Background: an optimization exercise with open tools, aiming at a short achievable clock period. Do not read the settings as production practice. Where RTL was checked, it was by simulation tests only, not by an equivalence proof against the original. The series may have gaps, and a smaller design here may also do less where the tests do not look. No functional check of the RTL was part of runs 2 to 4. In runs 5 to 8 the design's own scripts or RTL, not TritonCTS, make the clock network. The flow treats the clock pin as an ideal source. Dropping or thinning the clock tree relies on that and would not hold on a real chip.

**run.sh**
```bash
#!/bin/bash
# synth_recipe.tcl (not shown) runs the flow's synth.tcl, then flattens the netlist and writes it again
# the make line also repeats each setting of config.mk as NAME=value (left out here)
make -C /OpenROAD-flow-scripts/flow DESIGN_CONFIG=/design/flow/config.mk WORK_HOME=/design/flow/orfs CLKGATE_MAP_FILE= SYNTH_SCRIPT=/design/flow/synth_recipe.tcl finish
```
**config.mk**
```make
export PLATFORM = sky130hd
export DESIGN_NAME = Sine_wave
export DESIGN_NICKNAME = Sine_wave
export VERILOG_FILES = /design/flow/design.v
export SDC_FILE = /design/flow/constraint.sdc
export NUM_CORES = 4
export LEC_CHECK = 0
export ABC_CLOCK_PERIOD_IN_PS = 1500
export CAP_MARGIN = 20
export CORE_MARGIN = 2
export CORE_UTILIZATION = 40
export SETUP_SLACK_MARGIN = 2.3
export SLEW_MARGIN = 20
export SYNTH_HIERARCHICAL = 1
export SYNTH_MINIMUM_KEEP_SIZE = 0
```
**constraint.sdc**
```tcl
create_clock -name core_clock -period 3.8 [get_ports {clk}]
set_input_delay 0.7600 -clock core_clock [delete_from_list [all_inputs] [get_ports {clk}]]
set_output_delay 0.7600 -clock core_clock [all_outputs]
set_load 0.01 [all_outputs]
```
**design.v**
```verilog
module rotator
    #(
    parameter DATA_WIDTH     = 12,
    parameter ZW             = 16,    
    parameter ZWO            = 16,    
    parameter ROTATOR_NUMBER = 2,
    parameter [16:0] ATAN    = 1
    )(
    input                                   clk,
    input  wire signed [DATA_WIDTH:0]       x_i,
    input  wire signed [DATA_WIDTH:0]       y_i,
    input  wire                             d_i,    
    input  wire signed [ZW-1:0]             z_i,
    input              [1:0]                quarter_in,
    input                                   kill_in,
    output reg signed  [DATA_WIDTH:0]       x_o,
    output reg signed  [DATA_WIDTH:0]       y_o,
    output reg                              d_o,    
    output reg signed  [ZWO-1:0]            z_o,
    output reg         [1:0]                quarter_out,
    output reg                              kill_out
);
localparam W = DATA_WIDTH + 1;
wire signed [W-1:0] shifted_x = x_i >>> ROTATOR_NUMBER;
wire signed [W-1:0] shifted_y = y_i >>> ROTATOR_NUMBER;
wire [W-1:0] x_m, x_p, y_p, y_m;
ks_add #(.W(W), .CIN(1)) u_xm (.a(x_i), .b(~shifted_y), .s(x_m));
ks_add #(.W(W), .CIN(0)) u_xp (.a(x_i), .b( shifted_y), .s(x_p));
ks_add #(.W(W), .CIN(0)) u_yp (.a(y_i), .b( shifted_x), .s(y_p));
ks_add #(.W(W), .CIN(1)) u_ym (.a(y_i), .b(~shifted_x), .s(y_m));
wire signed [ZW:0] z_e = z_i;
wire signed [ZW:0] a_s = ATAN;
always @(posedge clk) begin
    quarter_out <= quarter_in;
    kill_out    <= kill_in;
    if (d_i) begin
        x_o <= x_m;
        y_o <= y_p;
        z_o <= z_e - a_s;
        d_o <= z_e > a_s;
    end else begin
        x_o <= x_p;
        y_o <= y_m;
        z_o <= z_e + a_s;
        d_o <= z_e > -a_s;
    end
end
endmodule
module ks_add #(parameter W = 13, parameter CIN = 0) (
    input  [W-1:0] a,
    input  [W-1:0] b,
    output [W-1:0] s
);
wire [W-2:0] c;      
ks_prefix #(.W(W), .CIN(CIN), .MODE(0)) u_p (.a(a), .b(b), .c(c));
assign s = a ^ b ^ {c, CIN[0]};
endmodule
module ks_cmp #(parameter W = 16, parameter CIN = 0) (
    input  [W-1:0] a,
    input  [W-1:0] b,
    output         co
);
ks_prefix #(.W(W), .CIN(CIN), .MODE(2)) u_p (.a(a), .b(b), .c(co));
endmodule
module ks_prefix #(parameter W = 13, parameter CIN = 0, parameter MODE = 0) (
    input  [W-1:0] a,
    input  [W-1:0] b,
    output [(MODE == 2 ? 1 : MODE == 1 ? W : W-1)-1:0] c
);
function integer nlev;
    input integer w;
    integer k;
begin
    nlev = 0;
    for (k = 1; k < w; k = k * 2) nlev = nlev + 1;
end
endfunction
localparam L = nlev(W);
function [255:0] need;
    input integer which;
    reg [255:0] ng, nt;
    integer l, i, k;
begin
    ng = 0;
    nt = 0;
    for (i = 0; i < W; i = i + 1)
        ng[L*32+i] = (MODE == 0) ? (i <= W-2) : (MODE == 1) ? 1'b1 : (i == W-1);
    for (l = L; l >= 1; l = l - 1) begin
        k = 1 << (l-1);
        for (i = 0; i < W; i = i + 1) begin
            if (i >= k) begin
                if (ng[l*32+i]) begin
                    ng[(l-1)*32+i]   = 1'b1;
                    nt[(l-1)*32+i]   = 1'b1;
                    ng[(l-1)*32+i-k] = 1'b1;
                end
                if (nt[l*32+i]) begin
                    nt[(l-1)*32+i]   = 1'b1;
                    nt[(l-1)*32+i-k] = 1'b1;
                end
            end else if (ng[l*32+i]) begin
                ng[(l-1)*32+i] = 1'b1;
            end
        end
    end
    need = which ? nt : ng;
end
endfunction
localparam [255:0] NG = need(0);
localparam [255:0] NT = need(1);
wire [W-1:0] g [0:L];
wire [W-1:0] t [0:L];
genvar i, l;
generate
    for (i = 0; i < W; i = i + 1) begin : pg
        if (i == 0) begin : b0
            if (NG[i]) begin : g0
                if (CIN) ks_nor2  u_g (.a(a[0]), .b(b[0]), .y(g[0][0]));
                else     ks_nand2 u_g (.a(a[0]), .b(b[0]), .y(g[0][0]));
            end
        end else begin : bi
            if (NG[i]) begin : gi
                ks_nand2 u_g (.a(a[i]), .b(b[i]), .y(g[0][i]));
            end
            if (NT[i]) begin : ti
                ks_nor2 u_t (.a(a[i]), .b(b[i]), .y(t[0][i]));
            end
        end
    end
    for (l = 1; l <= L; l = l + 1) begin : lev
        for (i = 0; i < W; i = i + 1) begin : bt
            if (i >= (1 << (l-1))) begin : comb
                if (NG[l*32+i]) begin : gn
                    if (l % 2) ks_oai21 u_g (.a1(t[l-1][i]), .a2(g[l-1][i-(1<<(l-1))]), .b1(g[l-1][i]), .y(g[l][i]));
                    else       ks_aoi21 u_g (.a1(t[l-1][i]), .a2(g[l-1][i-(1<<(l-1))]), .b1(g[l-1][i]), .y(g[l][i]));
                end
                if (NT[l*32+i]) begin : tn
                    if (l % 2) ks_nor2  u_t (.a(t[l-1][i]), .b(t[l-1][i-(1<<(l-1))]), .y(t[l][i]));
                    else       ks_nand2 u_t (.a(t[l-1][i]), .b(t[l-1][i-(1<<(l-1))]), .y(t[l][i]));
                end
            end else if (NG[l*32+i]) begin : pass
                ks_inv u_g (.a(g[l-1][i]), .y(g[l][i]));
            end
        end
    end
    if (MODE == 2) begin : o2
        if (L % 2) assign c = g[L][W-1];
        else       assign c = ~g[L][W-1];
    end else begin : o01
        if (L % 2) assign c = g[L][(MODE == 1 ? W : W-1)-1:0];
        else       assign c = ~g[L][(MODE == 1 ? W : W-1)-1:0];
    end
endgenerate
endmodule
module ks_nand2 (input a, input b, output y);
assign y = ~(a & b);
endmodule
module ks_nor2 (input a, input b, output y);
assign y = ~(a | b);
endmodule
module ks_oai21 (input a1, input a2, input b1, output y);
assign y = ~((a1 | a2) & b1);
endmodule
module ks_aoi21 (input a1, input a2, input b1, output y);
assign y = ~((a1 & a2) | b1);
endmodule
module ks_inv (input a, output y);
assign y = ~a;
endmodule
module cordic#(
    parameter DATA_WIDTH    = 12,
    parameter ANGLE_WIDTH   = 16
    )(
    input                           clk,
    input                           rst,       
    input  signed [DATA_WIDTH:0]    a_i,       
    input  signed [DATA_WIDTH:0]    na_i,      
    input                           kill_i,    
    input         [1:0]             quarter_in,
    input         [ANGLE_WIDTH-1:0] theta_i,   
    output reg    [DATA_WIDTH:0]    sin_o,
    output reg    [DATA_WIDTH:0]    cos_o
    );
localparam N = 16;
localparam W = DATA_WIDTH + 1;
function [16:0] tanangle;
    input integer i;
begin
    case (i)
    0: tanangle = 25723;
    1: tanangle = 15204;
    2: tanangle = 8028;
    3: tanangle = 4076;
    4: tanangle = 2045;
    5: tanangle = 1022;
    6: tanangle = 511;
    7: tanangle = 256;
    8: tanangle = 128;
    9: tanangle = 65;
    10: tanangle = 32;
    11: tanangle = 16;
    12: tanangle = 8;
    13: tanangle = 4;
    14: tanangle = 2;
    default: tanangle = 1;
    endcase
end
endfunction
function integer zwidth;
    input integer k;
begin
    if (k <= 1)      zwidth = 17;
    else if (k <= 3) zwidth = 16;
    else             zwidth = 15;
end
endfunction
wire [ANGLE_WIDTH-1:0] A = theta_i;
wire d0 = |A;
wire gt_a0, gt_a01, gt_a0m1;
ks_cmp #(.W(16), .CIN(0)) u_c0 (.a(A), .b(~16'd25723), .co(gt_a0));
ks_cmp #(.W(16), .CIN(0)) u_c1 (.a(A), .b(~16'd40927), .co(gt_a01));
ks_cmp #(.W(16), .CIN(0)) u_c2 (.a(A), .b(~16'd10519), .co(gt_a0m1));
wire d1 = ~d0 | gt_a0;
wire signed [W-1:0] a  = a_i;
wire signed [W-1:0] na = na_i;
wire signed [W-1:0] P  = a  >>> 1;
wire signed [W-1:0] M  = na >>> 1;
wire [W-1:0] x2_11, y2_11, x2_10, y2_10, x2_01, y2_01;
ks_add #(.W(W), .CIN(1)) u_x11 (.a(a),  .b(~P), .s(x2_11));   
ks_add #(.W(W), .CIN(0)) u_y11 (.a(a),  .b( P), .s(y2_11));   
assign x2_10 = y2_11;                                              
assign y2_10 = x2_11;                                              
ks_add #(.W(W), .CIN(1)) u_x01 (.a(a),  .b(~M), .s(x2_01));   
ks_add #(.W(W), .CIN(0)) u_y01 (.a(na), .b( P), .s(y2_01));   
wire [16:0] Ae = {1'b0, A};
wire [16:0] z2_11, z2_10;
ks_add #(.W(17), .CIN(1)) u_z11 (.a(Ae), .b(~17'd40927), .s(z2_11));
ks_add #(.W(17), .CIN(1)) u_z10 (.a(Ae), .b(~17'd10519), .s(z2_10));
wire [16:0] z2_0x = 17'd10519;                     
wire s11 = d0 & d1;
wire s10 = d0 & ~d1;
wire s0x = ~d0;
reg signed [W-1:0] x2, y2;
reg signed [15:0]  z2;
reg                d2;
reg        [1:0]   q2;
reg                k2;
always @(posedge clk) begin
    q2 <= quarter_in;
    k2 <= kill_i | rst;
    x2 <= ({W{s11}} & x2_11) | ({W{s10}} & x2_10) | ({W{s0x}} & x2_01);
    y2 <= ({W{s11}} & y2_11) | ({W{s10}} & y2_10) | ({W{s0x}} & y2_01);
    z2 <= ({16{s11}} & z2_11[15:0]) | ({16{s10}} & z2_10[15:0]) | ({16{s0x}} & z2_0x[15:0]);
    d2 <= (s11 & gt_a01) | (s10 & gt_a0m1) | s0x;
end
wire signed [W-1:0] xs [N:2];
wire signed [W-1:0] ys [N:2];
wire signed [17:0]  zs [N:2];
wire                ds [N:2];
wire        [1:0]   qs [N:2];
wire                ks [N:2];
assign xs[2] = x2;
assign ys[2] = y2;
assign zs[2] = z2;
assign ds[2] = d2;
assign qs[2] = q2;
assign ks[2] = k2;
genvar i;
generate
    for (i = 2; i < N-1; i = i + 1) begin : stage
        wire signed [zwidth(i+1)-1:0] z_o;
        rotator #(
            .DATA_WIDTH    (DATA_WIDTH),
            .ZW            (zwidth(i)),
            .ZWO           (zwidth(i+1)),
            .ROTATOR_NUMBER(i),
            .ATAN          (tanangle(i))
        ) rotator (
            .clk        (clk),
            .x_i        (xs[i]),
            .y_i        (ys[i]),
            .d_i        (ds[i]),
            .z_i        (zs[i][zwidth(i)-1:0]),
            .quarter_in (qs[i]),
            .kill_in    (ks[i] | rst),
            .x_o        (xs[i+1]),
            .y_o        (ys[i+1]),
            .d_o        (ds[i+1]),
            .z_o        (z_o),
            .quarter_out(qs[i+1]),
            .kill_out   (ks[i+1])
        );
        assign zs[i+1] = z_o;
    end
endgenerate
wire signed [W-1:0] x15 = xs[N-1];
wire signed [W-1:0] y15 = ys[N-1];
wire                d15 = ds[N-1];
wire        [1:0]   q15 = qs[N-1];
wire ux = y15[W-1];    
wire uy = x15[W-1];
wire signed [2:0] dx = ux ? (d15 ? 3'sd1 : -3'sd1) : 3'sd0;
wire signed [2:0] dy = uy ? (d15 ? -3'sd1 : 3'sd1) : 3'sd0;
wire neg_s = q15[1];
wire neg_c = q15[1] ^ q15[0];
wire signed [2:0] ey = neg_s ? 3'sd1 - dy : dy;
wire signed [2:0] ex = neg_c ? 3'sd1 - dx : dx;
wire [W-1:0] s_val, c_val;
ks_add #(.W(W), .CIN(0)) u_s (.a(y15 ^ {W{neg_s}}), .b({{(W-3){ey[2]}}, ey}), .s(s_val));
ks_add #(.W(W), .CIN(0)) u_c (.a(x15 ^ {W{neg_c}}), .b({{(W-3){ex[2]}}, ex}), .s(c_val));
always @(posedge clk) begin
    if (rst | ks[N-1]) begin
        sin_o <= 13'h1000;
        cos_o <= 13'h1000;
    end else begin
        sin_o <= s_val ^ 13'h1000;
        cos_o <= c_val ^ 13'h1000;
    end
end
endmodule
module Sine_wave
    #(
        parameter DATA_WIDTH    = 12,
        parameter ANGLE_WIDTH   = 16
    )(
    input                       clk,
    input                       reset,
    input                       ce,
    input  [DATA_WIDTH:0]       ampl,
    input  [ANGLE_WIDTH-1:0]    step,
    output [DATA_WIDTH:0]       sin_wave,
    output [DATA_WIDTH:0]       cos_wave
);
localparam angle_90 = 51315;
reg [ANGLE_WIDTH-1:0] step_r;     
reg [ANGLE_WIDTH-1:0] nstep_r;    
reg [ANGLE_WIDTH:0]   nlim_r;     
reg                   go_r;       
reg                   clr_r;      
reg [DATA_WIDTH:0]    a_r, na_r;  
reg                   k0;         
wire [DATA_WIDTH:0] neg_ampl = -ampl;
always @(posedge clk) begin
    step_r  <= step;
    nstep_r <= ~step;
    nlim_r  <= (step > angle_90) ? ~17'h10000 : ~(angle_90 - step);
    go_r    <= ce & ~reset;
    clr_r   <= ce & reset;
    a_r     <= ampl;
    na_r    <= neg_ampl;
    k0      <= reset;
end
reg [ANGLE_WIDTH-1:0] angle;
reg [1:0]             state;
wire [ANGLE_WIDTH-1:0] a_sum, a_diff;
wire up_n, down;
ks_add #(.W(ANGLE_WIDTH), .CIN(0)) u_sum  (.a(angle), .b(step_r),  .s(a_sum));
ks_add #(.W(ANGLE_WIDTH), .CIN(1)) u_diff (.a(angle), .b(nstep_r), .s(a_diff));
ks_cmp #(.W(ANGLE_WIDTH+1), .CIN(1)) u_up (.a({1'b0, angle}), .b(nlim_r), .co(up_n));
ks_cmp #(.W(ANGLE_WIDTH),   .CIN(0)) u_dn (.a(angle), .b(nstep_r), .co(down));
wire even     = ~state[0];
wire sel_sum  = go_r &  even & ~up_n;
wire sel_diff = go_r & ~even &  down;
wire turn     = go_r & (even ? up_n : ~down);
wire sel_hold = ~go_r & ~clr_r | turn;
always @(posedge clk) begin
    angle <= ({ANGLE_WIDTH{sel_sum}}  & a_sum)
           | ({ANGLE_WIDTH{sel_diff}} & a_diff)
           | ({ANGLE_WIDTH{sel_hold}} & angle);
    state <= clr_r ? 2'd0 : state + {1'b0, turn};
end
cordic #(
    .DATA_WIDTH    (DATA_WIDTH),
    .ANGLE_WIDTH   (ANGLE_WIDTH)
    ) cordic (
    .clk        (clk),
    .rst        (reset),
    .a_i        (a_r),
    .na_i       (na_r),
    .kill_i     (k0),
    .quarter_in (state),
    .theta_i    (angle),
    .sin_o      (sin_wave),
    .cos_o      (cos_wave)
);
endmodule
```
==> summary.md, run 1 <==
| Metric | Value |
|---|---|
| Combined area of the multi-input logic cells | `69400 um^2` |
| Non-clock buffering overhead in the final layout | `11.1%` |
| Post-cts hold buffer count | `0` |
| I/O pin total | `58` |
| Clock Buffer Count | `126` |
| Length of routed wiring on met1 | `103 mm` |
| Setup slack after layout | `1.61 ns` |
| Register with the most flip-flops | `cordic.stage.rotator.z_o` |
| Average vias per placed instance | `5.11` |
| Relative area change from synthesis to final layout | `43.1%` |
| Setup tns final | `0 ns` |
| Synthesized area | `78400 um^2` |
| Sequential cell count of the final layout | `738` |
| Worst Hold End | `step_r[2]$_DFF_P_` |
| Global-route track usage on met2 | `42.0%` |
| Latest clock arrival within the worst-skew pair | `0.75 ns` |
| Area-dominant cell class after layout | `multi-input combinational cells` |
| TritonCTS buffer count | `94` |
| Run status | `complete, no violations` |
| Reg-to-reg setup timing slack | `1.61 ns` |
| Maximum operating frequency | `0.456 GHz` |
| Cell count of the worst hold path | `1` |
| Worst-margin pin slew | `0.620 ns` |
| Total setup buffers inserted after CTS | `795` |
| Setup repair after global routing missed its margin | `yes` |
| Worst min-delay path category | `input port to flop` |
| Total inserted antenna cells | `0` |
| Final Hold Vio Count | `0` |
| Area enclosed by the die boundary | `200000 um^2` |
| Post-Syn Instances | `10200` |
| Final Non-Filler Cells | `14200` |
| Endpoint type of the worst setup path | `flop` |
| TritonCTS sink count | `738` |
| 1st-iter DRT viols | `3820` |
| Fillers | `16700` |
| Type of origin of the critical path | `flop` |
| Standard-cell rows | `162` |
| Max-Cap Viols | `0` |
| Top Usage Layer GRT | `met2` |
| Wire length of the first global-routing pass | `378 mm` |
| Arrival time at the worst endpoint | `2.80 ns` |
| Average detailed-routed wire length per instance | `17.3 um` |
| Fraction of area in registers | `14.2%` |
| Worst-case clock skew | `0.0482 ns` |
| DP Wirelength | `157 mm` |
| TritonCTS clock tree | `done` |
| CTS clock-pin slew for the worst setup and hold paths | `0.06 ns` |
| Number of antenna violations at the first check in global routing | `1` |
| Cell-by-cell trace of the critical path | `buf_12 > nor2_4 > o21ai_4 > a21oi_2 > o21ai_1 > a21oi_2 > inv_1 > xor3_2 > mux2_4 > mux2_4` |
| Met2 routed wirelength | `123 mm` |
| Fraction of layout instances using a drive strength above 1 | `49.9%` |
| Cell Count Post-Placement | `13000` |
| Cell depth of the worst setup path | `10` |
| Deepest clock path buffer count | `3` |
| Shortest clock period the worst path allows after layout | `2.19 ns` |
| Maximum number of pins on one net before global-route repair | `36` |
| Placeable Area | `195000 um^2` |
| Final critical-path share of the clock period | `57.7%` |
| Crit path launch | `a_r[4]$_DFF_P_` |
| Topmost layer with routed signal wires | `met4` |
| Amount of wire on met3 after detailed routing | `9.24 mm` |
| Final setup violation count | `0` |
| GP Congestion | `0.895` |
| Non-CTS buffers | `1101` |
| Final Hold Slack | `0.236 ns` |
| Total of cells resized after clock tree synthesis | `2434` |
| Yosys warns | `28` |
| Effective utilization at floorplan | `40.2%` |
| Total GRT Usage | `23.4%` |
| Number of flip-flops under the largest register name | `181` |
| Non-Clock Inverter Count | `1975` |
| Number of vias in the routed layout | `72400` |
| Met3 routing resource usage after global routing | `2.13%` |
| Crit path to | `cordic.y2[11]$_DFF_P_` |
| Portion of the layout cell area used by clock cells | `2.92%` |
| Syn avg cell area | `7.72 um^2` |
| Overall overflow remaining after global route | `0` |
| Number of well taps | `2624` |
| Total length of routed wires | `246 mm` |
| Post-layout utilization of the core | `57.6%` |
| Total Nets Final | `11600` |
| Leading cell type in the layout, fill and taps excluded | `inv_1` |
| DRC errors left | `0` |
| CP peak stage delay | `0.39 ns` |
| Post-placement setup slack | `0.998 ns` |
| Met1 Usage GRT | `28.8%` |
| Cell family contributing the most delay on the critical path | `multiplexers` |
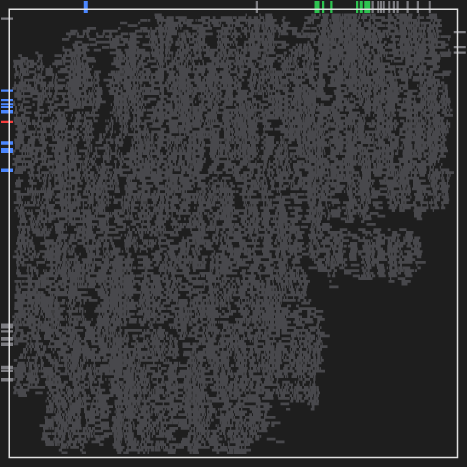
**Above:** run 1 (ports around the boundary).
Scale: 1 px per um. Pins as bars across the die edge, other pins in grey.
legend:
  green:
    port: sin_wave
    pins: 13
    direction: output
    edge: top
  red:
    port: ce
    pins: 1
    direction: input
    edge: left
  blue:
    port: step
    pins: 16
    direction: input
    edge: 13 left, 3 top
all pins by edge: 28 left, 27 top, 3 right
Die Ht: 447 um
IO buf count: 57
horizontal die dimension: 447 um

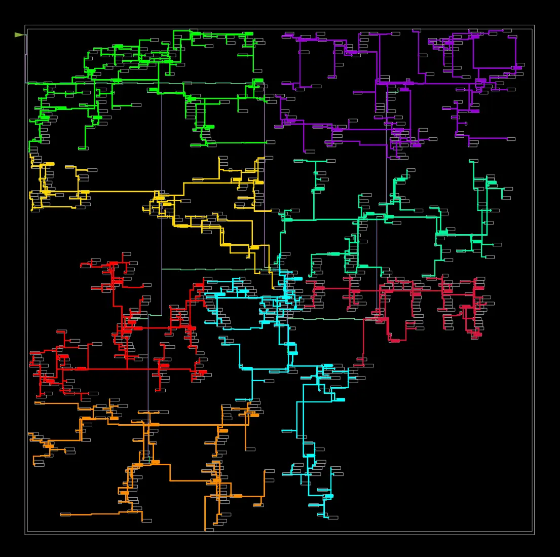
**Above:** run 1 (clock tree branches).
cell at the root of the clock tree: clkbuf_16
H-tree depth: 3

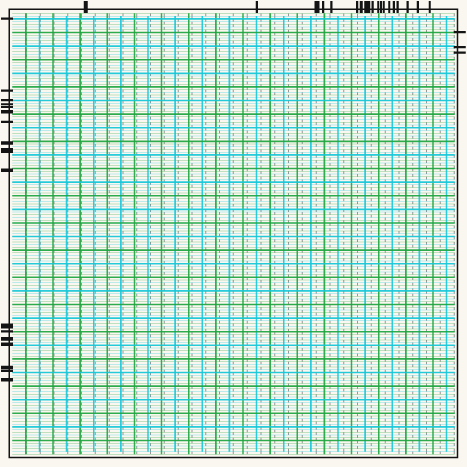
**Above:** run 1 (power grid).
Scale: 1 px per um. Pins as bars on the die edge. Tap cells in grey.
legend:
  green:
    net: VSS
  cyan:
    net: VDD
met5 straps: 32
met1 rails: 163
rows: 162
met4 straps: 32
signal pins: 58

## Run 2: files that changed since run 1, shown whole
==> design.v <==
module rotator
    #(
    parameter DATA_WIDTH     = 12,
    parameter ZW             = 16,    
    parameter ZWO            = 16,    
    parameter ROTATOR_NUMBER = 2,
    parameter [16:0] ATAN    = 1
    )(
    input                                   clk,
    input  wire signed [DATA_WIDTH:0]       x_i,
    input  wire signed [DATA_WIDTH:0]       y_i,
    input  wire                             d_i,    
    input  wire signed [ZW-1:0]             z_i,
    input              [1:0]                quarter_in,
    input                                   kill_in,
    output reg signed  [DATA_WIDTH:0]       x_o,
    output reg signed  [DATA_WIDTH:0]       y_o,
    output reg                              d_o,    
    output reg signed  [ZWO-1:0]            z_o,
    output reg         [1:0]                quarter_out,
    output reg                              kill_out
);
wire signed [DATA_WIDTH:0] shifted_x = x_i >>> ROTATOR_NUMBER;
wire signed [DATA_WIDTH:0] shifted_y = y_i >>> ROTATOR_NUMBER;
wire signed [17:0] a   = $signed({1'b0, ATAN});
wire signed [17:0] z_e = z_i;
always @(posedge clk) begin
    quarter_out <= quarter_in;
    kill_out    <= kill_in;
    if (d_i) begin
        x_o <= x_i - shifted_y;
        y_o <= y_i + shifted_x;
        z_o <= z_e - a;
        d_o <= z_e > a;
    end else begin
        x_o <= x_i + shifted_y;
        y_o <= y_i - shifted_x;
        z_o <= z_e + a;
        d_o <= z_e > -a;
    end
end
endmodule
module cordic#(
    parameter DATA_WIDTH    = 12,
    parameter ANGLE_WIDTH   = 16
    )(
    input                           clk,
    input                           rst,       
    input  signed [DATA_WIDTH:0]    a_i,       
    input  signed [DATA_WIDTH:0]    na_i,      
    input                           kill_i,    
    input         [1:0]             quarter_in,
    input         [ANGLE_WIDTH-1:0] theta_i,   
    output reg    [DATA_WIDTH:0]    sin_o,
    output reg    [DATA_WIDTH:0]    cos_o
    );
localparam N = 16;
localparam W = DATA_WIDTH + 1;
function [16:0] tanangle;
    input integer i;
begin
    case (i)
    0: tanangle = 25723;
    1: tanangle = 15204;
    2: tanangle = 8028;
    3: tanangle = 4076;
    4: tanangle = 2045;
    5: tanangle = 1022;
    6: tanangle = 511;
    7: tanangle = 256;
    8: tanangle = 128;
    9: tanangle = 65;
    10: tanangle = 32;
    11: tanangle = 16;
    12: tanangle = 8;
    13: tanangle = 4;
    14: tanangle = 2;
    default: tanangle = 1;
    endcase
end
endfunction
function integer zwidth;
    input integer k;
begin
    if (k <= 1)      zwidth = 17;
    else if (k <= 3) zwidth = 16;
    else             zwidth = 15;
end
endfunction
wire [ANGLE_WIDTH-1:0] A = theta_i;
wire d0 = |A;
wire d1 = ~d0 | (A > 16'd25723);
wire signed [W-1:0] a  = a_i;
wire signed [W-1:0] na = na_i;
wire signed [W-1:0] P  = a  >>> 1;
wire signed [W-1:0] M  = na >>> 1;
wire signed [W-1:0] x2_11 = a - P;
wire signed [W-1:0] y2_11 = a + P;
wire signed [W-1:0] x2_10 = a + P;
wire signed [W-1:0] y2_10 = a - P;
wire signed [W-1:0] x2_01 = a - M;
wire signed [W-1:0] y2_01 = na + P;
wire signed [W-1:0] x2_00 = a + M;
wire signed [W-1:0] y2_00 = na - P;
wire signed [17:0] Ae = {2'b00, A};
wire signed [17:0] z2_11 = Ae - 18'sd40927;
wire signed [17:0] z2_10 = Ae - 18'sd10519;
wire signed [17:0] z2_0x = 18'sd10519;           
wire d2_11 = A > 16'd40927;
wire d2_10 = A > 16'd10519;
reg signed [W-1:0] x2, y2;
reg signed [15:0]  z2;
reg                d2;
reg        [1:0]   q2;
reg                k2;
always @(posedge clk) begin
    q2 <= quarter_in;
    k2 <= kill_i | rst;
    case ({d0, d1})
        2'b11: begin x2 <= x2_11; y2 <= y2_11; z2 <= z2_11; d2 <= d2_11; end
        2'b10: begin x2 <= x2_10; y2 <= y2_10; z2 <= z2_10; d2 <= d2_10; end
        2'b01: begin x2 <= x2_01; y2 <= y2_01; z2 <= z2_0x; d2 <= 1'b1;  end
        default: begin x2 <= x2_00; y2 <= y2_00; z2 <= z2_0x; d2 <= 1'b1;  end
    endcase
end
wire signed [W-1:0] xs [N:2];
wire signed [W-1:0] ys [N:2];
wire signed [17:0]  zs [N:2];
wire                ds [N:2];
wire        [1:0]   qs [N:2];
wire                ks [N:2];
assign xs[2] = x2;
assign ys[2] = y2;
assign zs[2] = z2;
assign ds[2] = d2;
assign qs[2] = q2;
assign ks[2] = k2;
genvar i;
generate
    for (i = 2; i < N-1; i = i + 1) begin : stage
        wire signed [zwidth(i+1)-1:0] z_o;
        rotator #(
            .DATA_WIDTH    (DATA_WIDTH),
            .ZW            (zwidth(i)),
            .ZWO           (zwidth(i+1)),
            .ROTATOR_NUMBER(i),
            .ATAN          (tanangle(i))
        ) rotator (
            .clk        (clk),
            .x_i        (xs[i]),
            .y_i        (ys[i]),
            .d_i        (ds[i]),
            .z_i        (zs[i][zwidth(i)-1:0]),
            .quarter_in (qs[i]),
            .kill_in    (ks[i] | rst),
            .x_o        (xs[i+1]),
            .y_o        (ys[i+1]),
            .d_o        (ds[i+1]),
            .z_o        (z_o),
            .quarter_out(qs[i+1]),
            .kill_out   (ks[i+1])
        );
        assign zs[i+1] = z_o;
    end
endgenerate
wire signed [W-1:0] x15 = xs[N-1];
wire signed [W-1:0] y15 = ys[N-1];
wire                d15 = ds[N-1];
wire        [1:0]   q15 = qs[N-1];
wire ux = y15[W-1];    
wire uy = x15[W-1];
wire signed [2:0] dx = ux ? (d15 ? 3'sd1 : -3'sd1) : 3'sd0;
wire signed [2:0] dy = uy ? (d15 ? -3'sd1 : 3'sd1) : 3'sd0;
wire neg_s = q15[1];
wire neg_c = q15[1] ^ q15[0];
wire signed [2:0] ey = neg_s ? 3'sd1 - dy : dy;
wire signed [2:0] ex = neg_c ? 3'sd1 - dx : dx;
wire [W-1:0] s_val = (y15 ^ {W{neg_s}}) + {{(W-3){ey[2]}}, ey};
wire [W-1:0] c_val = (x15 ^ {W{neg_c}}) + {{(W-3){ex[2]}}, ex};
always @(posedge clk) begin
    if (rst | ks[N-1]) begin
        sin_o <= 13'h1000;
        cos_o <= 13'h1000;
    end else begin
        sin_o <= s_val ^ 13'h1000;
        cos_o <= c_val ^ 13'h1000;
    end
end
endmodule
module Sine_wave
    #(
        parameter DATA_WIDTH    = 12,
        parameter ANGLE_WIDTH   = 16
    )(
    input                       clk,
    input                       reset,
    input                       ce,
    input  [DATA_WIDTH:0]       ampl,
    input  [ANGLE_WIDTH-1:0]    step,
    output [DATA_WIDTH:0]       sin_wave,
    output [DATA_WIDTH:0]       cos_wave
);
localparam angle_90 = 51315;
reg [ANGLE_WIDTH-1:0] step_r;
reg [ANGLE_WIDTH:0]   lim_r;      
reg                   ce_r, rst_r;
reg [DATA_WIDTH:0]    a_r, na_r;  
reg                   k0;         
always @(posedge clk) begin
    step_r <= step;
    lim_r  <= (step > angle_90) ? 17'h10000 : angle_90 - step;
    ce_r   <= ce;
    rst_r  <= reset;
    a_r    <= ampl;
    na_r   <= -ampl;
    k0     <= reset;
end
reg [ANGLE_WIDTH-1:0] angle;
reg [1:0]             state;
wire [ANGLE_WIDTH-1:0] a_sum  = angle + step_r;
wire [ANGLE_WIDTH-1:0] a_diff = angle - step_r;
wire go_up   = {1'b0, angle} < lim_r;
wire go_down = angle > step_r;
always @(posedge clk) begin
    if (ce_r) begin
        if (rst_r) begin
            state <= 2'd0;
            angle <= 0;
        end else if (!state[0]) begin
            if (go_up) angle <= a_sum;
            else       state <= state + 2'd1;
        end else begin
            if (go_down) angle <= a_diff;
            else         state <= state + 2'd1;
        end
    end
end
cordic #(
    .DATA_WIDTH    (DATA_WIDTH),
    .ANGLE_WIDTH   (ANGLE_WIDTH)
    ) cordic (
    .clk        (clk),
    .rst        (reset),
    .a_i        (a_r),
    .na_i       (na_r),
    .kill_i     (k0),
    .quarter_in (state),
    .theta_i    (angle),
    .sin_o      (sin_wave),
    .cos_o      (cos_wave)
);
endmodule
==> config.mk <==
export PLATFORM = sky130hd
export DESIGN_NAME = Sine_wave
export DESIGN_NICKNAME = Sine_wave
export VERILOG_FILES = /design/flow/design.v
export SDC_FILE = /design/flow/constraint.sdc
export NUM_CORES = 4
export LEC_CHECK = 0
export ABC_CLOCK_PERIOD_IN_PS = 1500
export CAP_MARGIN = 20
export CORE_MARGIN = 2
export CORE_UTILIZATION = 40
export SETUP_SLACK_MARGIN = 2.3
export SLEW_MARGIN = 20
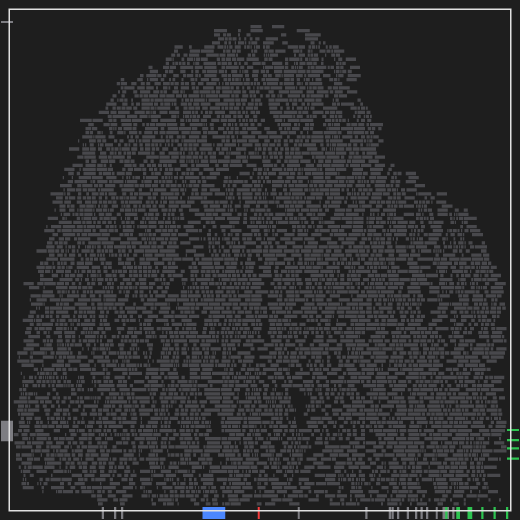
**Above:** run 2 (ports around the boundary).
Scale: 1.5 px per um. Pins as bars across the die edge, other pins in grey.
legend:
  red:
    port: ce
    pins: 1
    direction: input
    edge: bottom
  green:
    port: sin_wave
    pins: 13
    direction: output
    edge: 9 bottom, 4 right
  blue:
    port: step
    pins: 16
    direction: input
    edge: bottom
Die Ht: 333 um
horizontal die dimension: 333 um

==> summary.md, run 2 <==
| Metric | Value |
|---|---|
| Total length of routed wires | `118 mm (-52%)` |
| Cell-by-cell trace of the critical path | `nor4_2 > and4_4 > buf_12 > nor2_2 > xnor2_1 > ha_1 > nor2b_4 > o21a_1 > o21ai_2 > a21boi_2 > a211o_1 > xor2_1 > a221o_1` |
| Overall overflow remaining after global route | `0 (unchanged)` |
| Reg-to-reg setup timing slack | `0.52 ns (-1.09 ns)` |
| DRC errors left | `0 (unchanged)` |
| Maximum operating frequency | `0.305 GHz (-33%)` |
| IO buf count | `57 (unchanged)` |
| Worst-margin pin slew | `0.817 ns (+0.196 ns)` |
| Crit path to | `cordic.y2[12]$_DFF_P_` |
| Post-Syn Instances | `4804 (-53%)` |
| Final Hold Slack | `0.234 ns (-0.00176 ns)` |
| CP peak stage delay | `0.42 ns (+0.03 ns)` |
| Amount of wire on met3 after detailed routing | `4.01 mm (-57%)` |
| Endpoint type of the worst setup path | `flop` |
| Number of flip-flops under the largest register name | `181 (unchanged)` |
| Leading cell type in the layout, fill and taps excluded | `dfxtp_1` |
| Top Usage Layer GRT | `met2` |
| Yosys warns | `15 (-46%)` |
| Final setup violation count | `0 (unchanged)` |
| DP Wirelength | `74.6 mm (-53%)` |
| Total inserted antenna cells | `0 (unchanged)` |
| Setup repair after global routing missed its margin | `yes` |
| Global-route track usage on met2 | `34.7% (-7.4 points)` |
| Post-layout utilization of the core | `59.2% (+1.6 points)` |
| Met2 routed wirelength | `60.2 mm (-51%)` |
| Area-dominant cell class after layout | `multi-input combinational cells` |
| Cell family contributing the most delay on the critical path | `compound AO/OA/AOI/OAI gates` |
| Combined area of the multi-input logic cells | `35400 um^2 (-49%)` |
| Cell count of the worst hold path | `1 (unchanged)` |
| Topmost layer with routed signal wires | `met4` |
| Setup slack after layout | `0.521 ns (-1.09 ns)` |
| TritonCTS sink count | `721 (-2.3%)` |
| Worst Hold End | `step_r[2]$_DFF_P_` |
| Wire length of the first global-routing pass | `182 mm (-52%)` |
| Sequential cell count of the final layout | `721 (-2.3%)` |
| Standard-cell rows | `120 (-26%)` |
| Met1 Usage GRT | `24.5% (-4.3 points)` |
| Met3 routing resource usage after global routing | `2.62% (+0.49 points)` |
| Worst-case clock skew | `0.0310 ns (-0.0171 ns)` |
| Number of well taps | `1403 (-47%)` |
| Number of vias in the routed layout | `37400 (-48%)` |
| Total GRT Usage | `19.5% (-3.9 points)` |
| H-tree depth | `3 (unchanged)` |
| Max-Cap Viols | `0 (unchanged)` |
| Setup tns final | `0 ns (unchanged)` |
| Total of cells resized after clock tree synthesis | `1030 (-58%)` |
| GP Congestion | `0.884 (-1.3%)` |
| Average detailed-routed wire length per instance | `16.8 um (-3.1%)` |
| Total setup buffers inserted after CTS | `436 (-45%)` |
| Worst min-delay path category | `input port to flop` |
| Post-cts hold buffer count | `0 (unchanged)` |
| CTS clock-pin slew for the worst setup and hold paths | `0.07 ns (about the same)` |
| Average vias per placed instance | `5.33 (+4.3%)` |
| Final Non-Filler Cells | `7025 (-50%)` |
| Fraction of area in registers | `23.6% (+9.5 points)` |
| Maximum number of pins on one net before global-route repair | `28 (-22%)` |
| Shortest clock period the worst path allows after layout | `3.28 ns (+1.09 ns)` |
| 1st-iter DRT viols | `1712 (-55%)` |
| Syn avg cell area | `9.03 um^2 (+17%)` |
| I/O pin total | `58 (unchanged)` |
| Cell depth of the worst setup path | `13 (+3)` |
| Final critical-path share of the clock period | `86.3% (+29 points)` |
| TritonCTS clock tree | `done` |
| Post-placement setup slack | `0.426 ns (-0.572 ns)` |
| TritonCTS buffer count | `85 (-9.6%)` |
| Run status | `complete, no violations` |
| Cell Count Post-Placement | `6188 (-52%)` |
| Crit path launch | `angle[4]$_SDFFCE_PP0P_` |
| Deepest clock path buffer count | `3 (unchanged)` |
| Latest clock arrival within the worst-skew pair | `0.67 ns (-0.08 ns)` |
| Length of routed wiring on met1 | `51.0 mm (-51%)` |
| Total Nets Final | `6136 (-47%)` |
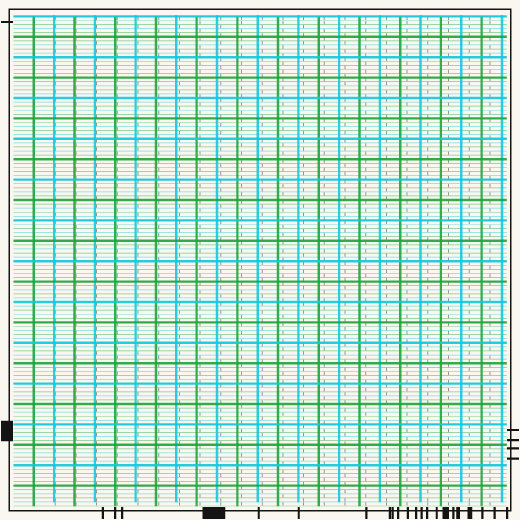
**Above:** run 2 (power grid).
Scale: 1.5 px per um. Pins as bars on the die edge. Tap cells in grey.
legend:
  green:
    net: VSS
  cyan:
    net: VDD
met5 straps: 24
rows: 120
met4 straps: 24
met1 rails: 121
signal pins: 58
Placeable Area: 107000 um^2

**Run 2: signal wires by layer**

Scale: 1 px per um.
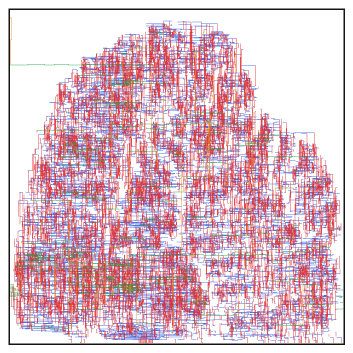

--- run 3 (diff from run 2) ---
--- a/config.mk
+++ b/config.mk
@@ -9,5 +9,6 @@
 export CAP_MARGIN = 20
 export CORE_MARGIN = 2
-export CORE_UTILIZATION = 40
+export CORE_UTILIZATION = 60
+export PLACE_DENSITY = 0.7
 export SETUP_SLACK_MARGIN = 2.3
 export SLEW_MARGIN = 20
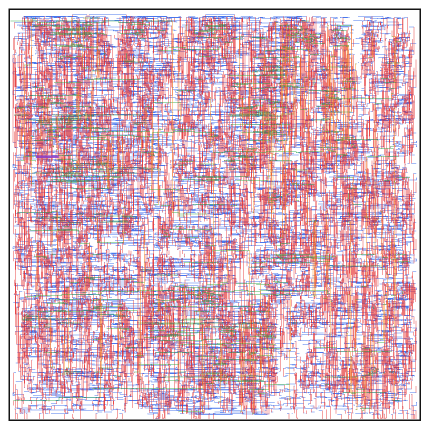
**Above:** run 3 (signal wires by layer).
Scale: 1.5 px per um.
legend:
  purple:
    layer: metal 5
    wire_length: 13.8 um
  red:
    layer: metal 2
    wire_length: 67.2 mm
  green:
    layer: metal 3
    wire_length: 6240 um
  orange:
    layer: metal 4
    wire_length: 5770 um
  blue:
    layer: metal 1
    wire_length: 52.3 mm
number of vias in the routed layout: 39100
Total GRT Usage: 29.1%
total length of routed wires: 132 mm
average detailed-routed wire length per instance: 20.2 um

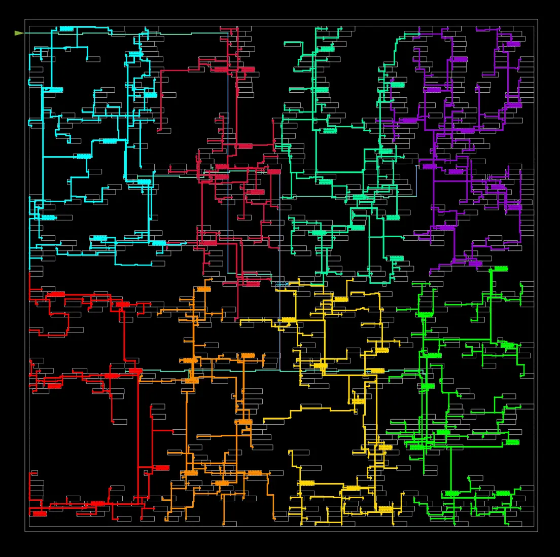
**Above:** run 3 (clock tree branches).
TritonCTS buffer count: 79
sequential cell count of the final layout: 721
TritonCTS sink count: 721

==> summary.md, run 3 <==
| Metric | Value |
|---|---|
| Wire length of the first global-routing pass | `181 mm (-0.50%)` |
| DRC errors left | `0 (unchanged)` |
| Post-Syn Instances | `4804 (unchanged)` |
| Shortest clock period the worst path allows after layout | `3.25 ns (-0.0264 ns)` |
| Number of max-slew violations in the final report | `0` |
| Crit path to | `cordic.x2[12]$_DFF_P_` |
| Final critical-path share of the clock period | `85.6% (-0.70 points)` |
| Deepest clock path buffer count | `3 (unchanged)` |
| Maximum operating frequency | `0.307 GHz (+0.81%)` |
| Met1 Usage GRT | `36.3% (+12 points)` |
| Horizontal die dimension | `273 um (-18%)` |
| Length of routed wiring on met1 | `52.3 mm (+2.7%)` |
| Total Nets Final | `6086 (-0.81%)` |
| Cell count of the worst hold path | `1 (unchanged)` |
| CP peak stage delay | `0.44 ns (+0.02 ns)` |
| Global-route track usage on met2 | `52.4% (+18 points)` |
| Standard-cell rows | `98 (-18%)` |
| Area enclosed by the die boundary | `74500 um^2` |
| Worst-case clock skew | `0.0323 ns (+0.00126 ns)` |
| TritonCTS clock tree | `done` |
| Overall overflow remaining after global route | `0 (unchanged)` |
| Worst min-delay path category | `input port to flop` |
| Area contributors post-synth | `dfxtp_1 32%, ha_1 15%, xnor2_1 9.7%` |
| Cell Count Post-Placement | `5730 (-7.4%)` |
| Capture point of the worst reg-to-reg path | `cordic.x2[12]$_DFF_P_` |
| Setup slack after layout | `0.548 ns (+0.0264 ns)` |
| Met2 routed wirelength | `67.2 mm (+12%)` |
| Average vias per placed instance | `6.00 (+13%)` |
| CTS clock-pin slew for the worst setup and hold paths | `0.06 ns (about the same)` |
| Endpoint type of the worst setup path | `flop` |
| Final Non-Filler Cells | `6516 (-7.2%)` |
| Area-dominant cell class after layout | `multi-input combinational cells` |
| DP Wirelength | `71.6 mm (-4.0%)` |
| Total inserted antenna cells | `0 (unchanged)` |
| Total of cells resized after clock tree synthesis | `997 (-3.2%)` |
| Top Usage Layer GRT | `met2` |
| Reg-to-reg setup timing slack | `0.55 ns (+0.03 ns)` |
| Maximum number of pins on one net before global-route repair | `30 (+7.1%)` |
| Cell depth of the worst setup path | `13 (unchanged)` |
| Crit path launch | `angle[3]$_SDFFCE_PP0P_` |
| Syn avg cell area | `9.03 um^2 (unchanged)` |
| I/O pin total | `58 (unchanged)` |
| Effective utilization at floorplan | `60.6%` |
| 1st-iter DRT viols | `2802 (+64%)` |
| Run status | `complete, no violations` |
| Setup repair after global routing missed its margin | `yes` |
| Fraction of area in registers | `24.4% (+0.72 points)` |
| Placeable Area | `71600 um^2 (-33%)` |
| Cell-by-cell trace of the critical path | `nor4_4 > nand4_1 > buf_12 > nor2_4 > a21oi_4 > fa_2 > a211oi_2 > o21ai_1 > a221o_1 > a31oi_1 > xnor2_1 > o22ai_1 > a21o_1` |
| Cell family contributing the most delay on the critical path | `compound AO/OA/AOI/OAI gates` |
| H-tree depth | `3 (unchanged)` |
| Setup tns final | `0 ns (unchanged)` |
| Yosys warns | `15 (unchanged)` |
| Met3 routing resource usage after global routing | `3.55% (+0.93 points)` |
| Worst-margin pin slew | `0.789 ns (-0.0273 ns)` |
| Post-cts hold buffer count | `0 (unchanged)` |
| Leading cell type in the layout, fill and taps excluded | `dfxtp_1` |
| Worst Hold End | `step_r[2]$_DFF_P_` |
| Latest clock arrival within the worst-skew pair | `0.64 ns (-0.03 ns)` |
| Total setup buffers inserted after CTS | `412 (-5.5%)` |
| Amount of wire on met3 after detailed routing | `6.24 mm (+56%)` |
| Combined area of the multi-input logic cells | `34900 um^2 (-1.3%)` |
| Post-layout utilization of the core | `86.2% (+27 points)` |
| IO buf count | `57 (unchanged)` |
| Fraction of layout instances using a drive strength above 1 | `41.4%` |
| Die Ht | `273 um (-18%)` |
| Final setup violation count | `0 (unchanged)` |
| GP Congestion | `0.888 (+0.45%)` |
| Number of well taps | `950 (-32%)` |
| Post-placement setup slack | `0.460 ns (+0.0341 ns)` |
**Run 3: sequential cells coloured by netlist name**

Scale: 1.5 px per um. Other sequential cells in the stronger grey, the rest of the logic in the fainter grey.
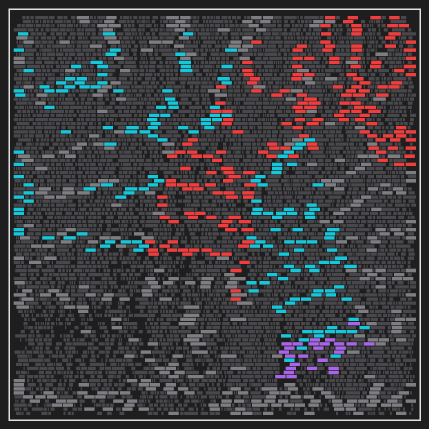

--- run 4 (changed files replaced; the others as in run 3) ---
==> design.v <==
`timescale 1ns / 1ps
module rotator
    #( 
    parameter DATA_WIDTH    = 12,
    parameter ANGLE_WIDTH   = 16,
    parameter ROTATOR_NUMBER = 1
    )(  
    input                                   clk,
    input                                   rst,
    input  wire signed [DATA_WIDTH:0]       x_i,
    input  wire signed [DATA_WIDTH:0]       y_i,
    input  wire signed [ANGLE_WIDTH:0]      z_i,
    input              [1:0]                quarter_in,
    input  wire        [ANGLE_WIDTH:0]      atan,
    output reg signed  [DATA_WIDTH:0]       x_o,
    output reg signed  [DATA_WIDTH:0]       y_o,
    output reg signed  [ANGLE_WIDTH:0]      z_o,
    output reg         [1:0]                quarter_out
);
wire signed [DATA_WIDTH:0] shifted_x;
wire signed [DATA_WIDTH:0] shifted_y;
assign shifted_x = x_i >>> ROTATOR_NUMBER;
assign shifted_y = y_i >>> ROTATOR_NUMBER;
always@(posedge clk)begin
    if (rst) begin
        x_o <= 0;
        y_o <= 0;
        z_o <= 0;
        quarter_out <=0;
    end else begin
        quarter_out <= quarter_in;
        if (z_i > 0) begin
            x_o <= x_i - shifted_y;
            y_o <= y_i + shifted_x;
            z_o <= z_i - atan;
        end else begin
            x_o <= x_i + shifted_y;
            y_o <= y_i - shifted_x;
            z_o <= z_i + atan;
        end
    end
end
endmodule
`timescale 1ns / 1ps
module cordic#(
    parameter DATA_WIDTH    = 12,
    parameter ANGLE_WIDTH   = 16
    )(
    input                           clk,
    input                           rst,
    input  signed [DATA_WIDTH:0]    x_i,
    input         [1:0]             quarter_in,
    input         [ANGLE_WIDTH-1:0]   theta_i,  
    output signed [DATA_WIDTH:0]    x_o,
    output signed [DATA_WIDTH:0]    y_o,
    output        [1:0]             quarter_out
    );
parameter ROTATORS_COUNT = 16;
genvar i;
wire signed   [DATA_WIDTH:0]  x_wire     [ROTATORS_COUNT:0]; 
wire signed   [DATA_WIDTH:0]  y_wire     [ROTATORS_COUNT:0]; 
wire signed   [ANGLE_WIDTH:0] z_wire     [ROTATORS_COUNT:0]; 
wire          [1:0]           quarter    [ROTATORS_COUNT:0]; 
assign x_wire[0][DATA_WIDTH:0] = x_i[DATA_WIDTH:0];
assign y_wire[0][DATA_WIDTH:0] = 0;
assign z_wire[0][ANGLE_WIDTH:0] = theta_i[ANGLE_WIDTH-1:0];
assign quarter[0][1:0] = quarter_in[1:0];
assign x_o[DATA_WIDTH:0] = x_wire[ROTATORS_COUNT][DATA_WIDTH:0];
assign y_o[DATA_WIDTH:0] = y_wire[ROTATORS_COUNT][DATA_WIDTH:0];
assign quarter_out[1:0] = quarter[ROTATORS_COUNT][1:0];
generate
    for(i=0; i < ROTATORS_COUNT; i = i + 1) begin
        rotator
        #( 
        .DATA_WIDTH    (DATA_WIDTH),
        .ANGLE_WIDTH   (ANGLE_WIDTH),
        .ROTATOR_NUMBER(i)
        ) rotator (  
        .clk        ( clk ),
        .rst        ( rst ),
        .x_i        ( x_wire[i][DATA_WIDTH:0]   ),
        .y_i        ( y_wire[i][DATA_WIDTH:0]   ),
        .z_i        ( z_wire[i][ANGLE_WIDTH:0]  ),
        .quarter_in (quarter[i]                 ),
        .atan       ( tanangle(i)               ),
        .x_o        ( x_wire[i+1][DATA_WIDTH:0] ),
        .y_o        ( y_wire[i+1][DATA_WIDTH:0] ),
        .z_o        ( z_wire[i+1][ANGLE_WIDTH:0]),
        .quarter_out( quarter[i+1]              )
        );
    end
endgenerate
function [ANGLE_WIDTH:0] tanangle;
    input [3:0] i;
begin
    case (i)
    4'b0000: tanangle = 25723;  
    4'b0001: tanangle = 15204;  
    4'b0010: tanangle = 8028;  
    4'b0011: tanangle = 4076;  
    4'b0100: tanangle = 2045;  
    4'b0101: tanangle = 1022;  
    4'b0110: tanangle = 511;  
    4'b0111: tanangle = 256;  
    4'b1000: tanangle = 128;  
    4'b1001: tanangle = 65;  
    4'b1010: tanangle = 32;  
    4'b1011: tanangle = 16;  
    4'b1100: tanangle = 8;  
    4'b1101: tanangle = 4;  
    4'b1110: tanangle = 2;  
    4'b1111: tanangle = 1;  
    endcase
    end
endfunction
endmodule
`timescale 1ns / 1ps
module Sine_wave
    #(
        parameter DATA_WIDTH    = 12,
        parameter ANGLE_WIDTH   = 16
    )(
    input                       clk,
    input                       reset,
    input                       ce,
    input  [DATA_WIDTH:0]       ampl,  
    input  [ANGLE_WIDTH-1:0]    step,  
    output [DATA_WIDTH:0]    sin_wave,
    output [DATA_WIDTH:0]    cos_wave   
);
localparam  MID_LVL = 2 << (DATA_WIDTH-1);
localparam angle_90 = 51315; 
wire signed [DATA_WIDTH:0] Xo_cordic, Yo_cordic;
reg [ANGLE_WIDTH-1:0] angle ;
wire [1:0] quarter;
localparam QUARTER_1 = 0;
localparam QUARTER_2 = 1;
localparam QUARTER_3 = 2;
localparam QUARTER_4 = 3;
reg [2:0] state;
cordic # (
    .DATA_WIDTH    (DATA_WIDTH),
    .ANGLE_WIDTH   (ANGLE_WIDTH)
    ) cordic ( 
    .clk        ( clk), 
    .rst        ( reset      ),
    .x_i        ( ampl       ), 
    .quarter_in ( state      ),
    .theta_i    ( angle      ),
    .x_o        ( Xo_cordic  ), 
    .y_o        ( Yo_cordic  ),
    .quarter_out( quarter    )
);
assign sin_wave = (quarter == QUARTER_1) | (quarter == QUARTER_2) ? MID_LVL + Yo_cordic : MID_LVL -Yo_cordic;
assign cos_wave = (quarter == QUARTER_1) | (quarter == QUARTER_4) ? MID_LVL + Xo_cordic : MID_LVL -Xo_cordic;
always@(posedge clk)begin
    if (!ce) begin
    end else if (reset) begin
        state <= QUARTER_1;
        angle <= 0;
    end else begin
        case (state)
            QUARTER_1: begin
                if (angle < angle_90 - step)
                    angle <= angle + step;
                else begin
                    state <= QUARTER_2;
                end
            end
            QUARTER_2: begin
                if (angle > step)
                    angle <= angle - step;
                else begin
                    state <= QUARTER_3;
                end
            end
            QUARTER_3: begin
                if (angle < angle_90 - step)
                    angle <= angle + step;
                else begin
                    state <= QUARTER_4;
                end
            end
            QUARTER_4: begin
                if (angle > step)
                    angle <= angle - step;
                else begin
                    state <= QUARTER_1;
                end
            end
        endcase
    end
end
endmodule
==> config.mk <==
export PLATFORM = sky130hd
export DESIGN_NAME = Sine_wave
export DESIGN_NICKNAME = Sine_wave
export VERILOG_FILES = /design/flow/design.v
export SDC_FILE = /design/flow/constraint.sdc
export NUM_CORES = 4
export LEC_CHECK = 0
export CAP_MARGIN = 20
export CORE_MARGIN = 2
export CORE_UTILIZATION = 40
export SLEW_MARGIN = 20
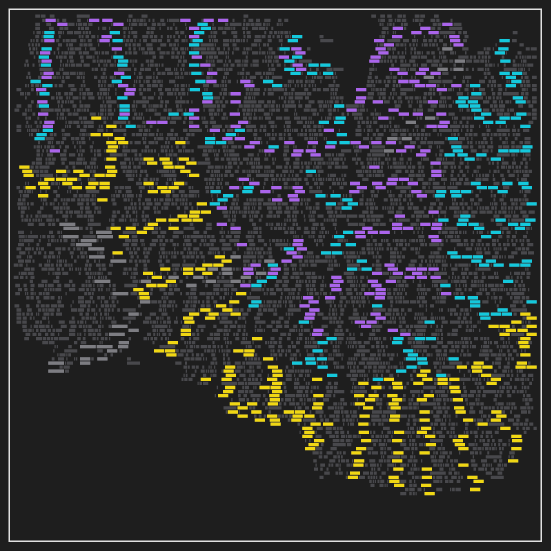
**Above:** run 4 (sequential cells coloured by netlist name).
Scale: 1.5 px per um. Other sequential cells in the stronger grey, the rest of the logic in the fainter grey.
legend:
  purple:
    signal: cordic.genblk1.rotator.x_o
    sequential_cells: 208
  cyan:
    signal: cordic.genblk1.rotator.y_o
    sequential_cells: 207
  yellow:
    signal: cordic.genblk1.rotator.z_o
    sequential_cells: 255

==> summary.md, run 4 <==
| Metric | Value |
|---|---|
| Length of routed wiring on met1 | `52.9 mm (+1.1%)` |
| Final Non-Filler Cells | `7615 (+17%)` |
| Worst Hold End | `cordic.genblk1[8].rotator.quarter_out[1]$_SDFF_PP0_` |
| Standard-cell rows | `128 (+31%)` |
| Cell Count Post-Placement | `7466 (+30%)` |
| Amount of wire on met3 after detailed routing | `3.13 mm (-50%)` |
| DP Wirelength | `84.2 mm (+18%)` |
| Overall overflow remaining after global route | `0 (unchanged)` |
| Cell family contributing the most delay on the critical path | `compound AO/OA/AOI/OAI gates` |
| Total length of routed wires | `108 mm (-18%)` |
| Leading cell types in the layout, fill and taps excluded | `845 x nor2_1, 702 x dfxtp_1, 635 x ha_1` |
| Leading cell type in the layout, fill and taps excluded | `nor2_1` |
| Average detailed-routed wire length per instance | `14.2 um (-29%)` |
| Final setup violation count | `0 (unchanged)` |
| Setup slack after layout | `0.213 ns (-0.334 ns)` |
| Post-Syn Instances | `5742 (+20%)` |
| Wire length of the first global-routing pass | `183 mm (+1.2%)` |
| Final critical-path share of the clock period | `94.4% (+8.8 points)` |
| Fraction of area in registers | `26.2% (+1.9 points)` |
| Total setup buffers inserted after CTS | `0 (-100%)` |
| Total Nets Final | `6639 (+9.1%)` |
| Cell-by-cell trace of the critical path | `nor4_1 > buf_4 > a41oi_2 > buf_4 > nand2_1 > o21ai_0 > ha_1 > a21oi_1 > o21ai_0 > a2111oi_0 > buf_4 > nor4_1 > nor3_1 > xor2_1 > nor2_1` |
| Die Ht | `354 um (+30%)` |
| Number of max-slew violations in the final report | `0 (unchanged)` |
| Global-route track usage on met2 | `29.1% (-23 points)` |
| Crit path launch | `cordic.genblk1[5].rotator.z_o[0]$_SDFF_PP0_` |
| Met3 routing resource usage after global routing | `2.21% (-1.3 points)` |
| Deepest clock path buffer count | `3 (unchanged)` |
| Syn avg cell area | `8.52 um^2 (-5.7%)` |
| Cell depth of the worst setup path | `15 (+2)` |
| IO buf count | `57 (unchanged)` |
| Met2 routed wirelength | `49.9 mm (-26%)` |
| TritonCTS sink count | `720 (-0.14%)` |
| 1st-iter DRT viols | `2208 (-21%)` |
| Reg-to-reg setup timing slack | `0.21 ns (-0.33 ns)` |
| Total of cells resized after clock tree synthesis | `1 (-99.9%)` |
| Area contributors post-synth | `dfxtp_1 29%, ha_1 16%, xnor2_1 6.8%` |
| Fraction of layout instances using a drive strength above 1 | `7.16% (-34 points)` |
| Post-placement setup slack | `-0.391 ns (-0.852 ns)` |
| TritonCTS clock tree | `done` |
| Horizontal die dimension | `354 um (+30%)` |
| Post-cts hold buffer count | `0 (unchanged)` |
| Worst-case clock skew | `0.0414 ns (+0.00915 ns)` |
| DRC errors left | `0 (unchanged)` |
| Yosys warns | `19 (+4)` |
| H-tree depth | `3 (unchanged)` |
| Maximum number of pins on one net before global-route repair | `110 (+270%)` |
| Relative area change from synthesis to final layout | `13.8%` |
| Met1 Usage GRT | `22.6% (-14 points)` |
| Total GRT Usage | `17.1% (-12 points)` |
| Latest clock arrival within the worst-skew pair | `0.66 ns (+0.02 ns)` |
| GP Congestion | `0.879 (-1.0%)` |
| Crit path to | `cordic.genblk1[6].rotator.x_o[11]$_SDFF_PP0_` |
| Maximum operating frequency | `0.279 GHz (-9.3%)` |
| Shortest clock period the worst path allows after layout | `3.59 ns (+0.334 ns)` |
| Number of vias in the routed layout | `39400 (+0.83%)` |
| I/O pin total | `58 (unchanged)` |
| Combined area of the multi-input logic cells | `32900 um^2 (-5.9%)` |
| Effective utilization at floorplan | `40.2% (-20 points)` |
| Worst-margin pin slew | `0.869 ns (+0.0797 ns)` |
| Sequential cell count of the final layout | `720 (-0.14%)` |
| CTS clock-pin slew for the worst setup and hold paths | `0.06 ns (about the same)` |
| CP peak stage delay | `0.56 ns (+0.12 ns)` |
| Non-clock buffering overhead in the final layout | `3.67%` |
| Capture point of the worst reg-to-reg path | `cordic.genblk1[6].rotator.x_o[11]$_SDFF_PP0_` |
| Number of well taps | `1625 (+71%)` |
| Run status | `complete, no violations` |
| Area-dominant cell class after layout | `multi-input combinational cells` |
| Setup repair after global routing missed its margin | `yes` |
| Total inserted antenna cells | `0 (unchanged)` |
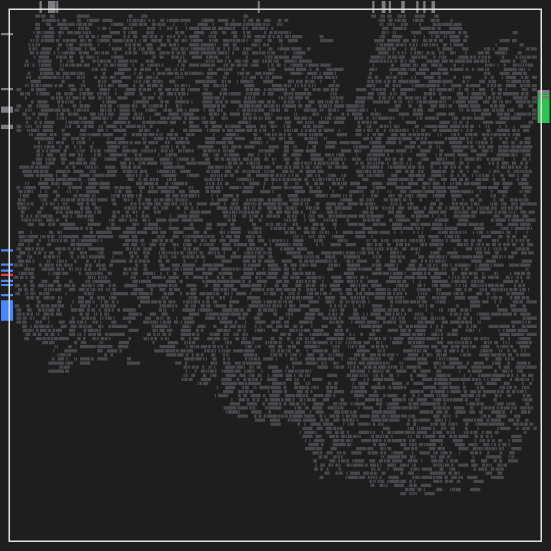
**Above:** run 4 (ports around the boundary).
Scale: 1.5 px per um. Pins as bars across the die edge, other pins in grey.
legend:
  blue:
    port: step
    pins: 16
    direction: input
    edge: left
  red:
    port: ce
    pins: 1
    direction: input
    edge: left
  green:
    port: sin_wave
    pins: 13
    direction: output
    edge: right

**Run 4: signal wires by layer**

Scale: 1 px per um.
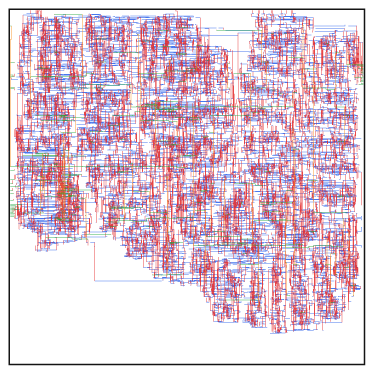

--- run 5 (changed files replaced; the others as in run 4) ---
removed: run.sh
==> design.v <==
module rotator
    #(
    parameter DATA_WIDTH     = 12,
    parameter ZW             = 16,    
    parameter ZWO            = 16,    
    parameter ROTATOR_NUMBER = 2,
    parameter [16:0] ATAN    = 1,
    parameter        LAST    = 0      
    )(
    input                                   clk,
    input  wire signed [DATA_WIDTH:0]       x_i,
    input  wire signed [DATA_WIDTH:0]       y_i,
    input  wire                             d_i,    
    input  wire signed [ZW-1:0]             z_i,
    input              [1:0]                quarter_in,
    input                                   kill_in,
    output reg signed  [DATA_WIDTH:0]       x_o,
    output reg signed  [DATA_WIDTH:0]       y_o,
    output reg                              d_o,    
    output reg signed  [ZWO-1:0]            z_o,
    output reg         [1:0]                quarter_out,
    output reg                              kill_out
);
localparam W = DATA_WIDTH + 1;
localparam KE = ROTATOR_NUMBER < W - 1 ? ROTATOR_NUMBER : W - 1;
wire [W-1:0] x_o_next, y_o_next;
rot_half #(.W(W), .K(KE)) u_x (.a(x_i), .b(y_i), .sub(d_i),  .s(x_o_next));
rot_half #(.W(W), .K(KE)) u_y (.a(y_i), .b(x_i), .sub(~d_i), .s(y_o_next));
wire signed [ZW:0] z_e = z_i;
wire signed [ZW:0] a_s = ATAN;
always @(posedge clk) begin
    quarter_out <= quarter_in;
    kill_out    <= kill_in;
    x_o <= x_o_next ^ {W{LAST[0] & (quarter_in[1] ^ quarter_in[0])}};
    y_o <= y_o_next ^ {W{LAST[0] & quarter_in[1]}};
    if (d_i) begin
        z_o <= z_e - a_s;
        d_o <= z_e > a_s;
    end else begin
        z_o <= z_e + a_s;
        d_o <= z_e > -a_s;
    end
end
endmodule
module rot_half #(parameter W = 13, parameter K = 2) (
    input  [W-1:0] a,
    input  [W-1:0] b,
    input          sub,
    output [W-1:0] s
);
localparam N = W - K;               
wire         sgn = b[W-1];
wire [N-1:0] a_lo = a[N-1:0];
wire [N-1:0] b_lo = b[W-1:K] ^ {N{sub}};
wire [K-1:0] a_hi = a[W-1:N];
wire [N-1:0] lo;
wire         c;
ks_addv #(.W(N)) u_lo (.a(a_lo), .b(b_lo), .cin(sub), .s(lo), .co(c));
wire [K-1:0] hi_p1, hi_m1;
generate
    if (K == 1) begin : k1
        assign hi_p1 = ~a_hi;
        assign hi_m1 = ~a_hi;
    end else begin : kn
        wire [K-2:0] all1, all0;
        pf_and #(.W(K-1), .INV(0)) u_p1 (.a(a_hi[K-2:0]), .p(all1));
        pf_and #(.W(K-1), .INV(1)) u_m1 (.a(a_hi[K-2:0]), .p(all0));
        assign hi_p1 = a_hi ^ {all1, 1'b1};
        assign hi_m1 = a_hi ^ {all0, 1'b1};
    end
endgenerate
wire         e = ~(sub ^ sgn);
wire [K-1:0] hi_c1 = e ? hi_p1 : a_hi;
wire [K-1:0] hi_c0 = e ? a_hi  : hi_m1;
wire [K-1:0] hi;
genvar i;
generate
    for (i = 0; i < K; i = i + 1) begin : hm
        cell_mux2 u_m (.s(c), .a1(hi_c1[i]), .a0(hi_c0[i]), .y(hi[i]));
    end
endgenerate
assign s = {hi, lo};
endmodule
module cell_mux2 (input s, input a1, input a0, output y);
assign y = s ? a1 : a0;
endmodule
module ks_addv #(parameter W = 11) (
    input  [W-1:0] a,
    input  [W-1:0] b,
    input          cin,
    output [W-1:0] s,
    output         co
);
wire [W-1:0] c;      
generate
    if (W == 1) begin : w1
        assign c = (a & b) | ((a | b) & cin);
    end else begin : wn
        ks_prefixv #(.W(W), .CIN(2), .MODE(1)) u_p (.a(a), .b(b), .cin(cin), .c(c));
    end
endgenerate
assign s  = a ^ b ^ {c[W-2:0], cin};
assign co = c[W-1];
endmodule
module pf_and #(parameter W = 4, parameter INV = 0) (
    input  [W-1:0] a,
    output [W-1:0] p
);
function integer nlev;
    input integer w;
    integer k;
begin
    nlev = 0;
    for (k = 1; k < w; k = k * 2) nlev = nlev + 1;
end
endfunction
localparam L = nlev(W);
wire [W-1:0] v [0:L];
assign v[0] = a;
genvar i, l;
generate
    for (l = 1; l <= L; l = l + 1) begin : lev
        for (i = 0; i < W; i = i + 1) begin : bt
            if (i >= (1 << (l-1))) begin : comb
                if ((INV + l) % 2) ks_nand2 u_c (.a(v[l-1][i]), .b(v[l-1][i-(1<<(l-1))]), .y(v[l][i]));
                else               ks_nor2  u_c (.a(v[l-1][i]), .b(v[l-1][i-(1<<(l-1))]), .y(v[l][i]));
            end else begin : pass
                ks_inv u_c (.a(v[l-1][i]), .y(v[l][i]));
            end
        end
    end
    if ((INV + L) % 2) begin : o_inv
        assign p = ~v[L];
    end else begin : o_pos
        assign p = v[L];
    end
endgenerate
endmodule
module ks_addc #(parameter W = 13, parameter CIN = 0) (
    input  [W-1:0] a,
    input  [W-1:0] b,
    output [W-1:0] s,
    output         co
);
wire [W-1:0] c;      
generate
    if (W == 1) begin : w1
        assign c = CIN ? (a | b) : (a & b);
    end else begin : wn
        ks_prefix #(.W(W), .CIN(CIN), .MODE(1)) u_p (.a(a), .b(b), .c(c));
    end
endgenerate
assign s  = a ^ b ^ {c[W-2:0], CIN[0]};
assign co = c[W-1];
endmodule
module ks_add #(parameter W = 13, parameter CIN = 0) (
    input  [W-1:0] a,
    input  [W-1:0] b,
    output [W-1:0] s
);
wire [W-2:0] c;      
ks_prefix #(.W(W), .CIN(CIN), .MODE(0)) u_p (.a(a), .b(b), .c(c));
assign s = a ^ b ^ {c, CIN[0]};
endmodule
module ks_cmp #(parameter W = 16, parameter CIN = 0) (
    input  [W-1:0] a,
    input  [W-1:0] b,
    output         co
);
ks_prefix #(.W(W), .CIN(CIN), .MODE(2)) u_p (.a(a), .b(b), .c(co));
endmodule
module ks_prefix #(parameter W = 13, parameter CIN = 0, parameter MODE = 0) (
    input  [W-1:0] a,
    input  [W-1:0] b,
    output [(MODE == 2 ? 1 : MODE == 1 ? W : W-1)-1:0] c
);
function integer nlev;
    input integer w;
    integer k;
begin
    nlev = 0;
    for (k = 1; k < w; k = k * 2) nlev = nlev + 1;
end
endfunction
localparam L = nlev(W);
function [255:0] need;
    input integer which;
    reg [255:0] ng, nt;
    integer l, i, k;
begin
    ng = 0;
    nt = 0;
    for (i = 0; i < W; i = i + 1)
        ng[L*32+i] = (MODE == 0) ? (i <= W-2) : (MODE == 1) ? 1'b1 : (i == W-1);
    for (l = L; l >= 1; l = l - 1) begin
        k = 1 << (l-1);
        for (i = 0; i < W; i = i + 1) begin
            if (i >= k) begin
                if (ng[l*32+i]) begin
                    ng[(l-1)*32+i]   = 1'b1;
                    nt[(l-1)*32+i]   = 1'b1;
                    ng[(l-1)*32+i-k] = 1'b1;
                end
                if (nt[l*32+i]) begin
                    nt[(l-1)*32+i]   = 1'b1;
                    nt[(l-1)*32+i-k] = 1'b1;
                end
            end else if (ng[l*32+i]) begin
                ng[(l-1)*32+i] = 1'b1;
            end
        end
    end
    need = which ? nt : ng;
end
endfunction
localparam [255:0] NG = need(0);
localparam [255:0] NT = need(1);
wire [W-1:0] g [0:L];
wire [W-1:0] t [0:L];
genvar i, l;
generate
    for (i = 0; i < W; i = i + 1) begin : pg
        if (i == 0) begin : b0
            if (NG[i]) begin : g0
                if (CIN == 1)      ks_nor2  u_g (.a(a[0]), .b(b[0]), .y(g[0][0]));
                else               ks_nand2 u_g (.a(a[0]), .b(b[0]), .y(g[0][0]));
            end
        end else begin : bi
            if (NG[i]) begin : gi
                ks_nand2 u_g (.a(a[i]), .b(b[i]), .y(g[0][i]));
            end
            if (NT[i]) begin : ti
                ks_nor2 u_t (.a(a[i]), .b(b[i]), .y(t[0][i]));
            end
        end
    end
    for (l = 1; l <= L; l = l + 1) begin : lev
        for (i = 0; i < W; i = i + 1) begin : bt
            if (i >= (1 << (l-1))) begin : comb
                if (NG[l*32+i]) begin : gn
                    if (l % 2) ks_oai21 u_g (.a1(t[l-1][i]), .a2(g[l-1][i-(1<<(l-1))]), .b1(g[l-1][i]), .y(g[l][i]));
                    else       ks_aoi21 u_g (.a1(t[l-1][i]), .a2(g[l-1][i-(1<<(l-1))]), .b1(g[l-1][i]), .y(g[l][i]));
                end
                if (NT[l*32+i]) begin : tn
                    if (l % 2) ks_nor2  u_t (.a(t[l-1][i]), .b(t[l-1][i-(1<<(l-1))]), .y(t[l][i]));
                    else       ks_nand2 u_t (.a(t[l-1][i]), .b(t[l-1][i-(1<<(l-1))]), .y(t[l][i]));
                end
            end else if (NG[l*32+i]) begin : pass
                ks_inv u_g (.a(g[l-1][i]), .y(g[l][i]));
            end
        end
    end
    if (MODE == 2) begin : o2
        if (L % 2) assign c = g[L][W-1];
        else       assign c = ~g[L][W-1];
    end else begin : o01
        if (L % 2) assign c = g[L][(MODE == 1 ? W : W-1)-1:0];
        else       assign c = ~g[L][(MODE == 1 ? W : W-1)-1:0];
    end
endgenerate
endmodule
module ks_prefixv #(parameter W = 13, parameter CIN = 0, parameter MODE = 0) (
    input  [W-1:0] a,
    input  [W-1:0] b,
    input          cin,      
    output [(MODE == 2 ? 1 : MODE == 1 ? W : W-1)-1:0] c
);
function integer nlev;
    input integer w;
    integer k;
begin
    nlev = 0;
    for (k = 1; k < w; k = k * 2) nlev = nlev + 1;
end
endfunction
localparam L = nlev(W);
function [255:0] need;
    input integer which;
    reg [255:0] ng, nt;
    integer l, i, k;
begin
    ng = 0;
    nt = 0;
    for (i = 0; i < W; i = i + 1)
        ng[L*32+i] = (MODE == 0) ? (i <= W-2) : (MODE == 1) ? 1'b1 : (i == W-1);
    for (l = L; l >= 1; l = l - 1) begin
        k = 1 << (l-1);
        for (i = 0; i < W; i = i + 1) begin
            if (i >= k) begin
                if (ng[l*32+i]) begin
                    ng[(l-1)*32+i]   = 1'b1;
                    nt[(l-1)*32+i]   = 1'b1;
                    ng[(l-1)*32+i-k] = 1'b1;
                end
                if (nt[l*32+i]) begin
                    nt[(l-1)*32+i]   = 1'b1;
                    nt[(l-1)*32+i-k] = 1'b1;
                end
            end else if (ng[l*32+i]) begin
                ng[(l-1)*32+i] = 1'b1;
            end
        end
    end
    need = which ? nt : ng;
end
endfunction
localparam [255:0] NG = need(0);
localparam [255:0] NT = need(1);
wire [W-1:0] g [0:L];
wire [W-1:0] t [0:L];
genvar i, l;
generate
    for (i = 0; i < W; i = i + 1) begin : pg
        if (i == 0) begin : b0
            if (NG[i]) begin : g0
                if (CIN == 2)      ks_maj_n u_g (.a(a[0]), .b(b[0]), .c(cin), .y(g[0][0]));
                else if (CIN == 1) ks_nor2  u_g (.a(a[0]), .b(b[0]), .y(g[0][0]));
                else               ks_nand2 u_g (.a(a[0]), .b(b[0]), .y(g[0][0]));
            end
        end else begin : bi
            if (NG[i]) begin : gi
                ks_nand2 u_g (.a(a[i]), .b(b[i]), .y(g[0][i]));
            end
            if (NT[i]) begin : ti
                ks_nor2 u_t (.a(a[i]), .b(b[i]), .y(t[0][i]));
            end
        end
    end
    for (l = 1; l <= L; l = l + 1) begin : lev
        for (i = 0; i < W; i = i + 1) begin : bt
            if (i >= (1 << (l-1))) begin : comb
                if (NG[l*32+i]) begin : gn
                    if (l % 2) ks_oai21 u_g (.a1(t[l-1][i]), .a2(g[l-1][i-(1<<(l-1))]), .b1(g[l-1][i]), .y(g[l][i]));
                    else       ks_aoi21 u_g (.a1(t[l-1][i]), .a2(g[l-1][i-(1<<(l-1))]), .b1(g[l-1][i]), .y(g[l][i]));
                end
                if (NT[l*32+i]) begin : tn
                    if (l % 2) ks_nor2  u_t (.a(t[l-1][i]), .b(t[l-1][i-(1<<(l-1))]), .y(t[l][i]));
                    else       ks_nand2 u_t (.a(t[l-1][i]), .b(t[l-1][i-(1<<(l-1))]), .y(t[l][i]));
                end
            end else if (NG[l*32+i]) begin : pass
                ks_inv u_g (.a(g[l-1][i]), .y(g[l][i]));
            end
        end
    end
    if (MODE == 2) begin : o2
        if (L % 2) assign c = g[L][W-1];
        else       assign c = ~g[L][W-1];
    end else begin : o01
        if (L % 2) assign c = g[L][(MODE == 1 ? W : W-1)-1:0];
        else       assign c = ~g[L][(MODE == 1 ? W : W-1)-1:0];
    end
endgenerate
endmodule
module ks_nand2 (input a, input b, output y);
assign y = ~(a & b);
endmodule
module ks_nor2 (input a, input b, output y);
assign y = ~(a | b);
endmodule
module ks_oai21 (input a1, input a2, input b1, output y);
assign y = ~((a1 | a2) & b1);
endmodule
module ks_aoi21 (input a1, input a2, input b1, output y);
assign y = ~((a1 & a2) | b1);
endmodule
module ks_maj_n (input a, input b, input c, output y);
assign y = ~((a & b) | ((a | b) & c));
endmodule
module ks_inv (input a, output y);
assign y = ~a;
endmodule
module cordic#(
    parameter DATA_WIDTH    = 12,
    parameter ANGLE_WIDTH   = 16
    )(
    input                           clk,
    input                           rst,       
    input  signed [DATA_WIDTH:0]    a_i,       
    input  signed [DATA_WIDTH:0]    na_i,      
    input                           kill_i,    
    input         [1:0]             quarter_in,
    input         [ANGLE_WIDTH-1:0] theta_i,   
    output reg    [DATA_WIDTH:0]    sin_o,
    output reg    [DATA_WIDTH:0]    cos_o
    );
localparam N = 16;
localparam W = DATA_WIDTH + 1;
function [16:0] tanangle;
    input integer i;
begin
    case (i)
    0: tanangle = 25723;
    1: tanangle = 15204;
    2: tanangle = 8028;
    3: tanangle = 4076;
    4: tanangle = 2045;
    5: tanangle = 1022;
    6: tanangle = 511;
    7: tanangle = 256;
    8: tanangle = 128;
    9: tanangle = 65;
    10: tanangle = 32;
    11: tanangle = 16;
    12: tanangle = 8;
    13: tanangle = 4;
    14: tanangle = 2;
    default: tanangle = 1;
    endcase
end
endfunction
function integer zwidth;
    input integer k;
begin
    if (k <= 1)      zwidth = 17;
    else if (k <= 3) zwidth = 16;
    else             zwidth = 15;
end
endfunction
wire [ANGLE_WIDTH-1:0] A = theta_i;
wire d0 = |A;
wire gt_a0, gt_a01, gt_a0m1;
ks_cmp #(.W(16), .CIN(0)) u_c0 (.a(A), .b(~16'd25723), .co(gt_a0));
ks_cmp #(.W(16), .CIN(0)) u_c1 (.a(A), .b(~16'd40927), .co(gt_a01));
ks_cmp #(.W(16), .CIN(0)) u_c2 (.a(A), .b(~16'd10519), .co(gt_a0m1));
wire signed [W-1:0] a  = a_i;
wire signed [W-1:0] na = na_i;
wire signed [W-1:0] P  = a  >>> 1;
wire signed [W-1:0] M  = na >>> 1;
wire [W-1:0] x2_11, y2_11, x2_10, y2_10, x2_01, y2_01;
ks_add #(.W(W), .CIN(1)) u_x11 (.a(a),  .b(~P), .s(x2_11));   
ks_add #(.W(W), .CIN(0)) u_y11 (.a(a),  .b( P), .s(y2_11));   
assign x2_10 = y2_11;                                              
assign y2_10 = x2_11;                                              
ks_add #(.W(W), .CIN(1)) u_x01 (.a(a),  .b(~M), .s(x2_01));   
ks_add #(.W(W), .CIN(0)) u_y01 (.a(na), .b( P), .s(y2_01));   
wire [16:0] Ae = {1'b0, A};
wire [16:0] z2_11, z2_10;
ks_add #(.W(17), .CIN(1)) u_z11 (.a(Ae), .b(~17'd40927), .s(z2_11));
ks_add #(.W(17), .CIN(1)) u_z10 (.a(Ae), .b(~17'd10519), .s(z2_10));
wire [16:0] z2_0x = 17'd10519;                     
wire [W-1:0] x2_g1 = d0 ? x2_11 : x2_01;
wire [W-1:0] x2_g0 = d0 ? x2_10 : x2_01;
wire [W-1:0] y2_g1 = d0 ? y2_11 : y2_01;
wire [W-1:0] y2_g0 = d0 ? y2_10 : y2_01;
wire [15:0]  z2_g1 = d0 ? z2_11[15:0] : z2_0x[15:0];
wire [15:0]  z2_g0 = d0 ? z2_10[15:0] : z2_0x[15:0];
wire         d2_g1 = ~d0 | gt_a01;
wire         d2_g0 = ~d0 | gt_a0m1;
wire [W-1:0] x2_n, y2_n;
wire [15:0]  z2_n;
wire         d2_n;
genvar j;
generate
    for (j = 0; j < W; j = j + 1) begin : m1
        cell_mux2 u_x (.s(gt_a0), .a1(x2_g1[j]), .a0(x2_g0[j]), .y(x2_n[j]));
        cell_mux2 u_y (.s(gt_a0), .a1(y2_g1[j]), .a0(y2_g0[j]), .y(y2_n[j]));
    end
    for (j = 0; j < 16; j = j + 1) begin : m2
        cell_mux2 u_z (.s(gt_a0), .a1(z2_g1[j]), .a0(z2_g0[j]), .y(z2_n[j]));
    end
endgenerate
cell_mux2 u_d (.s(gt_a0), .a1(d2_g1), .a0(d2_g0), .y(d2_n));
reg signed [W-1:0] x2, y2;
reg signed [15:0]  z2;
reg                d2;
reg        [1:0]   q2;
reg                k2;
always @(posedge clk) begin
    q2 <= quarter_in;
    k2 <= kill_i | rst;
    x2 <= x2_n;
    y2 <= y2_n;
    z2 <= z2_n;
    d2 <= d2_n;
end
wire signed [W-1:0] xs [N:2];
wire signed [W-1:0] ys [N:2];
wire signed [17:0]  zs [N:2];
wire                ds [N:2];
wire        [1:0]   qs [N:2];
wire                ks [N:2];
assign xs[2] = x2;
assign ys[2] = y2;
assign zs[2] = z2;
assign ds[2] = d2;
assign qs[2] = q2;
assign ks[2] = k2;
genvar i;
generate
    for (i = 2; i < N-1; i = i + 1) begin : stage
        wire signed [zwidth(i+1)-1:0] z_o;
        rotator #(
            .DATA_WIDTH    (DATA_WIDTH),
            .ZW            (zwidth(i)),
            .ZWO           (zwidth(i+1)),
            .ROTATOR_NUMBER(i),
            .ATAN          (tanangle(i)),
            .LAST          (i == N-2)
        ) rotator (
            .clk        (clk),
            .x_i        (xs[i]),
            .y_i        (ys[i]),
            .d_i        (ds[i]),
            .z_i        (zs[i][zwidth(i)-1:0]),
            .quarter_in (qs[i]),
            .kill_in    (ks[i] | rst),
            .x_o        (xs[i+1]),
            .y_o        (ys[i+1]),
            .d_o        (ds[i+1]),
            .z_o        (z_o),
            .quarter_out(qs[i+1]),
            .kill_out   (ks[i+1])
        );
        assign zs[i+1] = z_o;
    end
endgenerate
wire        [1:0]   q15 = qs[N-1];
wire neg_s = q15[1];
wire neg_c = q15[1] ^ q15[0];
wire [W-1:0] x15c = xs[N-1];
wire [W-1:0] y15c = ys[N-1];
wire                d15 = ds[N-1];
wire ux = y15c[W-1] ^ neg_s;    
wire uy = x15c[W-1] ^ neg_c;    
wire signed [2:0] dx = ux ? (d15 ? 3'sd1 : -3'sd1) : 3'sd0;
wire signed [2:0] dy = uy ? (d15 ? -3'sd1 : 3'sd1) : 3'sd0;
wire signed [2:0] ey = neg_s ? 3'sd1 - dy : dy;
wire signed [2:0] ex = neg_c ? 3'sd1 - dx : dx;
wire [W-1:0] s_val, c_val;
ks_add #(.W(W), .CIN(0)) u_s (.a(y15c), .b({{(W-3){ey[2]}}, ey}), .s(s_val));
ks_add #(.W(W), .CIN(0)) u_c (.a(x15c), .b({{(W-3){ex[2]}}, ex}), .s(c_val));
always @(posedge clk) begin
    if (rst | ks[N-1]) begin
        sin_o <= 13'h1000;
        cos_o <= 13'h1000;
    end else begin
        sin_o <= s_val ^ 13'h1000;
        cos_o <= c_val ^ 13'h1000;
    end
end
endmodule
module Sine_wave
    #(
        parameter DATA_WIDTH    = 12,
        parameter ANGLE_WIDTH   = 16
    )(
    input                       clk,
    input                       reset,
    input                       ce,
    input  [DATA_WIDTH:0]       ampl,
    input  [ANGLE_WIDTH-1:0]    step,
    output [DATA_WIDTH:0]       sin_wave,
    output [DATA_WIDTH:0]       cos_wave
);
localparam angle_90 = 51315;
reg [ANGLE_WIDTH-1:0] step_r;     
reg [ANGLE_WIDTH-1:0] nstep_r;    
reg [ANGLE_WIDTH:0]   nlim_r;     
reg                   go_r;       
reg                   clr_r;      
reg [DATA_WIDTH:0]    a_r, na_r;  
reg                   k0;         
wire [DATA_WIDTH:0] neg_ampl = -ampl;
always @(posedge clk) begin
    step_r  <= step;
    nstep_r <= ~step;
    nlim_r  <= (step > angle_90) ? ~17'h10000 : ~(angle_90 - step);
    go_r    <= ce & ~reset;
    clr_r   <= ce & reset;
    a_r     <= ampl;
    na_r    <= neg_ampl;
    k0      <= reset;
end
reg [ANGLE_WIDTH-1:0] angle;
reg [1:0]             state;
wire [ANGLE_WIDTH-1:0] a_sum, a_diff;
ks_add #(.W(ANGLE_WIDTH), .CIN(0)) u_sum  (.a(angle), .b(step_r),  .s(a_sum));
ks_add #(.W(ANGLE_WIDTH), .CIN(1)) u_diff (.a(angle), .b(nstep_r), .s(a_diff));
wire [1:0] up_n, down;
genvar h, i;
generate
    for (h = 0; h < 2; h = h + 1) begin : cp
        ks_cmp #(.W(ANGLE_WIDTH+1), .CIN(1)) u_up (.a({1'b0, angle}), .b(nlim_r), .co(up_n[h]));
        ks_cmp #(.W(ANGLE_WIDTH),   .CIN(0)) u_dn (.a(angle), .b(nstep_r), .co(down[h]));
    end
endgenerate
wire       even = ~state[0];
wire [1:0] move = {go_r & (even ? ~up_n[1] : down[1]),
                   go_r & (even ? ~up_n[0] : down[0])};
wire       turn = go_r & (even ? up_n[0] : ~down[0]);
wire [ANGLE_WIDTH-1:0] moved = even ? a_sum : a_diff;
wire [ANGLE_WIDTH-1:0] held  = clr_r ? {ANGLE_WIDTH{1'b0}} : angle;
wire [ANGLE_WIDTH-1:0] angle_next;
generate
    for (i = 0; i < ANGLE_WIDTH; i = i + 1) begin : nx
        cell_mux2 u_m (.s(move[i / (ANGLE_WIDTH / 2)]), .a1(moved[i]), .a0(held[i]), .y(angle_next[i]));
    end
endgenerate
always @(posedge clk) begin
    angle <= angle_next;
    state <= clr_r ? 2'd0 : state + {1'b0, turn};
end
cordic #(
    .DATA_WIDTH    (DATA_WIDTH),
    .ANGLE_WIDTH   (ANGLE_WIDTH)
    ) cordic (
    .clk        (clk),
    .rst        (reset),
    .a_i        (a_r),
    .na_i       (na_r),
    .kill_i     (k0),
    .quarter_in (state),
    .theta_i    (angle),
    .sin_o      (sin_wave),
    .cos_o      (cos_wave)
);
endmodule
==> flow/run.sh <==
#!/bin/bash
# Layout flow: the standard ORFS flow, except that the clock tree is
# built by flow/cts_custom.tcl (two buffer levels: the clock port drives
# four root buffers, each root drives a column of leaf buffers, each leaf
# drives a balanced cluster of flip-flops).  Each tool's output goes to a
# log file of its own in this folder.
set -euo pipefail
export TREE_COLS=4
export TREE_ROWS=10

# synthesis, floorplan and placement: standard
bash standard.sh place > 1_standard_to_place.log 2>&1

# clock tree: the make command of standard.sh, running our script
MAKECMD=$(grep '^make ' standard.sh | sed 's/"\${@:-finish}"//')
eval "$MAKECMD run RUN_SCRIPT=$PWD/flow/cts_custom.tcl RUN_LOG_NAME_STEM=4_1_cts" > 2_custom_cts.log 2>&1

# routing and finishing: standard (CTS results are up to date)
bash standard.sh finish > 3_standard_finish.log 2>&1
==> flow/cts_custom.tcl <==
# Clock tree built by hand: the clock port drives a few root buffers, each
# root drives a column of leaf buffers, each leaf drives one balanced
# cluster of flip-flops.  Then the usual post-CTS steps of ORFS's cts.tcl.
utl::set_metrics_stage "cts__{}"
source $::env(SCRIPTS_DIR)/load.tcl
erase_non_stage_variables cts
load_design 3_place.odb 3_place.sdc
set_dont_use $::env(DONT_USE_CELLS)

set NCOL   [expr {[info exists ::env(TREE_COLS)] ? $::env(TREE_COLS) : 4}]
set NROW   [expr {[info exists ::env(TREE_ROWS)] ? $::env(TREE_ROWS) : 5}]
set LEAF   [expr {[info exists ::env(TREE_LEAF)] ? $::env(TREE_LEAF) : "sky130_fd_sc_hd__clkbuf_16"}]
set ROOT   [expr {[info exists ::env(TREE_ROOT)] ? $::env(TREE_ROOT) : "sky130_fd_sc_hd__clkbuf_16"}]

set db    [ord::get_db]
set block [ord::get_db_block]
set clk   [$block findNet clk]
set leafm [$db findMaster $LEAF]
set rootm [$db findMaster $ROOT]

# sinks: every instance pin on the clock net
set sinks {}
foreach it [$clk getITerms] {
  set inst [$it getInst]
  set b [$inst getBBox]
  lappend sinks [list $it [expr {([$b xMin] + [$b xMax]) / 2}] [expr {([$b yMin] + [$b yMax]) / 2}]]
}
set n [llength $sinks]
puts "tree: $n sinks, $NCOL columns x $NROW rows"

# balanced grid: columns by x, then rows by y inside each column
set byx [lsort -integer -index 1 $sinks]
set cols {}
for {set c 0} {$c < $NCOL} {incr c} {
  set lo [expr {$c * $n / $NCOL}]
  set hi [expr {($c + 1) * $n / $NCOL - 1}]
  lappend cols [lrange $byx $lo $hi]
}

proc centroid {pts} {
  set sx 0; set sy 0
  foreach p $pts { set sx [expr {$sx + [lindex $p 1]}]; set sy [expr {$sy + [lindex $p 2]}] }
  set k [llength $pts]
  return [list [expr {$sx / $k}] [expr {$sy / $k}]]
}

set c 0
foreach col $cols {
  set m [llength $col]
  set byy [lsort -integer -index 2 $col]
  # root of this column
  set rnet [odb::dbNet_create $block "clknet_root_$c"]
  $rnet setSigType CLOCK
  set rinst [odb::dbInst_create $block $rootm "clkbuf_root_$c"]
  set leafpos {}
  for {set r 0} {$r < $NROW} {incr r} {
    set lo [expr {$r * $m / $NROW}]
    set hi [expr {($r + 1) * $m / $NROW - 1}]
    set grp [lrange $byy $lo $hi]
    lassign [centroid $grp] lx ly
    lappend leafpos [list x $lx $ly]
    set lnet [odb::dbNet_create $block "clknet_leaf_${c}_$r"]
    $lnet setSigType CLOCK
    set linst [odb::dbInst_create $block $leafm "clkbuf_leaf_${c}_$r"]
    $linst setLocation [expr {$lx - [$leafm getWidth] / 2}] $ly
    $linst setPlacementStatus PLACED
    [$linst findITerm A] connect $rnet
    [$linst findITerm X] connect $lnet
    foreach p $grp {
      set it [lindex $p 0]
      $it disconnect
      $it connect $lnet
    }
  }
  lassign [centroid $leafpos] rx ry
  $rinst setLocation [expr {$rx - [$rootm getWidth] / 2}] $ry
  $rinst setPlacementStatus PLACED
  [$rinst findITerm A] connect $clk
  [$rinst findITerm X] connect $rnet
  incr c
}

set_propagated_clock [all_clocks]
estimate_parasitics -placement
report_clock_latency

set_placement_padding -global \
  -left $::env(CELL_PAD_IN_SITES_DETAIL_PLACEMENT) \
  -right $::env(CELL_PAD_IN_SITES_DETAIL_PLACEMENT)
detailed_placement
estimate_parasitics -placement
report_clock_latency

if { !$::env(SKIP_CTS_REPAIR_TIMING) } {
  repair_timing_helper
  detailed_placement
  check_placement -verbose
}

report_clock_latency
report_metrics 4 "cts final"
orfs_write_db $::env(RESULTS_DIR)/4_1_cts.odb
orfs_write_sdc $::env(RESULTS_DIR)/4_cts.sdc
==> standard.sh <==
#!/bin/bash
# synth_recipe.tcl (not shown) runs the flow's synth.tcl, then flattens the netlist and writes it again
# the make line also repeats each setting of config.mk as NAME=value (left out here)
make -C /OpenROAD-flow-scripts/flow DESIGN_CONFIG=/design/flow/config.mk WORK_HOME=/design/flow/orfs CLKGATE_MAP_FILE= SYNTH_SCRIPT=/design/flow/synth_recipe.tcl "${@:-finish}"
==> config.mk <==
export PLATFORM = sky130hd
export DESIGN_NAME = Sine_wave
export DESIGN_NICKNAME = Sine_wave
export VERILOG_FILES = /design/flow/design.v
export SDC_FILE = /design/flow/constraint.sdc
export NUM_CORES = 4
export LEC_CHECK = 0
export ABC_CLOCK_PERIOD_IN_PS = 1500
export CAP_MARGIN = 20
export CORE_MARGIN = 2
export CORE_UTILIZATION = 40
export SETUP_SLACK_MARGIN = 2.3
export SLEW_MARGIN = 20
export SYNTH_HIERARCHICAL = 1
export SYNTH_MINIMUM_KEEP_SIZE = 0
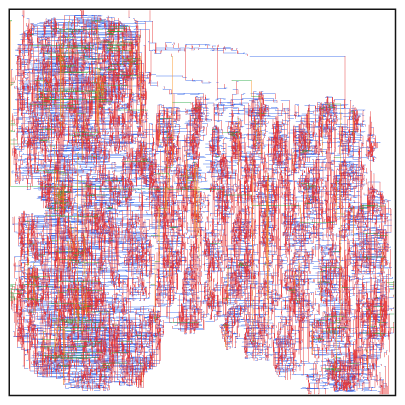
**Above:** run 5 (signal wires by layer).
Scale: 1 px per um.
legend:
  orange:
    layer: metal 4
    wire_length: 4740 um
  green:
    layer: metal 3
    wire_length: 4030 um
  red:
    layer: metal 2
    wire_length: 80.1 mm
  blue:
    layer: metal 1
    wire_length: 64.8 mm

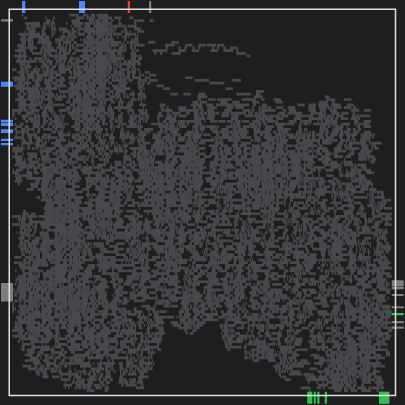
**Above:** run 5 (ports around the boundary).
Scale: 1 px per um. Pins as bars across the die edge, other pins in grey.
legend:
  red:
    port: ce
    pins: 1
    direction: input
    edge: top
  blue:
    port: step
    pins: 16
    direction: input
    edge: 10 left, 6 top
  green:
    port: sin_wave
    pins: 13
    direction: output
    edge: 12 bottom, 1 right
Die Ht: 385 um
horizontal die dimension: 385 um

==> summary.md, run 5 <==
| Metric | Value |
|---|---|
| Run status | `complete, no violations` |
| Post-placement setup slack | `1.06 ns (+1.45 ns)` |
| Number of well taps | `1903 (+17%)` |
| Capture point of the worst reg-to-reg path | `angle[14]$_DFF_P_` |
| Latest clock arrival within the worst-skew pair | `0.42 ns (-0.24 ns)` |
| 1st-iter DRT viols | `2230 (+1.0%)` |
| Maximum number of pins on one net before global-route repair | `87 (-21%)` |
| Setup repair after global routing missed its margin | `yes` |
| Crit path launch | `angle[3]$_DFF_P_` |
| Total length of routed wires | `154 mm (+42%)` |
| Met3 routing resource usage after global routing | `0.703% (-1.5 points)` |
| Final setup violation count | `0 (unchanged)` |
| Number of max-slew violations in the final report | `0 (unchanged)` |
| IO buf count | `57 (unchanged)` |
| Post-Syn Instances | `7319 (+27%)` |
| Overall overflow remaining after global route | `0 (unchanged)` |
| Leading cell type in the layout, fill and taps excluded | `nand2_1` |
| Total GRT Usage | `19.6% (+2.6 points)` |
| Standard-cell rows | `139 (+8.6%)` |
| Final critical-path share of the clock period | `57.4% (-37 points)` |
| CP peak stage delay | `0.38 ns (-0.18 ns)` |
| Shortest clock period the worst path allows after layout | `2.18 ns (-1.40 ns)` |
| Wire length of the first global-routing pass | `239 mm (+31%)` |
| Cell Count Post-Placement | `9376 (+26%)` |
| Reg-to-reg setup timing slack | `1.62 ns (+1.40 ns)` |
| Final Non-Filler Cells | `10100 (+32%)` |
| Leading cell types in the layout, fill and taps excluded | `1128 x nand2_1, 1066 x inv_1, 705 x nor2_1` |
| Cell depth of the worst setup path | `11 (-4)` |
| I/O pin total | `58 (unchanged)` |
| Average detailed-routed wire length per instance | `15.3 um (+7.3%)` |
| Amount of wire on met3 after detailed routing | `4.03 mm (+29%)` |
| Area-dominant cell class after layout | `multi-input combinational cells` |
| Fraction of area in registers | `19.7% (-6.6 points)` |
| CTS clock-pin slew for the worst setup and hold paths | `0.08 ns (+0.02 ns)` |
| Met1 Usage GRT | `24.0% (+1.4 points)` |
| Worst Hold End | `cordic.stage[7].rotator.quarter_out[1]$_DFF_P_` |
| Met2 routed wirelength | `80.1 mm (+61%)` |
| Length of routed wiring on met1 | `64.8 mm (+23%)` |
| Worst-margin pin slew | `0.897 ns (+0.0285 ns)` |
| Global-route track usage on met2 | `37.6% (+8.4 points)` |
| Worst-case clock skew | `0.0305 ns (-0.0110 ns)` |
| Cell family contributing the most delay on the critical path | `compound AO/OA/AOI/OAI gates` |
| Total Nets Final | `8242 (+24%)` |
==> run 6: too many edits to list; what changed since run 5 <==
design.v: 617 -> 755 lines; modules unchanged: 11
  rotator: edited, 44 -> 55 lines
  rot_half: edited, 39 -> 41 lines
  add_small: new, 34 lines
  dreg: new, 3 lines
  ks_addv: edited, 18 -> 24 lines
  ks_cmpv: new, 8 lines
  ks_addc: edited, 17 -> 17 lines
  ks_add: edited, 9 -> 9 lines
  ks_sum: new, 18 lines
  ks_sumv: new, 19 lines
  ks_xor2: new, 3 lines
  cordic: edited, 170 -> 182 lines
  Sine_wave: edited, 76 -> 98 lines
==> module ks_xor2 as of run 6 <==
module ks_xor2 (input a, input b, output y);
assign y = a ^ b;
endmodule
==> module Sine_wave as of run 6 <==
module Sine_wave
    #(
        parameter DATA_WIDTH    = 12,
        parameter ANGLE_WIDTH   = 16
    )(
    input                       clk,
    input                       reset,
    input                       ce,
    input  [DATA_WIDTH:0]       ampl,
    input  [ANGLE_WIDTH-1:0]    step,
    output [DATA_WIDTH:0]       sin_wave,
    output [DATA_WIDTH:0]       cos_wave
);
localparam angle_90 = 51315;
reg [ANGLE_WIDTH-1:0] step_r;     
reg [ANGLE_WIDTH-1:0] nstep_r;    
reg [ANGLE_WIDTH:0]   nlim_r;     
reg                   fdn_r;      
reg                   clr_r;      
reg [DATA_WIDTH:0]    am_r, ap_r, x01_r, y01_r;
reg                   k0;         
localparam W = DATA_WIDTH + 1;
wire [W-1:0] P = {ampl[W-1], ampl[W-1:1]};
wire [W-1:0] am, ap, apo, pma;
ks_add  #(.W(W), .CIN(1)) u_am  (.a(ampl), .b(~P),   .s(am));           
ks_add  #(.W(W), .CIN(0)) u_ap  (.a(ampl), .b(P),    .s(ap));           
ks_addv #(.W(W))          u_apo (.a(ampl), .b(P), .cin(ampl[0]), .s(apo), .co());  
ks_add  #(.W(W), .CIN(1)) u_pma (.a(P),    .b(~ampl), .s(pma));         
wire [W-1:0] x01 = (ampl == {1'b1, {(W-1){1'b0}}}) ? {2'b11, {(W-2){1'b0}}} : apo;
wire [ANGLE_WIDTH:0] nlim = (step > angle_90) ? ~17'h10000 : ~(angle_90 - step);
always @(posedge clk) begin
    if (!ce) begin
        step_r  <= {ANGLE_WIDTH{1'b0}};
        nstep_r <= {ANGLE_WIDTH{1'b1}};
        nlim_r  <= ~17'h10000;
        fdn_r   <= 1'b1;
    end else if (reset) begin
        step_r  <= {ANGLE_WIDTH{1'b0}};
        nstep_r <= {ANGLE_WIDTH{1'b0}};
        nlim_r  <= 17'h1ffff;
        fdn_r   <= 1'b0;
    end else begin
        step_r  <= step;
        nstep_r <= ~step;
        nlim_r  <= nlim;
        fdn_r   <= 1'b0;
    end
    clr_r   <= ce & reset;
    am_r    <= am;
    ap_r    <= ap;
    x01_r   <= x01;
    y01_r   <= pma;
    k0      <= reset;
end
reg [ANGLE_WIDTH-1:0] angle;
reg [1:0]             state;
wire [ANGLE_WIDTH-1:0] a_sum, a_diff;
ks_add #(.W(ANGLE_WIDTH), .CIN(0)) u_sum  (.a(angle), .b(step_r),  .s(a_sum));
ks_add #(.W(ANGLE_WIDTH), .CIN(1)) u_diff (.a(angle), .b(nstep_r), .s(a_diff));
wire [3:0] up_n, down;
genvar h, i;
generate
    for (h = 0; h < 4; h = h + 1) begin : cp
        ks_cmp  #(.W(ANGLE_WIDTH+1), .CIN(1)) u_up (.a({1'b0, angle}), .b(nlim_r), .co(up_n[h]));
        ks_cmpv #(.W(ANGLE_WIDTH))            u_dn (.a(angle), .b(nstep_r), .cin(fdn_r), .co(down[h]));
    end
endgenerate
wire       even = ~state[0];
wire [3:0] move = even ? ~up_n : down;
wire [ANGLE_WIDTH-1:0] moved = even ? a_sum : a_diff;
wire [ANGLE_WIDTH-1:0] held  = clr_r ? {ANGLE_WIDTH{1'b0}} : angle;
wire [ANGLE_WIDTH-1:0] angle_next;
generate
    for (i = 0; i < ANGLE_WIDTH; i = i + 1) begin : nx
        cell_mux2 u_m (.s(move[i / (ANGLE_WIDTH / 4)]), .a1(moved[i]), .a0(held[i]), .y(angle_next[i]));
    end
endgenerate
always @(posedge clk) begin
    angle <= angle_next;
    state <= clr_r ? 2'd0 : state + {1'b0, ~move[0]};
end
cordic #(
    .DATA_WIDTH    (DATA_WIDTH),
    .ANGLE_WIDTH   (ANGLE_WIDTH)
    ) cordic (
    .clk        (clk),
    .rst        (reset),
    .am_i       (am_r),
    .ap_i       (ap_r),
    .x01_i      (x01_r),
    .y01_i      (y01_r),
    .kill_i     (k0),
    .quarter_in (state),
    .theta_next (angle_next),
    .sin_o      (sin_wave),
    .cos_o      (cos_wave)
);
endmodule
==> module dreg as of run 6 <==
module dreg (input clk, input d, output reg q);
always @(posedge clk) q <= d;
endmodule
==> module add_small as of run 6 <==
module add_small #(parameter W = 13) (
    input  [W-1:0] a,
    input  [2:0]   e,
    input          kill,
    output [W-1:0] s
);
localparam K = W - 2;
wire [K-1:0] a_hi = a[W-1:2];
wire [1:0]   lo = a[1:0] + e[1:0];
wire         gn0, gn1, tn1;
wire [1:0]   c;
ks_nand2 u_g0 (.a(a[0]), .b(e[0]), .y(gn0));
ks_nand2 u_g1 (.a(a[1]), .b(e[1]), .y(gn1));
ks_nor2  u_t1 (.a(a[1]), .b(e[1]), .y(tn1));
ks_oai21 u_c0 (.a1(tn1), .a2(gn0), .b1(gn1), .y(c[0]));
ks_oai21 u_c1 (.a1(tn1), .a2(gn0), .b1(gn1), .y(c[1]));
wire [K-2:0] all1, all0;
pf_and #(.W(K-1), .INV(0)) u_p1 (.a(a_hi[K-2:0]), .p(all1));
pf_and #(.W(K-1), .INV(1)) u_m1 (.a(a_hi[K-2:0]), .p(all0));
wire [K-1:0] hi_p1 = a_hi ^ {all1, 1'b1};
wire [K-1:0] hi_m1 = a_hi ^ {all0, 1'b1};
wire [K-1:0] mid   = {1'b1, {(K-1){1'b0}}};
wire [K-1:0] flip  = {1'b1, {(K-1){1'b0}}};
wire [K-1:0] hi_c1 = kill ? mid : (e[2] ? a_hi  : hi_p1) ^ flip;
wire [K-1:0] hi_c0 = kill ? mid : (e[2] ? hi_m1 : a_hi) ^ flip;
wire [K-1:0] hi;
genvar i;
generate
    for (i = 0; i < K; i = i + 1) begin : hm
        cell_mux2 u_m (.s(c[i * 2 / K]), .a1(hi_c1[i]), .a0(hi_c0[i]), .y(hi[i]));
    end
endgenerate
assign s = {hi, kill ? 2'b00 : lo};
endmodule
==> module ks_sum as of run 6 <==
module ks_sum #(parameter W = 13, parameter CIN = 0) (
    input  [W-1:0] a,
    input  [W-1:0] b,
    input  [W-2:0] c,       
    output [W-1:0] s
);
wire [W-1:0] p;
genvar i;
generate
    for (i = 0; i < W; i = i + 1) begin : bt
        ks_xor2 u_p (.a(a[i]), .b(b[i]), .y(p[i]));
        if (i > 0) begin : hi
            ks_xor2 u_s (.a(p[i]), .b(c[i-1]), .y(s[i]));
        end
    end
endgenerate
assign s[0] = CIN ? ~p[0] : p[0];
endmodule
==> module ks_add as of run 6 <==
module ks_add #(parameter W = 13, parameter CIN = 0) (
    input  [W-1:0] a,
    input  [W-1:0] b,
    output [W-1:0] s
);
wire [W-2:0] c;      
ks_prefix #(.W(W), .CIN(CIN), .MODE(0)) u_p (.a(a), .b(b), .c(c));
ks_sum #(.W(W), .CIN(CIN)) u_s (.a(a), .b(b), .c(c), .s(s));
endmodule
==> module ks_addv as of run 6 <==
module ks_addv #(parameter W = 11) (
    input  [W-1:0] a,
    input  [W-1:0] b,
    input          cin,
    output [W-1:0] s,
    output         co
);
wire [W-1:0] c;      
generate
    if (W == 1) begin : w1
        assign c = (a & b) | ((a | b) & cin);
    end else begin : wn
        ks_prefixv #(.W(W), .CIN(2), .MODE(1)) u_p (.a(a), .b(b), .cin(cin), .c(c));
    end
endgenerate
generate
    if (W == 1) begin : s1
        assign s = a ^ b ^ cin;
    end else begin : sn
        ks_sumv #(.W(W)) u_s (.a(a), .b(b), .c(c[W-2:0]), .cin(cin), .s(s));
    end
endgenerate
assign co = c[W-1];
endmodule
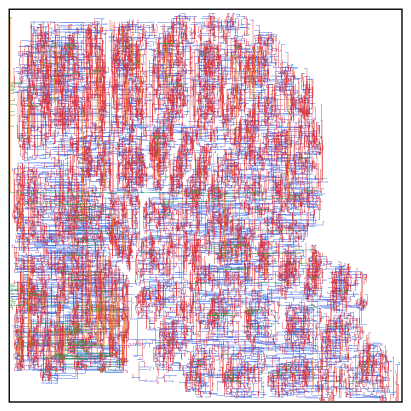
**Above:** run 6 (signal wires by layer).
Scale: 1 px per um.
legend:
  red:
    layer: metal 2
    wire_length: 79.0 mm
  green:
    layer: metal 3
    wire_length: 4020 um
  orange:
    layer: metal 4
    wire_length: 4310 um
  blue:
    layer: metal 1
    wire_length: 70.3 mm

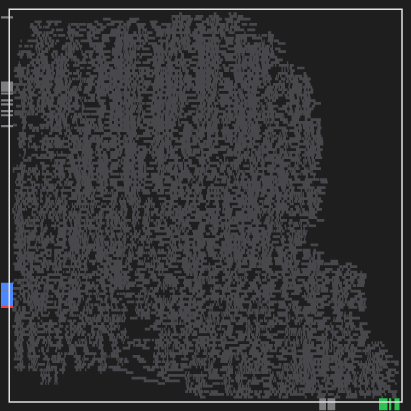
**Above:** run 6 (ports around the boundary).
Scale: 1 px per um. Pins as bars across the die edge, other pins in grey.
legend:
  red:
    port: ce
    pins: 1
    direction: input
    edge: left
  green:
    port: sin_wave
    pins: 13
    direction: output
    edge: bottom
  blue:
    port: step
    pins: 16
    direction: input
    edge: left
all pins by edge: 32 left, 26 bottom
Die Ht: 391 um
horizontal die dimension: 391 um

==> summary.md, run 6 <==
| Metric | Value |
|---|---|
| Crit path launch | `nlim_r[2]$_SDFF_PP1_` |
| Wire length of the first global-routing pass | `246 mm (+2.8%)` |
| Number of well taps | `2016 (+5.9%)` |
| Final setup violation count | `0 (unchanged)` |
| Area-dominant cell class after layout | `multi-input combinational cells` |
| Fraction of area in registers | `21.5% (+1.9 points)` |
| Worst Hold End | `cordic.stage[13].rotator.quarter_out[1]$_DFF_P_` |
| Met1 Usage GRT | `24.8% (+0.78 points)` |
| IO buf count | `57 (unchanged)` |
| Total Nets Final | `9147 (+11%)` |
| Total GRT Usage | `19.2% (-0.46 points)` |
| 1st-iter DRT viols | `2518 (+13%)` |
| Length of routed wiring on met1 | `70.3 mm (+8.4%)` |
| Standard-cell rows | `142 (+2.2%)` |
| Shortest clock period the worst path allows after layout | `2.10 ns (-0.0871 ns)` |
| Amount of wire on met3 after detailed routing | `4.02 mm (-0.30%)` |
| Cell depth of the worst setup path | `8 (-3)` |
| Worst-case clock skew | `0.0192 ns (-0.0112 ns)` |
| Overall overflow remaining after global route | `0 (unchanged)` |
| Met2 routed wirelength | `79.0 mm (-1.3%)` |
| Cell family contributing the most delay on the critical path | `compound AO/OA/AOI/OAI gates` |
| Capture point of the worst reg-to-reg path | `angle[0]$_DFF_P_` |
| Run status | `complete, no violations` |
| Setup repair after global routing missed its margin | `yes` |
| CP peak stage delay | `0.42 ns (+0.04 ns)` |
| I/O pin total | `58 (unchanged)` |
| Cell Count Post-Placement | `10400 (+11%)` |
| CTS clock-pin slew for the worst setup and hold paths | `0.09 ns (about the same)` |
| Number of max-slew violations in the final report | `0 (unchanged)` |
| Leading cell types in the layout, fill and taps excluded | `1334 x nand2_1, 1166 x inv_1, 950 x nor2_1` |
| Worst-margin pin slew | `0.827 ns (-0.0703 ns)` |
| Post-placement setup slack | `0.678 ns (-0.381 ns)` |
| Leading cell type in the layout, fill and taps excluded | `nand2_1` |
| Average detailed-routed wire length per instance | `14.2 um (-6.9%)` |
| Latest clock arrival within the worst-skew pair | `0.42 ns (about the same)` |
| Final Non-Filler Cells | `11100 (+10%)` |
| Reg-to-reg setup timing slack | `1.70 ns (+0.09 ns)` |
| Maximum number of pins on one net before global-route repair | `49 (-44%)` |
--- run 7 (diff from run 6) ---
--- a/design.v
+++ b/design.v
@@ -129,4 +129,10 @@
 assign s = {hi, kill ? 2'b00 : lo};
 endmodule
+module vreg #(parameter W = 16) (input clk, input [W-1:0] d, output reg [W-1:0] q);
+always @(posedge clk) q <= d;
+endmodule
+module or_reduce #(parameter W = 16) (input [W-1:0] a, output y);
+assign y = |a;
+endmodule
 module dreg (input clk, input d, output reg q);
 always @(posedge clk) q <= d;
@@ -525,5 +531,8 @@
 reg [ANGLE_WIDTH-1:0] A;
 always @(posedge clk) A <= theta_next;
-wire d0 = |A;
+wire [2:0] d0v;
+or_reduce #(.W(ANGLE_WIDTH)) u_or0 (.a(A), .y(d0v[0]));
+or_reduce #(.W(ANGLE_WIDTH)) u_or1 (.a(A), .y(d0v[1]));
+or_reduce #(.W(ANGLE_WIDTH)) u_or2 (.a(A), .y(d0v[2]));
 wire [2:0] gt_a0;
 wire gt_a01, gt_a0m1;
@@ -544,12 +553,12 @@
 ks_add #(.W(17), .CIN(1)) u_z10 (.a(Ae), .b(~17'd10519), .s(z2_10));
 wire [16:0] z2_0x = 17'd10519;                     
-wire [W-1:0] x2_g1 = d0 ? x2_11 : x2_01;
-wire [W-1:0] x2_g0 = d0 ? x2_10 : x2_01;
-wire [W-1:0] y2_g1 = d0 ? y2_11 : y2_01;
-wire [W-1:0] y2_g0 = d0 ? y2_10 : y2_01;
-wire [15:0]  z2_g1 = d0 ? z2_11[15:0] : z2_0x[15:0];
-wire [15:0]  z2_g0 = d0 ? z2_10[15:0] : z2_0x[15:0];
-wire         d2_g1 = ~d0 | gt_a01;
-wire         d2_g0 = ~d0 | gt_a0m1;
+wire [W-1:0] x2_g1 = d0v[0] ? x2_11 : x2_01;
+wire [W-1:0] x2_g0 = d0v[0] ? x2_10 : x2_01;
+wire [W-1:0] y2_g1 = d0v[1] ? y2_11 : y2_01;
+wire [W-1:0] y2_g0 = d0v[1] ? y2_10 : y2_01;
+wire [15:0]  z2_g1 = d0v[2] ? z2_11[15:0] : z2_0x[15:0];
+wire [15:0]  z2_g0 = d0v[2] ? z2_10[15:0] : z2_0x[15:0];
+wire         d2_g1 = ~d0v[2] | gt_a01;
+wire         d2_g0 = ~d0v[2] | gt_a0m1;
 wire [W-1:0] x2_n, y2_n;
 wire [15:0]  z2_n;
@@ -715,10 +724,11 @@
 ks_add #(.W(ANGLE_WIDTH), .CIN(0)) u_sum  (.a(angle), .b(step_r),  .s(a_sum));
 ks_add #(.W(ANGLE_WIDTH), .CIN(1)) u_diff (.a(angle), .b(nstep_r), .s(a_diff));
+wire [ANGLE_WIDTH-1:0] angle_c;
 wire [3:0] up_n, down;
 genvar h, i;
 generate
     for (h = 0; h < 4; h = h + 1) begin : cp
-        ks_cmp  #(.W(ANGLE_WIDTH+1), .CIN(1)) u_up (.a({1'b0, angle}), .b(nlim_r), .co(up_n[h]));
-        ks_cmpv #(.W(ANGLE_WIDTH))            u_dn (.a(angle), .b(nstep_r), .cin(fdn_r), .co(down[h]));
+        ks_cmp  #(.W(ANGLE_WIDTH+1), .CIN(1)) u_up (.a({1'b0, angle_c}), .b(nlim_r), .co(up_n[h]));
+        ks_cmpv #(.W(ANGLE_WIDTH))            u_dn (.a(angle_c), .b(nstep_r), .cin(fdn_r), .co(down[h]));
     end
 endgenerate
@@ -733,4 +743,5 @@
     end
 endgenerate
+vreg #(.W(ANGLE_WIDTH)) u_angle_c (.clk(clk), .d(angle_next), .q(angle_c));
 always @(posedge clk) begin
     angle <= angle_next;
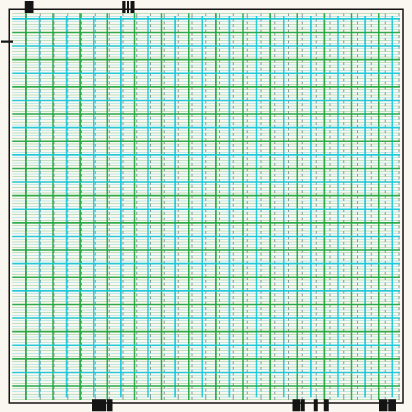
**Above:** run 7 (power grid).
Scale: 1 px per um. Pins as bars on the die edge. Tap cells in grey.
legend:
  green:
    net: VSS
  cyan:
    net: VDD
signal pins: 58
rows: 142
met5 straps: 28
Die Ht: 392 um
horizontal die dimension: 392 um

==> summary.md, run 7 <==
| Metric | Value |
|---|---|
| Total of cells resized after clock tree synthesis | `1222` |
| Amount of wire on met3 after detailed routing | `3.48 mm (-13%)` |
| Cell family contributing the most delay on the critical path | `compound AO/OA/AOI/OAI gates` |
| Crit path launch | `step_r[6]$_SDFF_PP0_` |
| 1st-iter DRT viols | `2832 (+12%)` |
| CP peak stage delay | `0.38 ns (-0.04 ns)` |
| Average detailed-routed wire length per instance | `14.3 um (+0.16%)` |
| Number of flip-flops under the largest register name | `181` |
| Reg-to-reg setup timing slack | `1.80 ns (+0.09 ns)` |
| Final setup violation count | `0 (unchanged)` |
| Global-route track usage on met2 | `35.4%` |
| Maximum number of pins on one net before global-route repair | `40 (-18%)` |
| Met2 routed wirelength | `81.0 mm (+2.4%)` |
| Length of routed wiring on met1 | `70.6 mm (+0.52%)` |
| Capture point of the worst reg-to-reg path | `u_angle_c.q[9]$_DFF_P_` |
| Area-dominant cell class after layout | `multi-input combinational cells` |
| Worst-margin pin slew | `0.987 ns (+0.160 ns)` |
| Leading cell types in the layout, fill and taps excluded | `1449 x nand2_1, 1153 x inv_1, 912 x nor2_1` |
| Number of well taps | `2016 (unchanged)` |
| Final Non-Filler Cells | `11200 (+0.97%)` |
| Cell depth of the worst setup path | `9 (+1)` |
| Number of max-slew violations in the final report | `0 (unchanged)` |
| Leading cell type in the layout, fill and taps excluded | `nand2_1` |
| Standard-cell rows | `142 (unchanged)` |
| Setup slack after layout | `1.80 ns` |
| CTS clock-pin slew for the worst setup and hold paths | `0.09 ns (about the same)` |
| Worst Hold End | `cordic.stage[13].rotator.quarter_out[1]$_DFF_P_` |
| Setup repair after global routing missed its margin | `yes` |
| Run status | `complete, no violations` |
| Met1 Usage GRT | `24.6% (-0.17 points)` |
| Overall overflow remaining after global route | `0 (unchanged)` |
| Post-placement setup slack | `0.468 ns (-0.209 ns)` |
| Number of antenna violations at the first check in global routing | `0` |
| Total GRT Usage | `19.1% (-0.065 points)` |
| DP Wirelength | `111 mm` |
| Crit path to | `u_angle_c.q[9]$_DFF_P_` |
| Effective utilization at floorplan | `40.3%` |
| Latest clock arrival within the worst-skew pair | `0.42 ns (about the same)` |
| Total Nets Final | `9254 (+1.2%)` |
| Cell Count Post-Placement | `10500 (+1.0%)` |
| Via count of the first global-routing pass | `49400` |
| Worst-case clock skew | `0.0211 ns (+0.00185 ns)` |
| Placeable Area | `150000 um^2` |
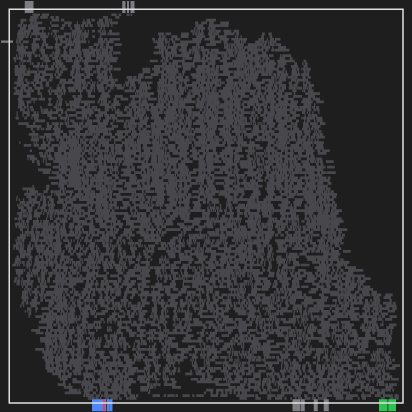
**Above:** run 7 (ports around the boundary).
Scale: 1 px per um. Pins as bars across the die edge, other pins in grey.
legend:
  green:
    port: sin_wave
    pins: 13
    direction: output
    edge: bottom
  blue:
    port: step
    pins: 16
    direction: input
    edge: bottom
  red:
    port: ce
    pins: 1
    direction: input
    edge: bottom
all pins by edge: 44 bottom, 13 top, 1 left

## Run 8: large edit since run 7, in outline
design.v: 766 -> 890 lines; modules unchanged: 24
  rotator: edited, 55 -> 56 lines
  kcmp: new, 108 lines
  kc_and2: new, 3 lines
  kc_or2: new, 3 lines
  kc_ao21: new, 3 lines
  zadd: new, 6 lines
  cordic: edited, 185 -> 185 lines
==> module zadd as of run 8 <==
module zadd #(parameter W = 16, parameter integer C = 0) (
    input  [W-1:0] a,
    output [W-1:0] s
);
assign s = a + C;
endmodule
==> module kc_or2 as of run 8 <==
module kc_or2 (input a, input b, output y);
assign y = a | b;
endmodule
==> module kc_and2 as of run 8 <==
module kc_and2 (input a, input b, output y);
assign y = a & b;
endmodule
==> module kc_ao21 as of run 8 <==
module kc_ao21 (input a1, input a2, input b1, output y);
assign y = (a1 & a2) | b1;
endmodule
==> summary.md, run 8 <==
| Metric | Value |
|---|---|
| Run status | `complete, no violations` |
| DRC errors left | `0` |
| Total cell area at the placement stage | `68300 um^2` |
| Fraction of layout instances using a drive strength above 1 | `38.2%` |
| Relative area change from synthesis to final layout | `28.9%` |
| Average vias per placed instance | `4.77` |
| Global-route track usage on met2 | `35.1% (-0.26 points)` |
| Remaining antenna violation count after routing | `0` |
| Cell-by-cell trace of the critical path | `nor2_4 > o21ai_4 > a21oi_4 > o21ai_1 > a21oi_2 > inv_1 > xor2_1 > mux2_4 > mux2_4` |
| Cell family contributing the most delay on the critical path | `multiplexers` |
| Sequential cell count of the final layout | `833` |
| Critical path buffers and inverters | `1` |
| Worst-path cell with the longest stage delay | `dfxtp_4` |
| Met1 Usage GRT | `22.0% (-2.6 points)` |
| Cell count of the worst hold path | `0` |
| Number of max-slew violations in the final report | `0 (unchanged)` |
| Number of detailed-routing iterations run before antenna repair | `6` |
| Number of flip-flops under the largest register name | `181 (unchanged)` |
| Overall overflow remaining after global route | `0 (unchanged)` |
| Final Hold Vio Count | `0` |
| Class of the most critical setup path | `flop to flop` |
| Setup repair after global routing missed its margin | `yes` |
| Standard-cell rows | `146 (+2.8%)` |
| CP peak stage delay | `0.40 ns (+0.02 ns)` |
| Final setup violation count | `0 (unchanged)` |
| I/O pin total | `58` |
| Total length of routed wires | `160 mm` |
| Total Nets Final | `9012 (-2.6%)` |
| Number of vias in the routed layout | `52500` |
| Worst-margin pin slew | `0.776 ns (-0.211 ns)` |
| Total of cells resized after clock tree synthesis | `1323 (+8.3%)` |
| Cell Count Post-Placement | `10300 (-1.9%)` |
| Multi-input logic cell count | `6028` |
| Average detailed-routed wire length per instance | `14.5 um (+1.8%)` |
| Final Hold Slack | `0.331 ns` |
| Topmost layer with routed signal wires | `met4` |
| Area-dominant cell class after layout | `multi-input combinational cells` |
| Latest clock arrival within the worst-skew pair | `0.42 ns (about the same)` |
| GP Congestion | `0.846` |
| Via count of the first global-routing pass | `50300 (+1.7%)` |
| Worst R2R Path Depth | `9` |
| Worst min-delay path category | `flop to flop` |
| Total setup buffers inserted after CTS | `491` |
| Reg-to-reg setup timing slack | `1.75 ns (-0.04 ns)` |
| Final critical-path share of the clock period | `53.8%` |
| Setup tns final | `0 ns` |
| Syn avg cell area | `7.67 um^2` |
| Top flop regs | `cordic.stage.rotator.z_o: 181 flops, cordic.stage.rotator.x_o: 169 flops, cordic.stage.rotator.y_o: 169 flops` |
| Effective utilization at floorplan | `40.2% (-0.054 points)` |
| Final Non-Filler Cells | `11000 (-1.5%)` |
| Amount of wire on met3 after detailed routing | `3.22 mm (-7.6%)` |
| Placeable Area | `158000 um^2 (+5.6%)` |
| Number of well taps | `2072 (+2.8%)` |
| Leading cell type in the layout, fill and taps excluded | `nand2_1` |
| Met3 routing resource usage after global routing | `0.539%` |
| Max-Cap Viols | `0` |
| Number of antenna violations at the first check in global routing | `1 (+1)` |
| Area enclosed by the die boundary | `162000 um^2` |
| 1st-iter DRT viols | `2726 (-3.7%)` |
| Relative slew slack | `48.2%` |
| Final Instance Area | `82100 um^2` |
| CTS clock-pin slew for the worst setup and hold paths | `0.08 ns (about the same)` |
| Post-cts hold buffer count | `0` |
| Worst path required time | `4.09 ns` |
| Leading cell types in the layout, fill and taps excluded | `1286 x nand2_1, 1075 x inv_1, 793 x nor2_1` |
| Total inserted antenna cells | `2` |
| Crit path launch | `nstep_r[7]$_SDFF_PN1_` |
| Post-placement setup slack | `0.481 ns (+0.0129 ns)` |
| Start point of the worst min-delay path | `cordic.stage[2].rotator.quarter_out[1]$_DFF_P_` |
| Capture point of the worst reg-to-reg path | `cordic.A[10]$_DFF_P_` |
| Length of routed wiring on met1 | `67.8 mm (-4.0%)` |
| Total GRT Usage | `18.2% (-0.96 points)` |
| Met2 routed wirelength | `84.2 mm (+4.0%)` |
| CP dominant cell by count | `mux2_4` |
| Cell depth of the worst setup path | `9 (unchanged)` |
| Maximum number of pins on one net before global-route repair | `40 (unchanged)` |
| Yosys warns | `91` |
| DP Wirelength | `109 mm (-1.4%)` |
| Post-layout utilization of the core | `51.9%` |
| Setup slack after layout | `1.75 ns (-0.0415 ns)` |
| Crit path to | `cordic.A[10]$_DFF_P_` |
| Worst Hold End | `cordic.stage[3].rotator.quarter_out[1]$_DFF_P_` |
| Arrival time at the worst endpoint | `2.33 ns` |
| Post-Syn Instances | `8297` |
| Endpoint type of the worst setup path | `flop` |
| Worst-case clock skew | `0.0233 ns (+0.00227 ns)` |
| FF-to-FF Start | `nstep_r[7]$_SDFF_PN1_` |
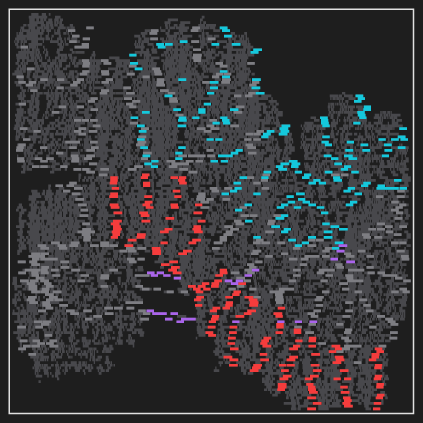
**Above:** run 8 (sequential cells coloured by netlist name).
Scale: 1 px per um. Other sequential cells in the stronger grey, the rest of the logic in the fainter grey.
legend:
  purple:
    signal: cordic.stage.rotator.quarter_out
    sequential_cells: 26
  cyan:
    signal: cordic.stage.rotator.x_o
    sequential_cells: 169
  red:
    signal: cordic.stage.rotator.z_o
    sequential_cells: 181
not coloured: 457
fraction of area in registers: 21.7%
sequential standard cell area: 17800 um^2

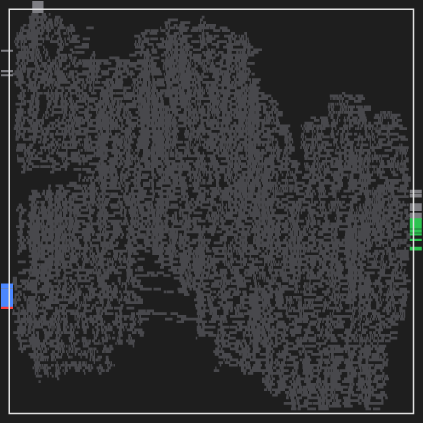
**Above:** run 8 (ports around the boundary).
Scale: 1 px per um. Pins as bars across the die edge, other pins in grey.
legend:
  red:
    port: ce
    pins: 1
    direction: input
    edge: left
  blue:
    port: step
    pins: 16
    direction: input
    edge: left
  green:
    port: sin_wave
    pins: 13
    direction: output
    edge: right
all pins by edge: 26 right, 21 left, 11 top
horizontal die dimension: 403 um
Die Ht: 403 um


==> layout pictures side by side <==
Sequential cells coloured by netlist name.
picture 1
Scale: 1 px per um. Other sequential cells in the stronger grey, the rest of the logic in the fainter grey.
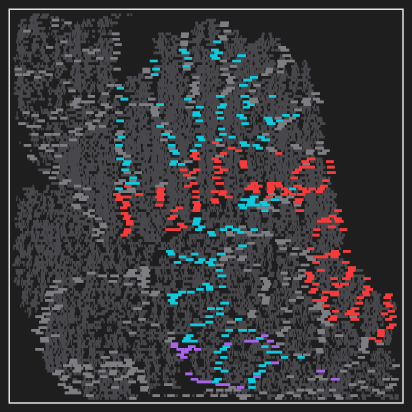
picture 2
Scale: 1 px per um. Other sequential cells in the stronger grey, the rest of the logic in the fainter grey.
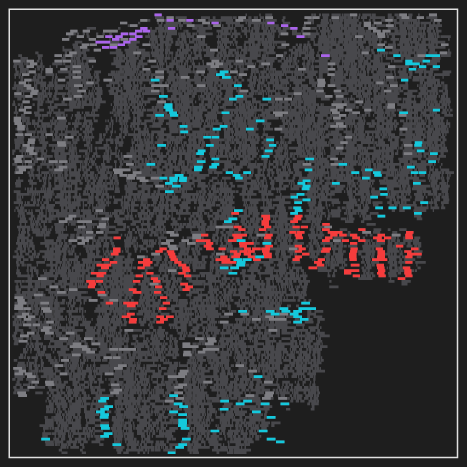
picture 3
Scale: 1.5 px per um. Other sequential cells in the stronger grey, the rest of the logic in the fainter grey.
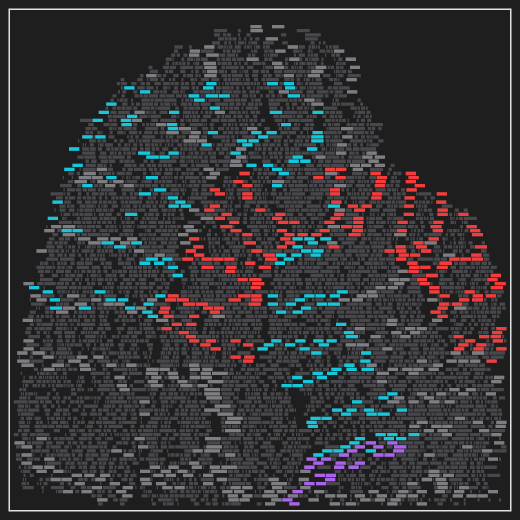
picture 4
Scale: 1 px per um. Other sequential cells in the stronger grey, the rest of the logic in the fainter grey.
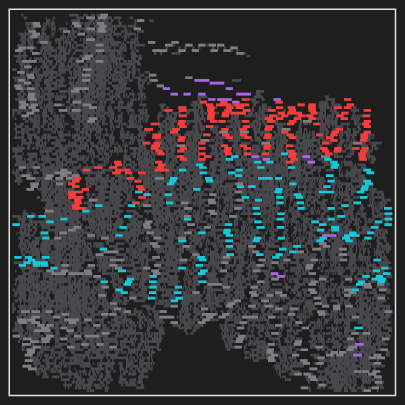
The one with the most cells is picture 2.
The one with the smallest die is picture 3.
picture 2: run 1
picture 1: run 7
picture 3: run 2
picture 4: run 5


==> notes/layouts.md <==
Pictures saved along the way, in no particular order.

Power grid.
shot_01.png
Scale: 1 px per um. Pins as bars on the die edge. Tap cells in grey.
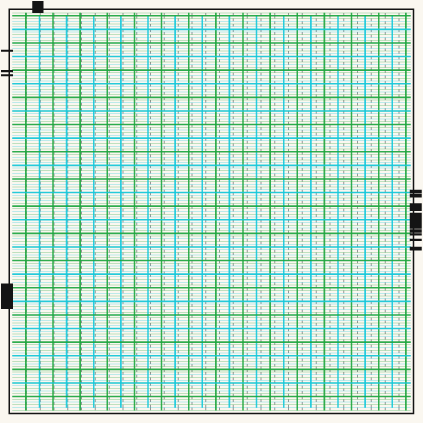
shot_02.png
Scale: 1.5 px per um. Pins as bars on the die edge. Tap cells in grey.
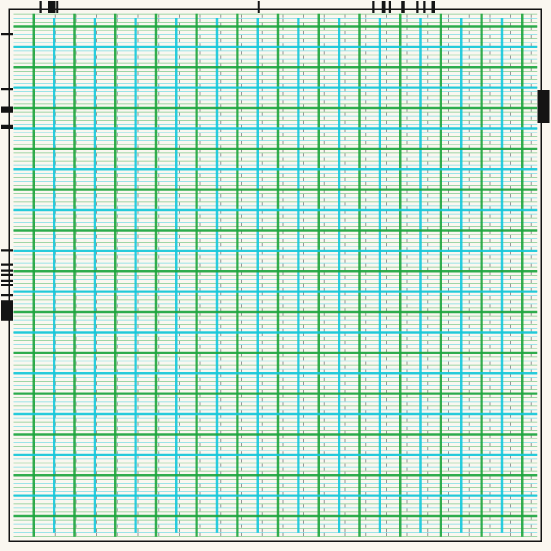
shot_03.png
Scale: 1.5 px per um. Pins as bars on the die edge. Tap cells in grey.
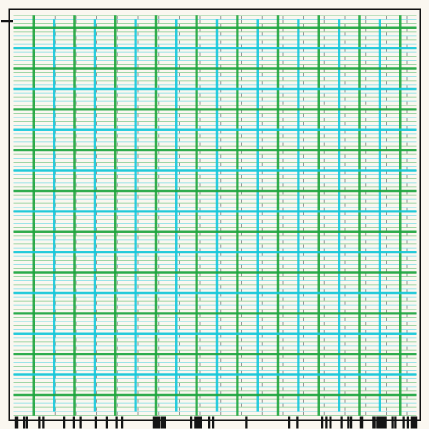
shot_04.png
Scale: 1 px per um. Pins as bars on the die edge. Tap cells in grey.
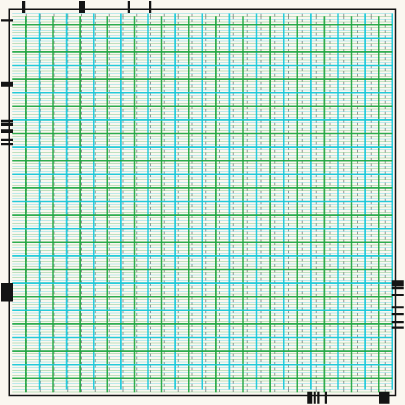
shot_05.png
Scale: 1 px per um. Pins as bars on the die edge. Tap cells in grey.
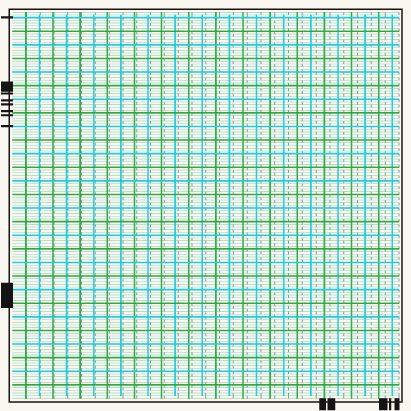
shot_05.png is run 6.
shot_01.png is run 8.
shot_03.png is run 3.
shot_02.png is run 4.
shot_04.png is run 5.
Of these, smallest die: shot_03.png

-- re-timing with driven ports --
The flow's constraints put no driver on any port. The routed layouts listed below were extracted and timed again, unchanged, in two steps.
Step 1, drivers: a clkbuf_16 drives clk and a buf_2 each remaining input, both assumed.
Step 2 times the ports against the registers' clock, not the clock port: input delays grow and output delays shrink by t, the midpoint of the rising clock arrivals with the driver on.
Three values: ideal ports, drivers, drivers and shift; two values: the first two.
| run | t (ns) | setup WS [ns] | worst setup path at the end | cell pins on the clock port's net |
|---|---|---|---|---|
| run 1 | 0.820 | 1.609 / 1.609 / 1.585 | input to register | 1 |
| run 2 | 0.726 | 0.521 / 0.521 / 0.521 | register to register | 1 |
| run 3 | 0.699 | 0.548 / 0.548 / 0.548 | register to register | 1 |
| run 4 | 0.710 | 0.213 / 0.213 / -0.394 | input to register | 1 |
| run 5 | 0.530 | 1.617 / 1.617 / 1.617 | register to register | 4 |
| run 6 | 0.534 | 1.704 / 1.704 / 1.538 | input to register | 4 |
| run 7 | 0.544 | 1.796 / 1.796 / 1.567 | input to register | 4 |
| run 8 | 0.538 | 1.755 / 1.755 / 1.522 | input to register | 4 |
Met with ideal ports but missed after step 2: setup timing in run 4. For run 4, which loses most, drivers alone change the setup slack by 0.000 ns; drivers and shift together by -0.607 ns.
